What follows belongs to an exercise in optimizing a design on an open flow for small area, a short achievable clock period and few clock cycles; a production flow would make more cautious choices. In this exercise RTL edits were held to simulation tests only and were not proved equivalent to the original. Not every run is shown, and edits may drop behaviour that the tests do not exercise. Power and IR drop assume default switching activity.

==> flow/design.v <==
module counter(
	clk,
	rst,
	count,
	clear,
	keep
);
	input               clk;
	input               rst;
	input               keep;
	input               clear;
	output reg        [13:0]   count;
	reg        [13:0]   count_in;
	always@(posedge clk or posedge rst)
	begin
		if(rst)
		begin
			count<=14'd0;
		end
		else
		begin
			count<=count_in;
		end
	end
	always@(*)
	begin
		if(clear)
		begin
			count_in=14'd0;
		end
		else if(keep)
		begin
			count_in=count;
		end
		else
		begin
			count_in=count+14'd1;
		end
	end
endmodule
module storing_reg(
clk,
rst,
start,
start_addr,
data_in,
value_1_1,
value_1_2,
value_1_3,
value_2_1,
value_2_2,
value_2_3,
value_3_1,
value_3_2,
value_3_3,
finish,
addr
);
input clk;
input rst;
input start;
input  [13:0] start_addr;
input  [7:0] data_in;
output [7:0] value_1_1;
output [7:0] value_1_2;
output [7:0] value_1_3;
output [7:0] value_2_1;
output [7:0] value_2_2;
output [7:0] value_2_3;
output [7:0] value_3_1;
output [7:0] value_3_2;
output [7:0] value_3_3;
output finish;
output [13:0] addr;
wire [7:0] row_1;
wire [7:0] col_1;
wire [7:0] row_2;
wire [7:0] col_2;
wire [7:0] row_3;
wire [7:0] col_3;
wire [15:0] get_1_1_addr;
wire [15:0] get_1_2_addr;
wire [15:0] get_1_3_addr;
wire [15:0] get_2_1_addr;
wire [15:0] get_2_2_addr;
wire [15:0] get_2_3_addr;
wire [15:0] get_3_1_addr;
wire [15:0] get_3_2_addr;
wire [15:0] get_3_3_addr;
reg [7:0] localreg_in [8:0];
reg [7:0] localreg_out [8:0];
reg [7:0] col_;
reg [7:0] row_;
reg [3:0] CS;
reg [3:0] NS;
reg [13:0] start_addr_out;
integer i;
always@(posedge clk or posedge rst)
begin
	if(rst)
	begin
		for(i=0;i<9;i=i+1)
		begin
			localreg_out[i]<=8'd0;
		end
			start_addr_out<=14'd0;
	end
	else
	begin
		for(i=0;i<9;i=i+1)
		begin
			localreg_out[i]<=localreg_in[i];
			start_addr_out<=start_addr;
		end
	end
end
always@(posedge clk or posedge rst)
begin
	if(rst)
	begin
		CS<=4'd0;
	end
	else
	begin
		CS<=NS;
	end
end
localparam IDLE   =4'b0000;
localparam POINT_1=4'b0001;
localparam POINT_2=4'b0010;
localparam POINT_3=4'b0011;
localparam POINT_4=4'b0100;
localparam POINT_5=4'b0101;
localparam POINT_6=4'b0110;
localparam POINT_7=4'b0111;
localparam POINT_8=4'b1000;
localparam POINT_9=4'b1001;
localparam LAST   =4'b1010;
assign row_1={1'b0,start_addr_out[13:7]};
assign col_1={1'b0,start_addr_out[6:0]};
assign row_2={1'b0,start_addr_out[13:7]}+8'd1;
assign col_2={1'b0,start_addr_out[6:0]}+8'd1;
assign row_3={1'b0,start_addr_out[13:7]}+8'd2;
assign col_3={1'b0,start_addr_out[6:0]}+8'd2;
assign get_1_1_addr={row_1,col_1};
assign get_1_2_addr={row_1,col_2};
assign get_1_3_addr={row_1,col_3};
assign get_2_1_addr={row_2,col_1};
assign get_2_2_addr={row_2,col_2};
assign get_2_3_addr={row_2,col_3};
assign get_3_1_addr={row_3,col_1};
assign get_3_2_addr={row_3,col_2};
assign get_3_3_addr={row_3,col_3};
assign addr={row_[6:0],col_[6:0]};
assign finish=(CS==LAST)?1'b1:1'b0;
always@(*)
begin
	for(i=0;i<8;i=i+1)
	begin
		localreg_in[i+1]=localreg_out[i];
	end
	case(CS)
		IDLE:
		begin
			NS  =start?POINT_1:IDLE;
			row_=8'd0;
			col_=8'd0;
			localreg_in[0]=8'd0;
		end
		POINT_1:
		begin
			NS=POINT_2;
			row_=get_1_1_addr[15:8]-8'd1;
			col_=get_1_1_addr[7:0]-8'd1;
			localreg_in[0]=(get_1_1_addr[7:0]==8'd0||get_1_1_addr[15:8]==8'd0||get_1_1_addr[7:0]==8'd129||get_1_1_addr[15:8]==8'd129)?8'd0:data_in;
		end
		POINT_2:
		begin
			NS=POINT_3;
			row_=get_1_2_addr[15:8]-8'd1;
			col_=get_1_2_addr[7:0]-8'd1;
			localreg_in[0]=(get_1_2_addr[7:0]==8'd0||get_1_2_addr[15:8]==8'd0||get_1_2_addr[7:0]==8'd129||get_1_2_addr[15:8]==8'd129)?8'd0:data_in;
		end
		POINT_3:
		begin
			NS=POINT_4;
			row_=get_1_3_addr[15:8]-8'd1;
			col_=get_1_3_addr[7:0]-8'd1;
			localreg_in[0]=(get_1_3_addr[7:0]==8'd0||get_1_3_addr[15:8]==8'd0||get_1_3_addr[7:0]==8'd129||get_1_3_addr[15:8]==8'd129)?8'd0:data_in;
		end
		POINT_4:
		begin
			NS=POINT_5;
			row_=get_2_1_addr[15:8]-8'd1;
			col_=get_2_1_addr[7:0]-8'd1;
			localreg_in[0]=(get_2_1_addr[7:0]==8'd0||get_2_1_addr[15:8]==8'd0||get_2_1_addr[7:0]==8'd129||get_2_1_addr[15:8]==8'd129)?8'd0:data_in;
		end
		POINT_5:
		begin
			NS=POINT_6;
			row_=get_2_2_addr[15:8]-8'd1;
			col_=get_2_2_addr[7:0]-8'd1;
			localreg_in[0]=(get_2_2_addr[7:0]==8'd0||get_2_2_addr[15:8]==8'd0||get_2_2_addr[7:0]==8'd129||get_2_2_addr[15:8]==8'd129)?8'd0:data_in;
		end
		POINT_6:
		begin
			NS=POINT_7;
			row_=get_2_3_addr[15:8]-8'd1;
			col_=get_2_3_addr[7:0]-8'd1;
			localreg_in[0]=(get_2_3_addr[7:0]==8'd0||get_2_3_addr[15:8]==8'd0||get_2_3_addr[7:0]==8'd129||get_2_3_addr[15:8]==8'd129)?8'd0:data_in;
		end
		POINT_7:
		begin
			NS=POINT_8;
			row_=get_3_1_addr[15:8]-8'd1;
			col_=get_3_1_addr[7:0]-8'd1;
			localreg_in[0]=(get_3_1_addr[7:0]==8'd0||get_3_1_addr[15:8]==8'd0||get_3_1_addr[7:0]==8'd129||get_3_1_addr[15:8]==8'd129)?8'd0:data_in;
		end
		POINT_8:
		begin
			NS=POINT_9;
			row_=get_3_2_addr[15:8]-8'd1;
			col_=get_3_2_addr[7:0]-8'd1;
			localreg_in[0]=(get_3_2_addr[7:0]==8'd0||get_3_2_addr[15:8]==8'd0||get_3_2_addr[7:0]==8'd129||get_3_2_addr[15:8]==8'd129)?8'd0:data_in;
		end
		POINT_9:
		begin
			NS=LAST;
			row_=get_3_3_addr[15:8]-8'd1;
			col_=get_3_3_addr[7:0]-8'd1;
			localreg_in[0]=(get_3_3_addr[7:0]==8'd0||get_3_3_addr[15:8]==8'd0||get_3_3_addr[7:0]==8'd129||get_3_3_addr[15:8]==8'd129)?8'd0:data_in;
		end
		LAST:
		begin
			NS=IDLE;
			row_=8'd0;
			col_=8'd0;
			localreg_in[0]=localreg_out[8];
		end
		default
		begin
			NS=IDLE;
			row_=8'd0;
			col_=8'd0;
			localreg_in[0]=8'd0;
		end
	endcase
end
assign value_1_1=localreg_out[0];
assign value_1_2=localreg_out[1];
assign value_1_3=localreg_out[2];
assign value_2_1=localreg_out[3];
assign value_2_2=localreg_out[4];
assign value_2_3=localreg_out[5];
assign value_3_1=localreg_out[6];
assign value_3_2=localreg_out[7];
assign value_3_3=localreg_out[8];
endmodule 
module bubble_sort(
	clk,
	rst,
	start,
	value_1_1,
	value_1_2,
	value_1_3,
	value_2_1,
	value_2_2,
	value_2_3,
	value_3_1,
	value_3_2,
	value_3_3,
	value_median,
	finish
);
	input clk;
	input rst;
	input [7:0] value_1_1;
	input [7:0] value_1_2;
	input [7:0] value_1_3;
	input [7:0] value_2_1;
	input [7:0] value_2_2;
	input [7:0] value_2_3;
	input [7:0] value_3_1;
	input [7:0] value_3_2;
	input [7:0] value_3_3;
	input start;
	reg [7:0] value_1_1_out;
	reg [7:0] value_1_2_out;
	reg [7:0] value_1_3_out;
	reg [7:0] value_2_1_out;
	reg [7:0] value_2_2_out;
	reg [7:0] value_2_3_out;
	reg [7:0] value_3_1_out;
	reg [7:0] value_3_2_out;
	reg [7:0] value_3_3_out;
	reg [7:0] value_1_1_out2;
	reg [7:0] value_1_2_out2;
	reg [7:0] value_1_3_out2;
	reg [7:0] value_2_1_out2;
	reg [7:0] value_2_2_out2;
	reg [7:0] value_2_3_out2;
	reg [7:0] value_3_1_out2;
	reg [7:0] value_3_2_out2;
	reg [7:0] value_3_3_out2;
	output [7:0] value_median;
	output reg finish;
	reg [8:0] count;
	always@(posedge clk or posedge rst)
	begin
		if(rst)
		begin
			 value_1_1_out<=8'd0;
			 value_1_2_out<=8'd0;
			 value_1_3_out<=8'd0;
			 value_2_1_out<=8'd0;
			 value_2_2_out<=8'd0;
			 value_2_3_out<=8'd0;
			 value_3_1_out<=8'd0;
			 value_3_2_out<=8'd0;
			 value_3_3_out<=8'd0;
			 value_1_1_out2<=8'd0;
			 value_1_2_out2<=8'd0;
			 value_1_3_out2<=8'd0;
			 value_2_1_out2<=8'd0;
			 value_2_2_out2<=8'd0;
			 value_2_3_out2<=8'd0;
			 value_3_1_out2<=8'd0;
			 value_3_2_out2<=8'd0;
			 value_3_3_out2<=8'd0;
			 count<=9'd0;
			 finish<=1'b0;
		end
		else
		begin
			if(!start)
			begin
				 value_1_1_out<=(value_1_1>=value_1_2)?value_1_1:value_1_2;
				 value_1_2_out<=(value_1_1>=value_1_2)?value_1_2:value_1_1;
				 value_1_3_out<=(value_1_3>=value_2_1)?value_1_3:value_2_1;
				 value_2_1_out<=(value_1_3>=value_2_1)?value_2_1:value_1_3;
				 value_2_2_out<=(value_2_2>=value_2_3)?value_2_2:value_2_3;
				 value_2_3_out<=(value_2_2>=value_2_3)?value_2_3:value_2_2;
				 value_3_1_out<=(value_3_1>=value_3_2)?value_3_1:value_3_2;
				 value_3_2_out<=(value_3_1>=value_3_2)?value_3_2:value_3_1;
				 value_3_3_out<=value_3_3;
				 count<=9'd1;
				 finish<=1'd0;
			end
			else
			begin
				 value_1_1_out<=(value_1_1_out2>=value_1_2_out2)?value_1_1_out2:value_1_2_out2;
				 value_1_2_out<=(value_1_1_out2>=value_1_2_out2)?value_1_2_out2:value_1_1_out2;
				 value_1_3_out<=(value_1_3_out2>=value_2_1_out2)?value_1_3_out2:value_2_1_out2;
				 value_2_1_out<=(value_1_3_out2>=value_2_1_out2)?value_2_1_out2:value_1_3_out2;
				 value_2_2_out<=(value_2_2_out2>=value_2_3_out2)?value_2_2_out2:value_2_3_out2;
				 value_2_3_out<=(value_2_2_out2>=value_2_3_out2)?value_2_3_out2:value_2_2_out2;
				 value_3_1_out<=(value_3_1_out2>=value_3_2_out2)?value_3_1_out2:value_3_2_out2;
				 value_3_2_out<=(value_3_1_out2>=value_3_2_out2)?value_3_2_out2:value_3_1_out2;
				 value_3_3_out<=value_3_3_out2;
				 count<=count<<1;
				 finish<=(count[8]==1)?1'b1:1'b0;
			end
			 value_1_1_out2<=value_1_1_out;
			 value_1_2_out2<=(value_1_2_out>=value_1_3_out)?value_1_2_out:value_1_3_out;
			 value_1_3_out2<=(value_1_2_out>=value_1_3_out)?value_1_3_out:value_1_2_out;
			 value_2_1_out2<=(value_2_1_out>=value_2_2_out)?value_2_1_out:value_2_2_out;
			 value_2_2_out2<=(value_2_1_out>=value_2_2_out)?value_2_2_out:value_2_1_out;
			 value_2_3_out2<=(value_2_3_out>=value_3_1_out)?value_2_3_out:value_3_1_out;
			 value_3_1_out2<=(value_2_3_out>=value_3_1_out)?value_3_1_out:value_2_3_out;
			 value_3_2_out2<=(value_3_2_out>=value_3_3_out)?value_3_2_out:value_3_3_out;
			 value_3_3_out2<=(value_3_2_out>=value_3_3_out)?value_3_3_out:value_3_2_out;
		end
	end
	assign value_median=value_2_2_out2;
	endmodule
`timescale 1ns/10ps
module MFE(clk,reset,busy,ready,iaddr,idata,data_rd,data_wr,addr,wen);
	input				clk;
	input				reset;
	input				ready;	
	input	[7:0]		idata;	
	input	[7:0]		data_rd;
	output	[13:0]		iaddr;
	output reg		    busy;
	output	[ 7:0]		data_wr;
	output	[13:0]		addr;
	output reg			wen;
	reg [1:0] CS;
	reg [1:0] NS;
	localparam IDLE =2'b00;
	localparam STORING=2'b01;
	localparam SORTING=2'b10;
	localparam DONE=2'b11;
	reg       clear_C0;
	reg ready_out;
	wire [13:0]count_C0;
	reg       keep_C0;
	wire [7:0] value_1_1_B0;
	wire [7:0] value_1_2_B0;
	wire [7:0] value_1_3_B0;
	wire [7:0] value_2_1_B0;
	wire [7:0] value_2_2_B0;
	wire [7:0] value_2_3_B0;
	wire [7:0] value_3_1_B0;
	wire [7:0] value_3_2_B0;
	wire [7:0] value_3_3_B0;
counter C0(
	.clk(clk),
	.rst(reset),
	.count(count_C0),
	.clear(clear_C0),
	.keep(keep_C0)
);
reg start_B0;
wire finish_B0;
bubble_sort B0(
	.clk(clk),
	.rst(reset),
	.start(start_B0),
	.value_1_1(value_1_1_B0),
	.value_1_2(value_1_2_B0),
	.value_1_3(value_1_3_B0),
	.value_2_1(value_2_1_B0),
	.value_2_2(value_2_2_B0),
	.value_2_3(value_2_3_B0),
	.value_3_1(value_3_1_B0),
	.value_3_2(value_3_2_B0),
	.value_3_3(value_3_3_B0),
	.value_median(data_wr),
	.finish(finish_B0)
);
reg start_S0;
wire finish_S0;
storing_reg S0(
.clk(clk),
.rst(reset),
.start(start_S0),
.start_addr(count_C0),
.data_in(idata),
.value_1_1(value_1_1_B0),
.value_1_2(value_1_2_B0),
.value_1_3(value_1_3_B0),
.value_2_1(value_2_1_B0),
.value_2_2(value_2_2_B0),
.value_2_3(value_2_3_B0),
.value_3_1(value_3_1_B0),
.value_3_2(value_3_2_B0),
.value_3_3(value_3_3_B0),
.finish(finish_S0),
.addr(iaddr)
);
assign addr=count_C0;
	always@(posedge clk or posedge reset)
	begin
		if(reset)
		begin
			CS<=3'd0;
			ready_out<=1'd0;
		end
		else
		begin
			CS<=NS;
			ready_out<=ready;
		end
	end
	always@(*)
	begin
		case(CS)
			IDLE:
			begin
				if(reset)
				begin
					NS=IDLE;
					busy=1'b0;
					start_S0=1'b0;
					clear_C0=1'b1;
					keep_C0=1'b0;
					busy=1'b0;
				end
				else
				begin
					clear_C0=1'b0;
					keep_C0=1'b1;
					if(ready_out)
					begin
						NS=STORING;
						start_S0=1'b1;
						busy=1'b1;
					end
					else
					begin
						NS=IDLE;
						start_S0=1'b0;
						busy=1'b0;
					end
				end
				wen=1'b0;
				start_B0=1'd0;
			end
			STORING:
			begin
				NS=finish_S0?SORTING:STORING;
				start_S0=1'b1;
				busy=1'b1;
				clear_C0=1'b0;
				keep_C0=1'b1;
				start_B0=1'd0;
				wen=1'b0;
			end
			SORTING:
			begin
				start_S0=1'b0;
				NS=finish_B0?((count_C0==14'b11_1111_1111_1111)?DONE:STORING):SORTING;
				wen=finish_B0?1'b1:1'b0;
				busy=1'b1;
				clear_C0=1'b0;
				keep_C0=finish_B0?1'b0:1'b1;
				start_B0=1'd1;
			end
			DONE:
			begin
				start_S0=1'b0;
				NS=IDLE;
				wen=1'b0;
				busy=1'b0;
				clear_C0=1'b1;
				keep_C0=1'b0;
				start_B0=1'd0;
			end
		endcase
	end
endmodule
==> flow/run.sh <==
#!/bin/bash
# synth_recipe.tcl (not shown) runs the flow's synth.tcl, then flattens the netlist and writes it again
# the make line also repeats each setting of config.mk as NAME=value (left out here)
make -C /OpenROAD-flow-scripts/flow DESIGN_CONFIG=/design/flow/config.mk WORK_HOME=/design/flow/orfs CLKGATE_MAP_FILE= SYNTH_SCRIPT=/design/flow/synth_recipe.tcl finish
==> flow/config.mk <==
export PLATFORM = sky130hd
export DESIGN_NAME = MFE
export DESIGN_NICKNAME = MFE
export VERILOG_FILES = /design/flow/design.v
export SDC_FILE = /design/flow/constraint.sdc
export NUM_CORES = 4
export LEC_CHECK = 0
export CAP_MARGIN = 20
export CORE_MARGIN = 2
export CORE_UTILIZATION = 40
export SLEW_MARGIN = 20
==> flow/constraint.sdc <==
create_clock -name core_clock -period 4.5 [get_ports {clk}]
set_input_delay 0.9000 -clock core_clock [delete_from_list [all_inputs] [get_ports {clk}]]
set_output_delay 0.9000 -clock core_clock [all_outputs]
set_load 0.01 [all_outputs]
### Sequential cells coloured by netlist name, run 1

The bar under the picture is 50 um long.
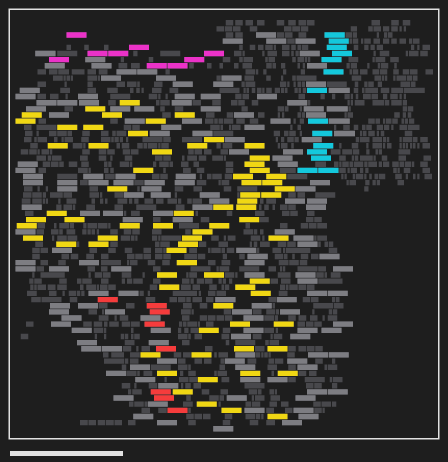
| netlist name | colour | flops |
|---|---|---|
| `S0.start_addr_out` | cyan | 14 |
| `B0.count` | magenta | 9 |
| `S0.localreg_out` | yellow | 72 |
| `B0.value_2_1_out2` | red | 8 |
seq pwr: 2.49 mW
final core utilization: 0.4631
Seq/total area: 0.4188
FF+latch area: 6536 um2

### Placed standard cells, run 1

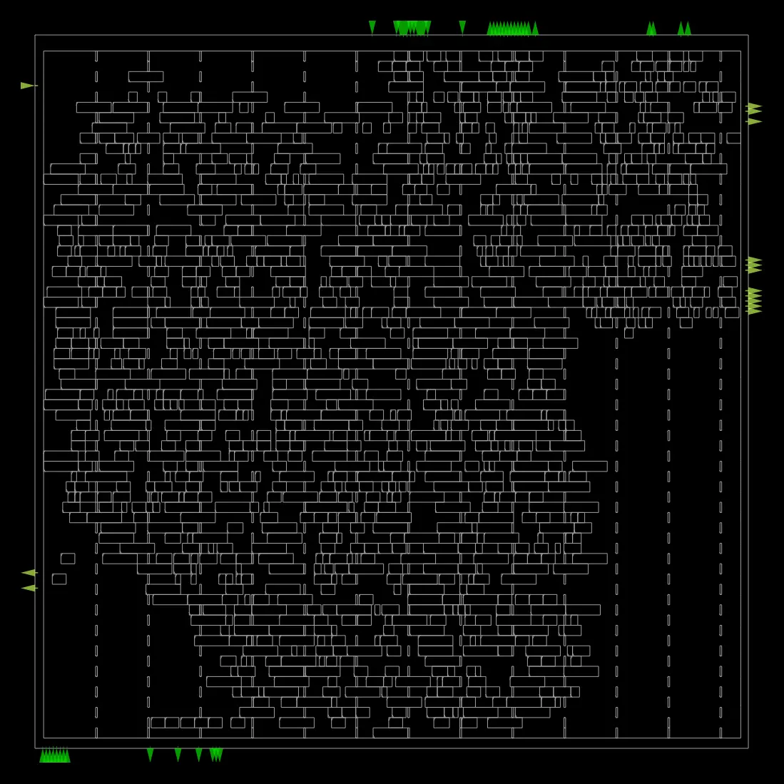
Tap Count: 448
fillers: 3084
CORE AREA: 33700 um2

### Hierarchy map of the flops, run 1

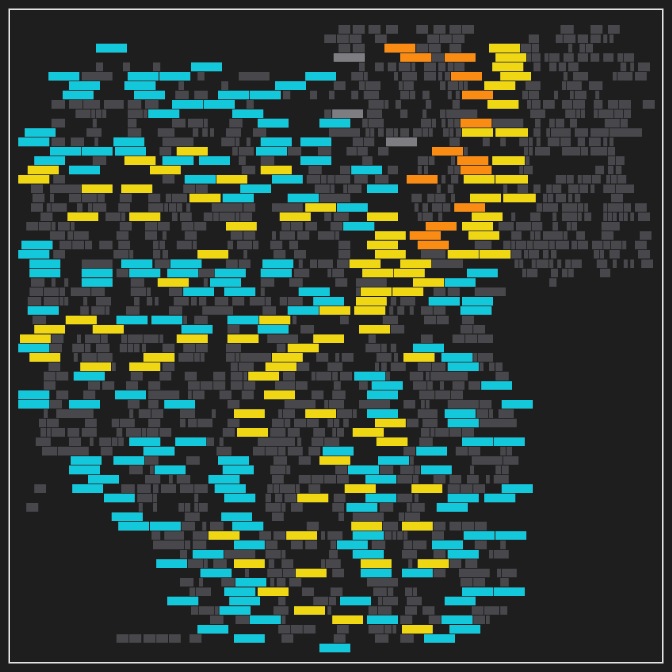
| scope | colour | flops |
|---|---|---|
| `C0` | orange | 14 |
| `S0` | yellow | 90 |
| `B0` | cyan | 154 |
not coloured: 3
fin cells: 1682
die footprint: 35810 um2

==> metrics.yaml, run 1 <==
outcome:
  status: "timing/DRC/antenna clean"
placement:
  pre_cts_ws_ns: 0.5846
  place_congestion: 0.8066
routing:
  wl_um: 27120
  routed-via-count: 8438
  wl_per_cell_um: 16.13
  drt_pass1_iterations: 7
  ant_nets: 0
power:
  power.group.top: "registers"
  pg_comb_mw: 0.541
  powerClk_mw: 2.38
  power_frac_comb: 0.100
critical_path:
  end_kind: "primary output"
  worstPathCellList: "nor2b_2 > a221oi_2 > mux2i_1 > a221oi_4 > nand3_1 > nor3b_1 > mux2_1 > clkdlybuf4s50_1"
  path_delay_family: "compound AO/OA/AOI/OAI gates"
  worstSetupStartpoint: "S0.CS[2]$_DFF_PP0_"
clock_tree:
  clock_latency_ns: 0.54
  cts-root-buf: "clkbuf_16"
  clkSinkCount: 261
logic_synthesis:
  post_synth.cell_area_avg_um2: 11.69
  syn_area_um2: 13720
  synth_mux_area_frac: 0.2030
  yosys-top-cells-area: "dfrtp_1 48%, mux2i_1 14%, ha_1 10%"
  synth-xor-area-share: 0.02161
cells_and_area:
  layout_commonest_cell: "dfrtp_1"
  fin_nets: 1348
  diodes: 0
floorplanning:
  die_w_um: 189.2
timing:
  fin_ws_ns: 0.1857
  hold_viol: 0
global_route:
  met3_usage: 0.01724
  grt-busiest-layer: "met2"
  grt_pass1_vias: 8709
Testbench counts for the RTL of run 1, summed over its fixed seeds: cycles 4,128,786.
run 1: cells in the mapped netlist, types with 3 or more instances:
cell	instances
ha_1	114
nand3b_1	3
nand3_1	26
o21ai_1	12
xnor2_1	20
mux2_1	7
o31ai_1	4
nor2_1	54
nor2b_1	11
xor2_1	12
mux2_2	67
a21oi_1	33
mux2i_1	195
nor3_1	13
o21ai_0	23
a211oi_1	4
dfrtp_1	261
or3_1	3
nand2_1	26
nor3b_1	3
inv_1	115
a21o_1	9
and2_1	15
buf_2	20
and3_1	10
o41a_1	8
o41ai_2	5
a22o_1	8
nand4_1	5
clkbuf_1	23
nand2b_1	21
nor4_1	6
run 1: area by class of cell:
type	instances	area, um2	share of cell area
multi-input combinational	751	6549	0.4196
clock buffer	36	770.7	0.04938
timing repair buffer	57	563.0	0.03607
inverter	116	440.4	0.02822
sequential	261	6536	0.4188
clock inverter	13	187.7	0.01202
tap	448	560.5	0.03591
run 1: flip-flops by register name, summed over array words and instances, names as in the netlist, 9 cells and up:
register	flops
S0.localreg_out	72
S0.start_addr_out	14
C0.count	14
B0.count	9
### Gate-type map, run 1

The bar under the picture is 50 um long.
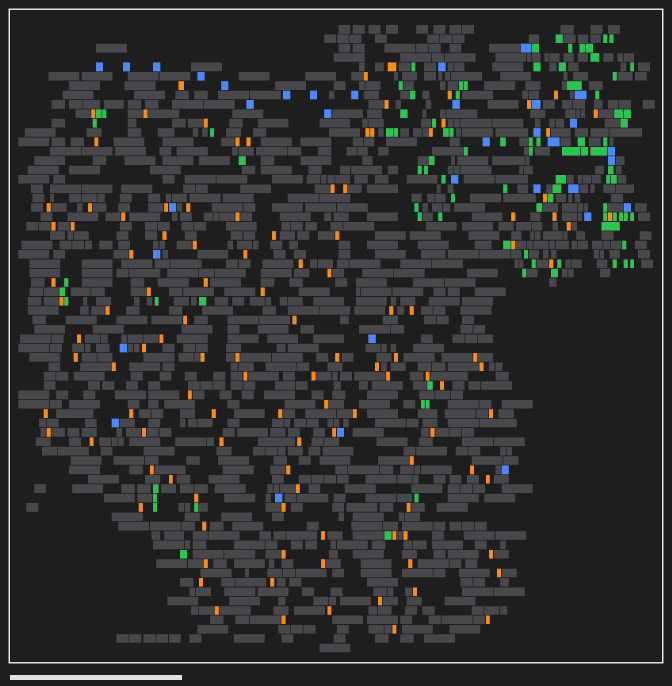

--- run 2 (changed files replaced; the others as in run 1) ---
==> flow/design.v <==
module counter(
	input             clk,
	input             rst,
	input             ready,
	output reg        run,
	output reg        pre,
	output reg [3:0]  j,
	output reg [7:0]  c,
	output reg [3:0]  s,
	output reg [6:0]  row,
	output            pad,
	output            vld
);
	localparam H = 10;
	wire jend = (j == H-1);
	wire cend = c[7];
	wire done = jend & cend & ~pre & (s == 4'd15);
	wire [3:0] s_nx = cend ? s + 4'd1 : s;
	always @(posedge clk or posedge rst) begin
		if (rst) begin
			run <= 1'b0;
			pre <= 1'b0;
		end else if (ready) begin
			run <= 1'b1;
			pre <= 1'b1;
		end else if (run & jend & cend) begin
			pre <= 1'b0;
			if (done) run <= 1'b0;
		end
	end
	always @(posedge clk) begin
		if (ready) begin
			j <= 4'd0;
			c <= 8'd128;
			s <= 4'd15;
		end else if (jend) begin
			j   <= 4'd0;
			c   <= cend ? 8'd0 : c + 8'd1;
			s   <= s_nx;
			row <= {s_nx, 3'b000} - 7'd1;
		end else begin
			j   <= j + 4'd1;
			row <= row + 7'd1;
		end
	end
	assign pad = cend | ((s == 4'd0) & (j == 4'd0)) | ((s == 4'd15) & jend);
	assign vld = run & ~pre & (j >= 4'd2) & (c != 8'd0);
endmodule
module storing_reg(
	input            clk,
	input            pad,
	input      [7:0] data_in,
	output     [7:0] tap0,
	output     [7:0] tap1,
	output     [7:0] tap2
);
	localparam H = 10;
	localparam L = 2*H + 1;
	reg [7:0] sr [0:L-1];
	integer i;
	always @(posedge clk) begin
		sr[0] <= pad ? 8'd0 : data_in;
		for (i = 1; i < L; i = i + 1)
			sr[i] <= sr[i-1];
	end
	assign tap0 = sr[0];
	assign tap1 = sr[H];
	assign tap2 = sr[2*H];
endmodule
module sort3(
	input  [7:0] a,
	input  [7:0] b,
	input  [7:0] c,
	output [7:0] lo,
	output [7:0] md,
	output [7:0] hi
);
	wire gab = a > b;
	wire gac = a > c;
	wire gbc = b > c;
	assign hi = (gab & gac) ? a : (~gab & gbc) ? b : c;
	assign lo = (~gab & ~gac) ? a : (gab & ~gbc) ? b : c;
	assign md = (gab ^ gac) ? a : (~gab ^ gbc) ? b : c;
endmodule
module bubble_sort(
	input            clk,
	input      [7:0] a,
	input      [7:0] b,
	input      [7:0] c,
	output reg [7:0] value_median
);
	wire [7:0] lo, md, hi;
	sort3 u_row(.a(a), .b(b), .c(c), .lo(lo), .md(md), .hi(hi));
	reg [7:0] lo0, md0, hi0, lo1, md1, hi1, lo2, md2, hi2;
	always @(posedge clk) begin
		lo0 <= lo;  md0 <= md;  hi0 <= hi;
		lo1 <= lo0; md1 <= md0; hi1 <= hi0;
		lo2 <= lo1; md2 <= md1; hi2 <= hi1;
	end
	wire [7:0] maxlo, medmd, minhi;
	wire [7:0] unused0, unused1, unused2, unused3, unused4, unused5;
	sort3 u_lo(.a(lo0), .b(lo1), .c(lo2), .lo(unused0), .md(unused1), .hi(maxlo));
	sort3 u_md(.a(md0), .b(md1), .c(md2), .lo(unused2), .md(medmd), .hi(unused3));
	sort3 u_hi(.a(hi0), .b(hi1), .c(hi2), .lo(minhi), .md(unused4), .hi(unused5));
	reg [7:0] u0, u1, u2;
	always @(posedge clk) begin
		u0 <= maxlo; u1 <= medmd; u2 <= minhi;
	end
	wire [7:0] m, unused6, unused7;
	sort3 u_fin(.a(u0), .b(u1), .c(u2), .lo(unused6), .md(m), .hi(unused7));
	always @(posedge clk)
		value_median <= m;
endmodule
`timescale 1ns/10ps
module MFE(clk,reset,busy,ready,iaddr,idata,data_rd,data_wr,addr,wen);
	input				clk;
	input				reset;
	input				ready;
	input	[7:0]		idata;
	input	[7:0]		data_rd;
	output	[13:0]		iaddr;
	output reg		    busy;
	output	[ 7:0]		data_wr;
	output	[13:0]		addr;
	output reg			wen;
	wire       run, pre, pad, vld;
	wire [3:0] j, s;
	wire [7:0] c;
	wire [6:0] row;
	counter C0(
		.clk(clk), .rst(reset), .ready(ready),
		.run(run), .pre(pre), .j(j), .c(c), .s(s), .row(row),
		.pad(pad), .vld(vld)
	);
	assign iaddr = {row, c[6:0]};
	wire [7:0] t0, t1, t2;
	storing_reg S0(
		.clk(clk), .pad(pad), .data_in(idata),
		.tap0(t0), .tap1(t1), .tap2(t2)
	);
	bubble_sort B0(
		.clk(clk), .a(t0), .b(t1), .c(t2), .value_median(data_wr)
	);
	reg v1, v2, v3;
	reg r1, r2, r3;
	wire run_nx = ready | (run & ~(~pre & (s == 4'd15) & c[7] & (j == 4'd9)));
	always @(posedge clk or posedge reset) begin
		if (reset) begin
			v1 <= 1'b0; v2 <= 1'b0; v3 <= 1'b0; wen <= 1'b0;
			r1 <= 1'b0; r2 <= 1'b0; r3 <= 1'b0; busy <= 1'b0;
		end else begin
			v1 <= vld; v2 <= v1; v3 <= v2; wen <= v3;
			r1 <= run; r2 <= r1; r3 <= r2;
			busy <= run_nx | run | r1 | r2 | r3;
		end
	end
	reg [13:0] n;
	always @(posedge clk or posedge reset) begin
		if (reset)
			n <= 14'd0;
		else if (wen)
			n <= n + 14'd1;
	end
	assign addr = {n[13:10], n[2:0], n[9:3]};
endmodule
### Gate-type map, run 2

The bar under the picture is 50 um long.
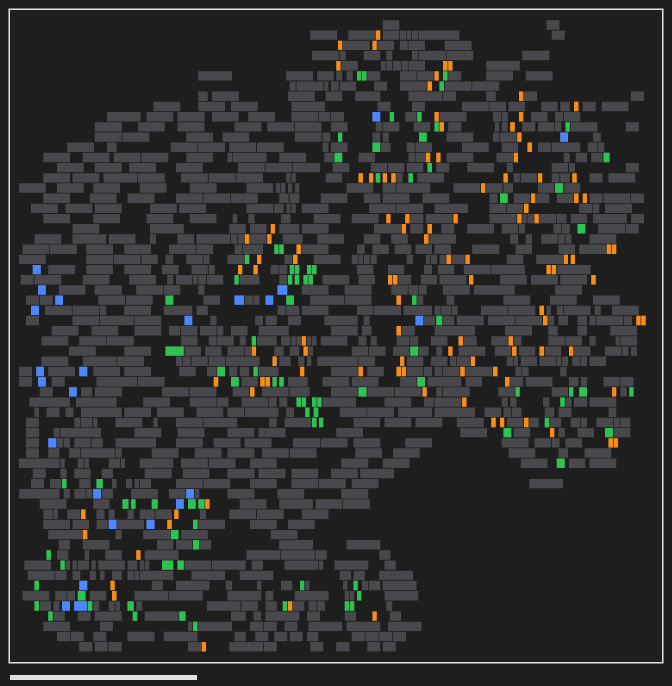
| family | colour | cells |
|---|---|---|
| inverters | orange | 108 |
| AND and OR gates | blue | 24 |
| NOR gates | green | 91 |
fin cells: 1501
fraction of area in multi-input gates: 0.3312
commonest non-fill, non-tap cell in the layout: dfxtp_1

==> run 2 against run 1 <==
  * Fmax is 62% higher
  * Critical path depth is 1 higher
  * Sequential power is 21% higher
  * Largest cell class is now flip-flops and latches
  * Highest routed layer unchanged
==> metrics.yaml, run 2 <==
global_route:
  grtUsageTotal: 0.1397
  overflow: 0
  antenna_found_initial: 0
  grt_pass1_vias: 7231
cells_and_area:
  nNonClkInverters: 108
  buffer_area_frac: 0.03515
  multi_input_area_um2: 4527
  final-clk-cell-share: 0.08778
  sh_seq_area: 0.4811
  fin_nets: 1242
  top_register: "S0.sr"
  post-route-util: 0.4788
  n_fill_cell: 2674
  reg.largest.list: "S0.sr: 168 flops, n: 14 flops"
  multi_input_cells: 581
  n_clock_buffer: 38
  area_dominant_class: "flip-flops and latches"
  seq_cells: 319
  diodes: 0
  layout-drive-gt1-share: 0.08236
  largest_reg_flops: 168
power:
  power_frac_comb: 0.150
  power.group.top: "registers"
  pg_comb_mw: 1.05
placement:
  pre_cts_ws_ns: 1.866
  place_congestion: 0.8510
timing:
  fin_ws_ns: 1.831
  hold_viol: 0
floorplanning:
  die_area_um2: 30270
  coreArea_um2: 28550
  die_w_um: 174.0
  well_tap_count: 384
routing:
  wl_per_cell_um: 13.85
  wl_um: 20790
  routed-via-count: 7341
logic_synthesis:
  yosys-top-cells-area: "dfxtp_1 50%, ha_1 14%, dfrtp_1 5.2%"
  synth_common_cells: "288 x dfxtp_1, 131 x ha_1, 107 x inv_1, 59 x nor2_1, 51 x nand2_1"
  syn_area_um2: 11560
  synth_mux_area_frac: 0.01158
  post_synth.cell_area_avg_um2: 11.33
  synth-xor-area-share: 0.02652
clock_tree:
  clock_latency_ns: 0.53
  clkSinkCount: 319
  cts-root-buf: "clkbuf_16"
critical_path:
  worstSetupStartpoint: "S0.sr[10][1]$_DFF_P_"
  end_kind: "flop"
outcome:
  status: "timing/DRC/antenna clean"
Testbench counts for the RTL of run 2, summed over its fixed seeds: cycles 247,866.
### Sequential cells coloured by netlist name, run 2

The bar under the picture is 50 um long.
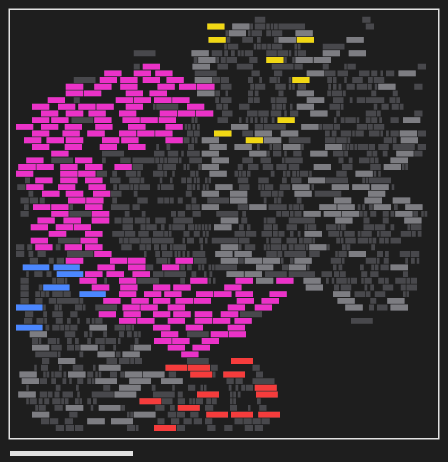
| netlist name | colour | flops |
|---|---|---|
| `n` | red | 14 |
| `C0.row` | blue | 7 |
| `S0.sr` | magenta | 168 |
| `B0.lo1` | yellow | 8 |
not coloured: 122
FF+latch area: 6576 um2
seq pwr: 3.02 mW

run 2: cell types whose count changed after synthesis, sizes merged, moves of 16 or more:
cell / previous run / this run
a222oi: 0 / 16
ha: 114 / 131
mux2i: 195 / 11
a21oi: 33 / 52
clkbuf: 23 / 7
mux2: 74 / 1
dfxtp: 0 / 288
nand2: 26 / 52
nand2b: 21 / 5
buf: 23 / 5
dfrtp: 261 / 24
nand4: 5 / 37
run 2: path summary, 6_finish.rpt:
check                      slack [ns]                  end
max                              1.83    B0.md0[4]$_DFF_P_
max in group asynchronous        3.08    n[12]$_DFFE_PP0P_
min in group asynchronous        0.85     n[0]$_DFFE_PP0P_
min                              0.32  S0.sr[4][1]$_DFF_P_
max reg2reg                      1.83    B0.md0[4]$_DFF_P_
min reg2reg                      0.32  S0.sr[4][1]$_DFF_P_
run 2: worst max-delay path, stage by stage (launching register included):
cell	delay (ns)
dfxtp_1	0.43
inv_1	0.10
ha_1	0.31
nor2b_1	0.13
o211ai_1	0.17
a21oi_1	0.10
o22ai_2	0.33
nand2b_1	0.34
mux2i_4	0.46
a221oi_2	0.15
### Placed standard cells, run 2

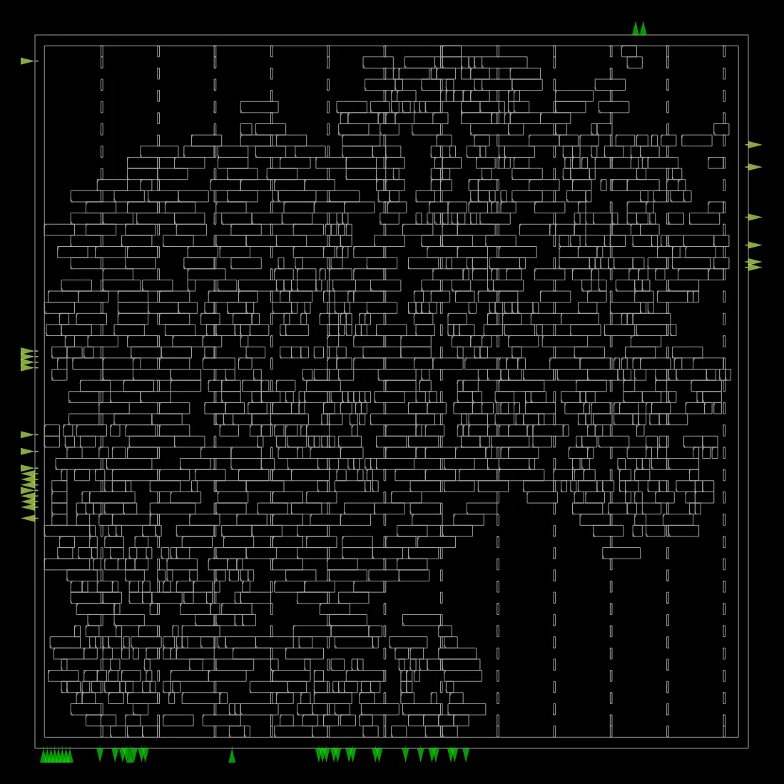

## Run 3: files that changed since run 2, shown whole
==> flow/design.v <==
module counter(
	input             clk,
	input             rst,
	input             ready,
	output reg        run,
	output reg        pre,
	output reg [3:0]  j,
	output reg [7:0]  c,
	output reg [6:0]  row,
	output            done,
	output            pad,
	output            vld
);
	localparam H = 10;
	wire jend = (j == H-1);
	wire cend = c[7];
	wire row0 = (row == 7'd0);
	assign done = jend & cend & ~pre & row0;
	always @(posedge clk or posedge rst) begin
		if (rst) begin
			run <= 1'b0;
			pre <= 1'b0;
		end else if (ready) begin
			run <= 1'b1;
			pre <= 1'b1;
		end else if (run & jend & cend) begin
			pre <= 1'b0;
			if (done) run <= 1'b0;
		end
	end
	always @(posedge clk) begin
		if (ready) begin
			j   <= 4'd0;
			c   <= 8'd128;
			row <= 7'd119;
		end else if (jend) begin
			j   <= 4'd0;
			c   <= cend ? 8'd0 : c + 8'd1;
			row <= {row[6:3] - (cend ? 4'd1 : 4'd2), 3'b111};
		end else begin
			j   <= j + 4'd1;
			row <= row + 7'd1;
		end
	end
	assign pad = cend | ((j == 4'd0) & (row == 7'd127)) | (jend & row0);
	assign vld = run & ~pre & (j >= 4'd2) & (c != 8'd0);
endmodule
module storing_reg(
	input            clk,
	input            pad,
	input      [7:0] data_in,
	output     [7:0] tap0,
	output     [7:0] tap1,
	output     [7:0] tap2
);
	localparam H = 10;
	localparam L = 2*H + 1;
	reg [7:0] sr [0:L-1];
	integer i;
	always @(posedge clk) begin
		sr[0] <= pad ? 8'd0 : data_in;
		for (i = 1; i < L; i = i + 1)
			sr[i] <= sr[i-1];
	end
	assign tap0 = sr[0];
	assign tap1 = sr[H];
	assign tap2 = sr[2*H];
endmodule
module gt8(
	input  [7:0] a,
	input  [7:0] b,
	output       y
);
	wire [7:0] g = a & ~b;
	wire [7:0] e = ~(a ^ b);
	wire [3:0] g1, e1;
	wire [1:0] g2, e2;
	genvar i;
	generate
		for (i = 0; i < 4; i = i + 1) begin : l1
			assign g1[i] = g[2*i+1] | (e[2*i+1] & g[2*i]);
			assign e1[i] = e[2*i+1] & e[2*i];
		end
		for (i = 0; i < 2; i = i + 1) begin : l2
			assign g2[i] = g1[2*i+1] | (e1[2*i+1] & g1[2*i]);
			assign e2[i] = e1[2*i+1] & e1[2*i];
		end
	endgenerate
	assign y = g2[1] | (e2[1] & g2[0]);
endmodule
module sel3(
	input  [7:0] a,
	input  [7:0] b,
	input  [7:0] c,
	input        gab,
	input        gac,
	input        gbc,
	output [7:0] lo,
	output [7:0] md,
	output [7:0] hi
);
	assign hi = (gab & gac) ? a : (~gab & gbc) ? b : c;
	assign lo = (~gab & ~gac) ? a : (gab & ~gbc) ? b : c;
	assign md = (gab ^ gac) ? a : (~gab ^ gbc) ? b : c;
endmodule
module bubble_sort(
	input            clk,
	input      [7:0] a,
	input      [7:0] b,
	input      [7:0] c,
	output reg [7:0] value_median
);
	wire gab, gac, gbc;
	gt8 c_ab(.a(a), .b(b), .y(gab));
	gt8 c_ac(.a(a), .b(c), .y(gac));
	gt8 c_bc(.a(b), .b(c), .y(gbc));
	wire [7:0] lo, md, hi;
	sel3 s_row(.a(a), .b(b), .c(c), .gab(gab), .gac(gac), .gbc(gbc),
		.lo(lo), .md(md), .hi(hi));
	reg [7:0] lo0, md0, hi0, lo1, md1, hi1, lo2, md2, hi2;
	reg       q_lo, q_md, q_hi;
	wire      g01_lo, g02_lo, g01_md, g02_md, g01_hi, g02_hi;
	gt8 c_lo01(.a(lo0), .b(lo1), .y(g01_lo));
	gt8 c_lo02(.a(lo0), .b(lo2), .y(g02_lo));
	gt8 c_md01(.a(md0), .b(md1), .y(g01_md));
	gt8 c_md02(.a(md0), .b(md2), .y(g02_md));
	gt8 c_hi01(.a(hi0), .b(hi1), .y(g01_hi));
	gt8 c_hi02(.a(hi0), .b(hi2), .y(g02_hi));
	always @(posedge clk) begin
		lo0 <= lo;  md0 <= md;  hi0 <= hi;
		lo1 <= lo0; md1 <= md0; hi1 <= hi0;
		lo2 <= lo1; md2 <= md1; hi2 <= hi1;
		q_lo <= g01_lo; q_md <= g01_md; q_hi <= g01_hi;
	end
	wire [7:0] maxlo, medmd, minhi;
	wire [7:0] unused0, unused1, unused2, unused3, unused4, unused5;
	sel3 s_lo(.a(lo0), .b(lo1), .c(lo2), .gab(g01_lo), .gac(g02_lo), .gbc(q_lo),
		.lo(unused0), .md(unused1), .hi(maxlo));
	sel3 s_md(.a(md0), .b(md1), .c(md2), .gab(g01_md), .gac(g02_md), .gbc(q_md),
		.lo(unused2), .md(medmd), .hi(unused3));
	sel3 s_hi(.a(hi0), .b(hi1), .c(hi2), .gab(g01_hi), .gac(g02_hi), .gbc(q_hi),
		.lo(minhi), .md(unused4), .hi(unused5));
	reg [7:0] u0, u1, u2;
	always @(posedge clk) begin
		u0 <= maxlo; u1 <= medmd; u2 <= minhi;
	end
	wire g01_u, g02_u, g12_u;
	gt8 c_u01(.a(u0), .b(u1), .y(g01_u));
	gt8 c_u02(.a(u0), .b(u2), .y(g02_u));
	gt8 c_u12(.a(u1), .b(u2), .y(g12_u));
	wire [7:0] m, unused6, unused7;
	sel3 s_fin(.a(u0), .b(u1), .c(u2), .gab(g01_u), .gac(g02_u), .gbc(g12_u),
		.lo(unused6), .md(m), .hi(unused7));
	always @(posedge clk)
		value_median <= m;
endmodule
`timescale 1ns/10ps
module MFE(clk,reset,busy,ready,iaddr,idata,data_rd,data_wr,addr,wen);
	input				clk;
	input				reset;
	input				ready;
	input	[7:0]		idata;
	input	[7:0]		data_rd;
	output	[13:0]		iaddr;
	output reg		    busy;
	output	[ 7:0]		data_wr;
	output	[13:0]		addr;
	output reg			wen;
	wire       run, pre, done, pad, vld;
	wire [3:0] j;
	wire [7:0] c;
	wire [6:0] row;
	counter C0(
		.clk(clk), .rst(reset), .ready(ready),
		.run(run), .pre(pre), .j(j), .c(c), .row(row), .done(done),
		.pad(pad), .vld(vld)
	);
	assign iaddr = {row, c[6:0]};
	wire [7:0] t0, t1, t2;
	storing_reg S0(
		.clk(clk), .pad(pad), .data_in(idata),
		.tap0(t0), .tap1(t1), .tap2(t2)
	);
	bubble_sort B0(
		.clk(clk), .a(t0), .b(t1), .c(t2), .value_median(data_wr)
	);
	reg v1, v2, v3;
	wire run_nx = ready | (run & ~done);
	always @(posedge clk or posedge reset) begin
		if (reset) begin
			v1 <= 1'b0; v2 <= 1'b0; v3 <= 1'b0; wen <= 1'b0;
			busy <= 1'b0;
		end else begin
			v1 <= vld; v2 <= v1; v3 <= v2; wen <= v3;
			busy <= run_nx | vld | v1 | v2 | v3;
		end
	end
	reg [13:0] n;
	always @(posedge clk or posedge reset) begin
		if (reset)
			n <= 14'd0;
		else if (wen)
			n <= n + 14'd1;
	end
	assign addr = {n[13:10], n[2:0], n[9:3]};
endmodule
==> flow/config.mk <==
export PLATFORM = sky130hd
export DESIGN_NAME = MFE
export DESIGN_NICKNAME = MFE
export VERILOG_FILES = /design/flow/design.v
export SDC_FILE = /design/flow/constraint.sdc
export NUM_CORES = 4
export LEC_CHECK = 0
export CAP_MARGIN = 20
export CORE_MARGIN = 2
export CORE_UTILIZATION = 40
export CTS_BUF_LIST = sky130_fd_sc_hd__clkbuf_8
export SETUP_SLACK_MARGIN = 2.3
export SLEW_MARGIN = 20
### Placed standard cells, run 3

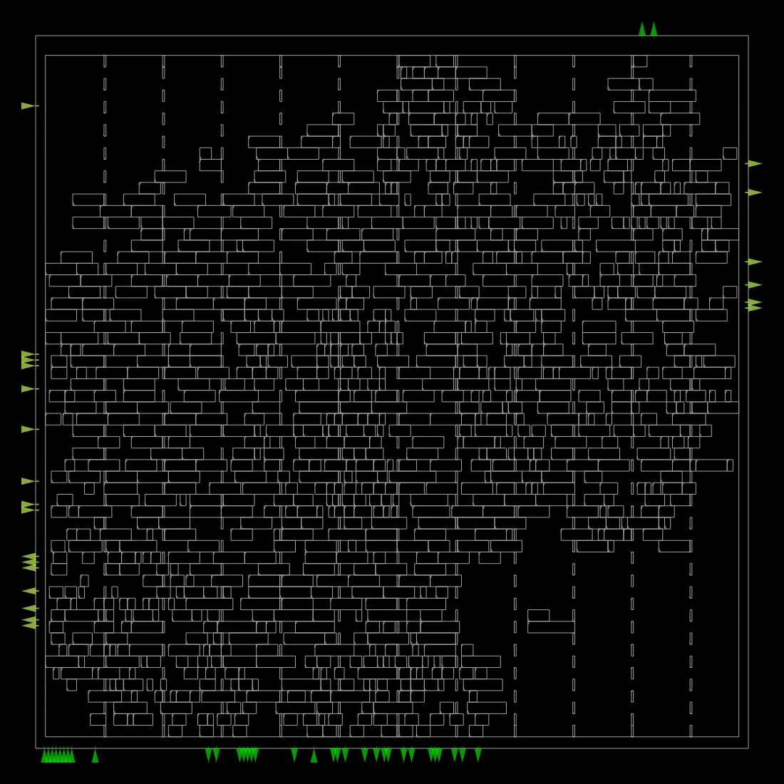
Seq/total area: 0.4833
num sequential: 315
CORE AREA: 26210 um2
Rows: 59

### Hierarchy map of the flops, run 3

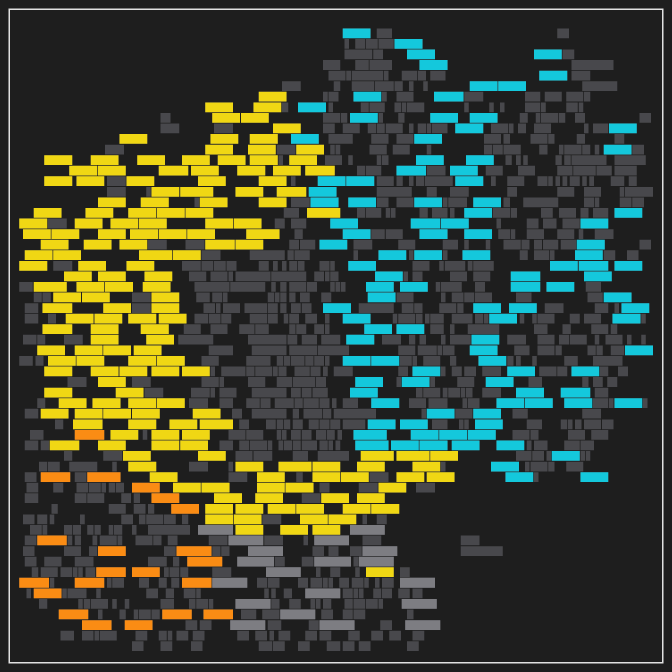
| scope | colour | flops |
|---|---|---|
| `C0` | orange | 21 |
| `S0` | yellow | 168 |
| `B0` | cyan | 107 |
die footprint: 28170 um2
fin cells: 1392
final core utilization: 0.5125

==> run 3 against run 2 <==
  * Still clean on timing, DRC and antenna
  * Combinational power grew 26%
  * Design area shrank 1.7%
  * Cell count shrank 7.3%
  * Highest routed layer unchanged
==> metrics.yaml, run 3 <==
routing:
  wl_per_cell_um: 13.89
  drt_pass1_iterations: 4
  ant_nets: 0
  routed-via-count: 6653
  wl_um: 19330
logic_synthesis:
  netlist.top_cell.by_area: "dfxtp_1"
  yosys-top-cells-area: "dfxtp_1 55%, ha_1 11%, dfrtp_1 4.9%"
  synth_common_cells: "294 x dfxtp_1, 95 x ha_1, 88 x inv_1, 42 x nand2_1, 32 x nor2_1"
  syn_area_um2: 10740
  syn_inst: 891
  post_synth.cell_area_avg_um2: 12.05
  yosysMostFrequentCell: "dfxtp_1"
critical_path:
  critPathSlowestCell: "dfxtp_4"
  cp.depth: 8
  end_kind: "flop"
  path_delay_family: "compound AO/OA/AOI/OAI gates"
  timing.rr.end: "B0.md0[3]$_DFF_P_"
  endpoint: "B0.md0[3]$_DFF_P_"
  worstPathCellList: "inv_1 > ha_1 > and4b_1 > o211ai_2 > nand3_4 > buf_12 > mux2i_4 > o221a_2"
  worstSetupStartpoint: "S0.sr[20][2]$_DFF_P_"
  slowest_delay_ns: 0.36
  reg2reg_slack_ns: 2.35
cells_and_area:
  layout_commonest_cell: "dfxtp_1"
  reg.largest.list: "S0.sr: 168 flops, n: 14 flops"
  final_cell_area_um2: 13430
  n_fill_cell: 2289
  top_register: "S0.sr"
  diodes: 0
  fin_nets: 1139
  layout-drive-gt1-share: 0.2630
  largest_reg_flops: 168
global_route:
  overflow: 0
  grt_util_met2: 0.2284
  grtUsageTotal: 0.1368
  met3_usage: 0.03032
  antenna_found_initial: 0
  grt_max_degree: 22
  grt_pass1_vias: 6542
timing:
  hold_viol: 0
  fin_ws_ns: 2.352
  maxSlewHeadroom: 0.4778
  tightest_slew_ns: 0.7825
power:
  pg_comb_mw: 1.32
  p_per_area_nw_per_um2: 502.2
  pg_seq_mw: 3.00
  power_frac_comb: 0.196
  powerClk_mw: 2.42
  power.group.top: "registers"
min_path:
  holdPathEnd: "S0.sr[17][2]$_DFF_P_"
floorplanning:
  die_w_um: 167.8
placement:
  place_congestion: 0.8123
  pre_cts_ws_ns: 1.711
outcome:
  status: "timing/DRC/antenna clean"
clock_tree:
  cts-root-buf: "clkbuf_8"
  clkSinkCount: 315
Testbench counts for the RTL of run 3, summed over its fixed seeds: cycles 247,866.
[run 3: cell count changes after synthesis, moves of 15 or more]
cell      delta
ha_1        -36
nor2_1      -27
nand4_1     -25
o221a_2     +25
o21ai_0     -22
a21oi_1     -21
inv_1       -19
a222oi_1    -16
nor2b_1     -15
[run 3: kinds of logic (layout without fill, tap and decap cells)]
logic type	Yosys count	after routing	share of synthesized area
multiplexers	22	22	0.02470
AND/OR/NAND/NOR	196	197	0.1038
XOR/XNOR	29	29	0.02365
flip-flops	315	315	0.5971
adder cells (fa/ha/maj)	96	96	0.1126
buffers and inverters	97	262	0.03589
AO/OA/AOI/OAI	136	136	0.1023
[run 3: area by class of cell]
| cell class | count | area, um2 | area share |
|---|---|---|---|
| Tap cell | 335 | 419.2 | 0.03121 |
| Clock buffer | 57 | 784.5 | 0.05841 |
| Clock inverter | 26 | 226.5 | 0.01686 |
| Multi-Input combinational cell | 480 | 4368 | 0.3252 |
| Timing Repair Buffer | 91 | 812.0 | 0.06046 |
| Inverter | 88 | 330.3 | 0.02459 |
| Sequential cell | 315 | 6491 | 0.4833 |
### Sequential cells coloured by netlist name, run 3

The bar under the picture is 50 um long.
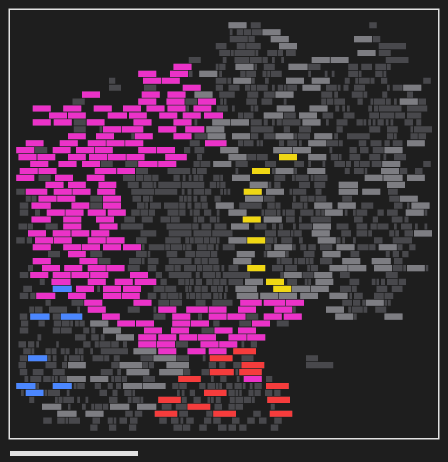

==> run 4, diff against run 3 <==
--- a/flow/config.mk
+++ b/flow/config.mk
@@ -9,5 +9,7 @@
 export CORE_MARGIN = 2
 export CORE_UTILIZATION = 40
 export CTS_BUF_LIST = sky130_fd_sc_hd__clkbuf_8
-export SETUP_SLACK_MARGIN = 2.3
+export CTS_CLUSTER_DIAMETER = 60
+export CTS_CLUSTER_SIZE = 20
+export SETUP_SLACK_MARGIN = 2.2
 export SLEW_MARGIN = 20
### Sequential cells coloured by netlist name, run 4

The bar under the picture is 50 um long.
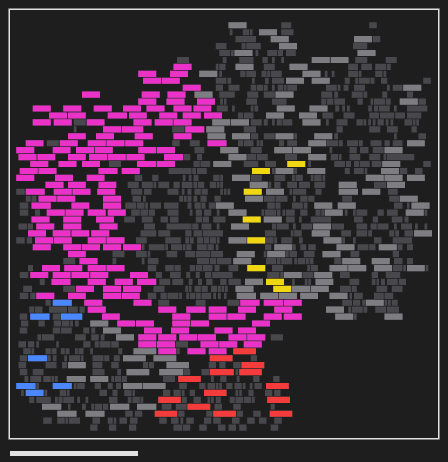
| netlist name | colour | flops |
|---|---|---|
| `B0.lo1` | yellow | 8 |
| `S0.sr` | magenta | 168 |
| `C0.row` | blue | 7 |
| `n` | red | 14 |
not coloured: 118
Seq/total area: 0.5137
final core utilization: 0.4795
seq pwr: 3.00 mW
FF+latch area: 6455 um2

### Placed standard cells, run 4

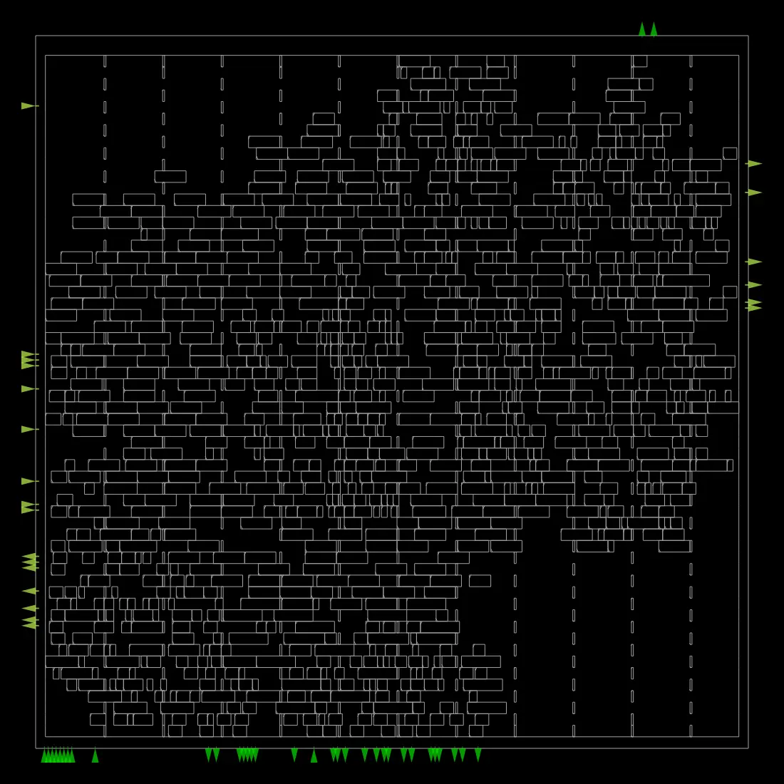
fillers: 2370
Tap Count: 335
fin cells: 1339

==> run 4 against run 3 <==
  * Still clean on timing, DRC and antenna
  * Global-route usage down 0.58 points
  * Clock skew shrank 0.0019 ns
  * Via count decreased by 3.5%
  * Combinational power shrank 11%
  * Sequential cell count is the same
  * Critical path depth unchanged
  * First-iteration DRC count decreased by 3.4%
  * Register-to-register slack lost 0.03 ns
  * Count of clock-buffer cells in the layout shrank 29
  * Sequential power barely moved
  * Critical path type unchanged
  * Largest cell class unchanged
==> metrics.yaml, run 4 <==
routing:
  drt_pass1_iterations: 5
  wl_per_cell_um: 13.63
placement:
  pre_cts_ws_ns: 1.711
  place_congestion: 0.8123
cells_and_area:
  top_register: "S0.sr"
  seq_cells: 315
  reg.largest.list: "S0.sr: 168 flops, n: 14 flops"
  final-clk-cell-share: 0.04710
  largest_reg_flops: 168
  multi_input_area_um2: 4123
  multi_input_cells: 480
  layout-drive-gt1-share: 0.1902
  nNonClkInverters: 88
  multi_input_area_share: 0.3281
critical_path:
  end_kind: "flop"
  timing.rr.end: "B0.value_median[2]$_DFF_P_"
  crit_buf_inv: 1
  path_delay_family: "compound AO/OA/AOI/OAI gates"
  worstPathCellList: "inv_1 > ha_1 > a21oi_1 > a211oi_1 > or3_4 > and3b_1 > a21oi_4 > o221a_2"
  reg2reg_slack_ns: 2.32
logic_synthesis:
  netlist.top_cell.by_area: "dfxtp_1"
  synth_fa_ha_area_frac: 0.1126
  synth_mux_area_frac: 0.02470
  synth_top_family_by_area: "adder cells"
  synth_common_cells: "294 x dfxtp_1, 95 x ha_1, 88 x inv_1, 42 x nand2_1, 32 x nor2_1"
  yosys.area_share.simple: 0.1038
floorplanning:
  die_w_um: 167.8
  row_count: 59
clock_tree:
  cts-root-buf: "clkbuf_8"
timing:
  fin_ws_ns: 2.317
  tightest_slew_ns: 0.7825
global_route:
  grtUsageTotal: 0.1310
  overflow: 0
power:
  power_frac_comb: 0.200
  pg_comb_mw: 1.18
outcome:
  status: "timing/DRC/antenna clean"
==> run 4: cell counts after synthesis <==
No cell type changed its count.
==> run 4: worst max path at each step <==
stage / cells after the start / endpoint / from
6_report: 8 / B0.value_median[2]$_DFF_P_ / B0.u2[2]$_DFF_P_
5_1_grt: 8 / B0.md0[3]$_DFF_P_ / S0.sr[20][2]$_DFF_P_
4_1_cts: 8 / B0.lo0[0]$_DFF_P_ / S0.sr[20][7]$_DFF_P_
3_5_place_dp: 8 / B0.md0[3]$_DFF_P_ / S0.sr[10][7]$_DFF_P_
3_3_place_gp: 8 / B0.md0[3]$_DFF_P_ / S0.sr[10][7]$_DFF_P_
2_1_floorplan: 8 / B0.md0[3]$_DFF_P_ / S0.sr[20][7]$_DFF_P_
==> run 4: cells by family after synthesis <==
group                    count (synthesis)
AND/OR/NAND/NOR                        196
multiplexers                            22
flip-flops                             315
AO/OA/AOI/OAI                          136
buffers and inverters                   97
XOR/XNOR                                29
adder cells (fa/ha/maj)                 96
==> run 4: what timing repair did <==
action / in CTS / in global routing
buffers inserted: 18 / 10
pin swaps: 4 / 7
endpoints found under the setup margin: 81 / 44
gates cloned: 0 / 1
gates resized for setup: 72 / 31
### Hierarchy map of the flops, run 4

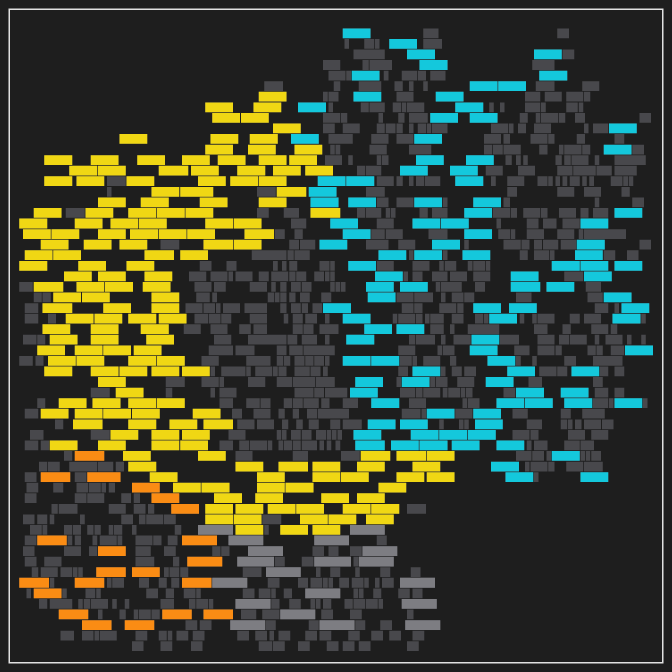

==> run 5, diff against run 4 <==
==> flow/flow/run.sh (new file) <==
#!/bin/bash
# Layout flow: the standard ORFS flow (standard.sh, synthesis included)
# with two changes made through ORFS's own variables:
#  - the port buffers are sky130_fd_sc_hd__buf_1 cells (every input and
#    output port still gets its buffer);
#  - clock tree synthesis uses clkbuf_8 cells, sink clusters of at most 20
#    flip-flops within 60 um, and no dummy load cells.
# The full make output goes to flow_make.log here; ORFS's per-step logs stay
# in orfs/logs/.
set -euo pipefail
export BUFFER_PORTS_ARGS="-buffer_cell sky130_fd_sc_hd__buf_1"
export CTS_ARGS="-sink_clustering_enable -repair_clock_nets -buf_list sky130_fd_sc_hd__clkbuf_8 -sink_clustering_size 20 -sink_clustering_max_diameter 60 -dont_use_dummy_load"
bash standard.sh finish > flow_make.log 2>&1
==> flow/standard.sh (new file) <==
#!/bin/bash
# synth_recipe.tcl (not shown) runs the flow's synth.tcl, then flattens the netlist and writes it again
# the make line also repeats each setting of config.mk as NAME=value (left out here)
make -C /OpenROAD-flow-scripts/flow DESIGN_CONFIG=/design/flow/config.mk WORK_HOME=/design/flow/orfs CLKGATE_MAP_FILE= SYNTH_SCRIPT=/design/flow/synth_recipe.tcl "${@:-finish}"
--- a/flow/config.mk
+++ b/flow/config.mk
@@ -8,8 +8,5 @@
 export CAP_MARGIN = 20
 export CORE_MARGIN = 2
 export CORE_UTILIZATION = 40
-export CTS_BUF_LIST = sky130_fd_sc_hd__clkbuf_8
-export CTS_CLUSTER_DIAMETER = 60
-export CTS_CLUSTER_SIZE = 20
 export SETUP_SLACK_MARGIN = 2.2
 export SLEW_MARGIN = 20
removed: flow/run.sh
### Hierarchy map of the flops, run 5

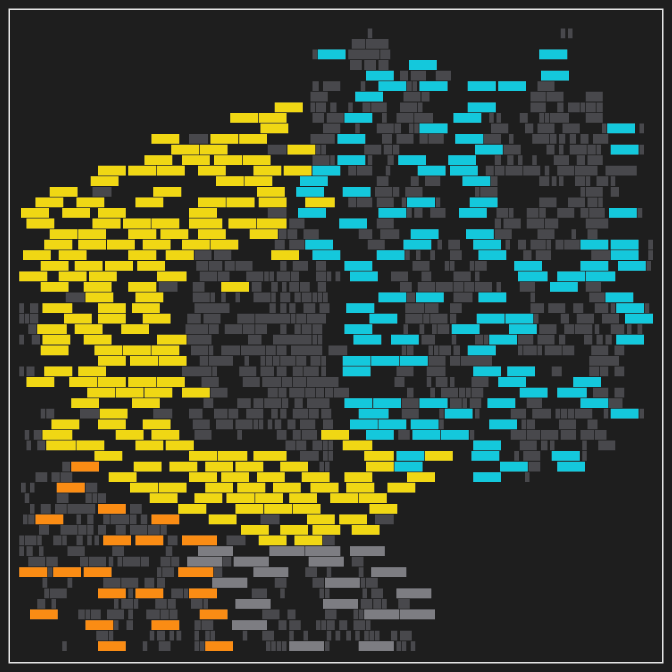
| scope | colour | flops |
|---|---|---|
| `C0` | orange | 21 |
| `S0` | yellow | 168 |
| `B0` | cyan | 107 |
not coloured: 19
final core utilization: 0.4573
fin cells: 1309

==> run 5 against run 4 <==
  * Routed wire length shrank 2.5%
  * Synthesized cell count is the same
  * Clock skew rose by 0.065 ns
  * Worst hold slack got worse by 0.022 ns
  * Design area shrank 4.6%
  * Critical path type unchanged
  * Power down 8.3%
  * Via count down 1.5%
  * Clock power shrank 28%
  * Fmax decreased by 1.5%
  * Highest routed layer unchanged
  * First-iteration DRC count up 30%
  * Non-clock buffer count is 9 lower
==> metrics.yaml, run 5 <==
floorplanning:
  coreArea_um2: 26210
  well_tap_count: 335
  row_count: 59
placement:
  pre_cts_ws_ns: 1.760
outcome:
  status: "timing/DRC/antenna clean"
routing:
  wl_um: 17790
  routed-via-count: 6321
critical_path:
  path_delay_family: "compound AO/OA/AOI/OAI gates"
  worstPathCellList: "inv_1 > ha_1 > and4b_1 > a211oi_2 > o211a_4 > and2_4 > a21oi_2 > buf_4 > o221a_2"
  timing.rr.end: "B0.u1[7]$_DFF_P_"
  end_kind: "flop"
  endpoint: "B0.u1[7]$_DFF_P_"
  critPathSlowestCell: "dfxtp_1"
power:
  power_frac_comb: 0.215
  powerClk_mw: 1.24
  power.group.top: "registers"
cells_and_area:
  multi_input_area_share: 0.3466
  buffer_area_frac: 0.02725
  reg.largest.list: "S0.sr: 168 flops, n: 14 flops"
  largest_reg_flops: 168
  layout_commonest_cell: "dfxtp_1"
  multi_input_cells: 481
  final-clk-cell-share: 0.02641
  fin_nets: 1091
  top_register: "S0.sr"
global_route:
  antenna_found_initial: 0
  met3_usage: 0.02069
  grt_pass1_vias: 5980
  overflow: 0
logic_synthesis:
  synth_fa_ha_area_frac: 0.1126
  yosys.area_share.simple: 0.1038
timing:
  tightest_slew_ns: 0.7849
### Sequential cells coloured by netlist name, run 5

The bar under the picture is 50 um long.
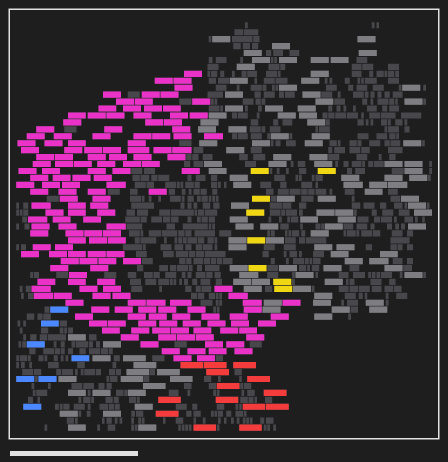
| netlist name | colour | flops |
|---|---|---|
| `S0.sr` | magenta | 168 |
| `B0.lo1` | yellow | 8 |
| `C0.row` | blue | 7 |
| `n` | red | 14 |
FF+latch area: 6437 um2
Seq/total area: 0.5372

[run 5: cell counts after synthesis]
Identical to the previous run, type by type.
[run 5: worst min-delay path by stage]
stage | start | to | slack (ns) | cells past startpoint
2_1_floorplan | S0.sr[9][0]$_DFF_P_ | S0.sr[10][0]$_DFF_P_ | 0.31 | 0
3_3_place_gp | S0.sr[8][7]$_DFF_P_ | S0.sr[9][7]$_DFF_P_ | 0.31 | 0
3_5_place_dp | S0.sr[9][3]$_DFF_P_ | S0.sr[10][3]$_DFF_P_ | 0.31 | 0
4_1_cts | S0.sr[16][4]$_DFF_P_ | S0.sr[17][4]$_DFF_P_ | 0.30 | 0
5_1_grt | S0.sr[13][7]$_DFF_P_ | S0.sr[14][7]$_DFF_P_ | 0.30 | 0
6_report | S0.sr[13][7]$_DFF_P_ | S0.sr[14][7]$_DFF_P_ | 0.31 | 0
[run 5: repair_timing]
item,4_1_cts,5_1_grt
resized for setup,22,33
pin swaps,3,8
cloned,0,2
setup endpoints to repair,42,47
setup buffers,11,8

==> what the ideal ports hide <==
How much do the figures lean on ideal ports? The routed layouts below were timed once more, with nothing changed but the port constraints. Step 1 assumes that a clkbuf_16 drives the clock port and a buf_2 every other input. Step 2 also shifts input and output timing later by t, the mid clock arrival at the registers, as if the neighbouring blocks saw the same clock. a / b / c = ideal ports / drivers / drivers and shift; a / b = the first two.
| run | t (ns) | setup WS [ns] | hold WS [ns] | worst slew at a driven data input, ns |
|---|---|---|---|---|
| run 1 | 0.581 | 0.186 / 0.140 / 0.720 | 0.346 / 0.346 / 0.346 | 0.03 |
| run 2 | 0.569 | 1.831 / 1.831 / 1.831 | 0.316 / 0.316 / 0.316 | 0.03 |
| run 3 | 0.589 | 2.352 / 2.316 / 2.247 | 0.321 / 0.321 / 0.321 | 0.03 |
| run 4 | 0.592 | 2.317 / 2.286 / 2.276 | 0.329 / 0.329 / 0.329 | 0.03 |
| run 5 | 0.559 | 2.285 / 2.285 / 2.285 | 0.307 / 0.307 / 0.307 | 0.03 |
After both steps every run listed still meets setup and hold. For run 3, which loses most, drivers alone change the setup slack by -0.036 ns; drivers and shift together by -0.105 ns.
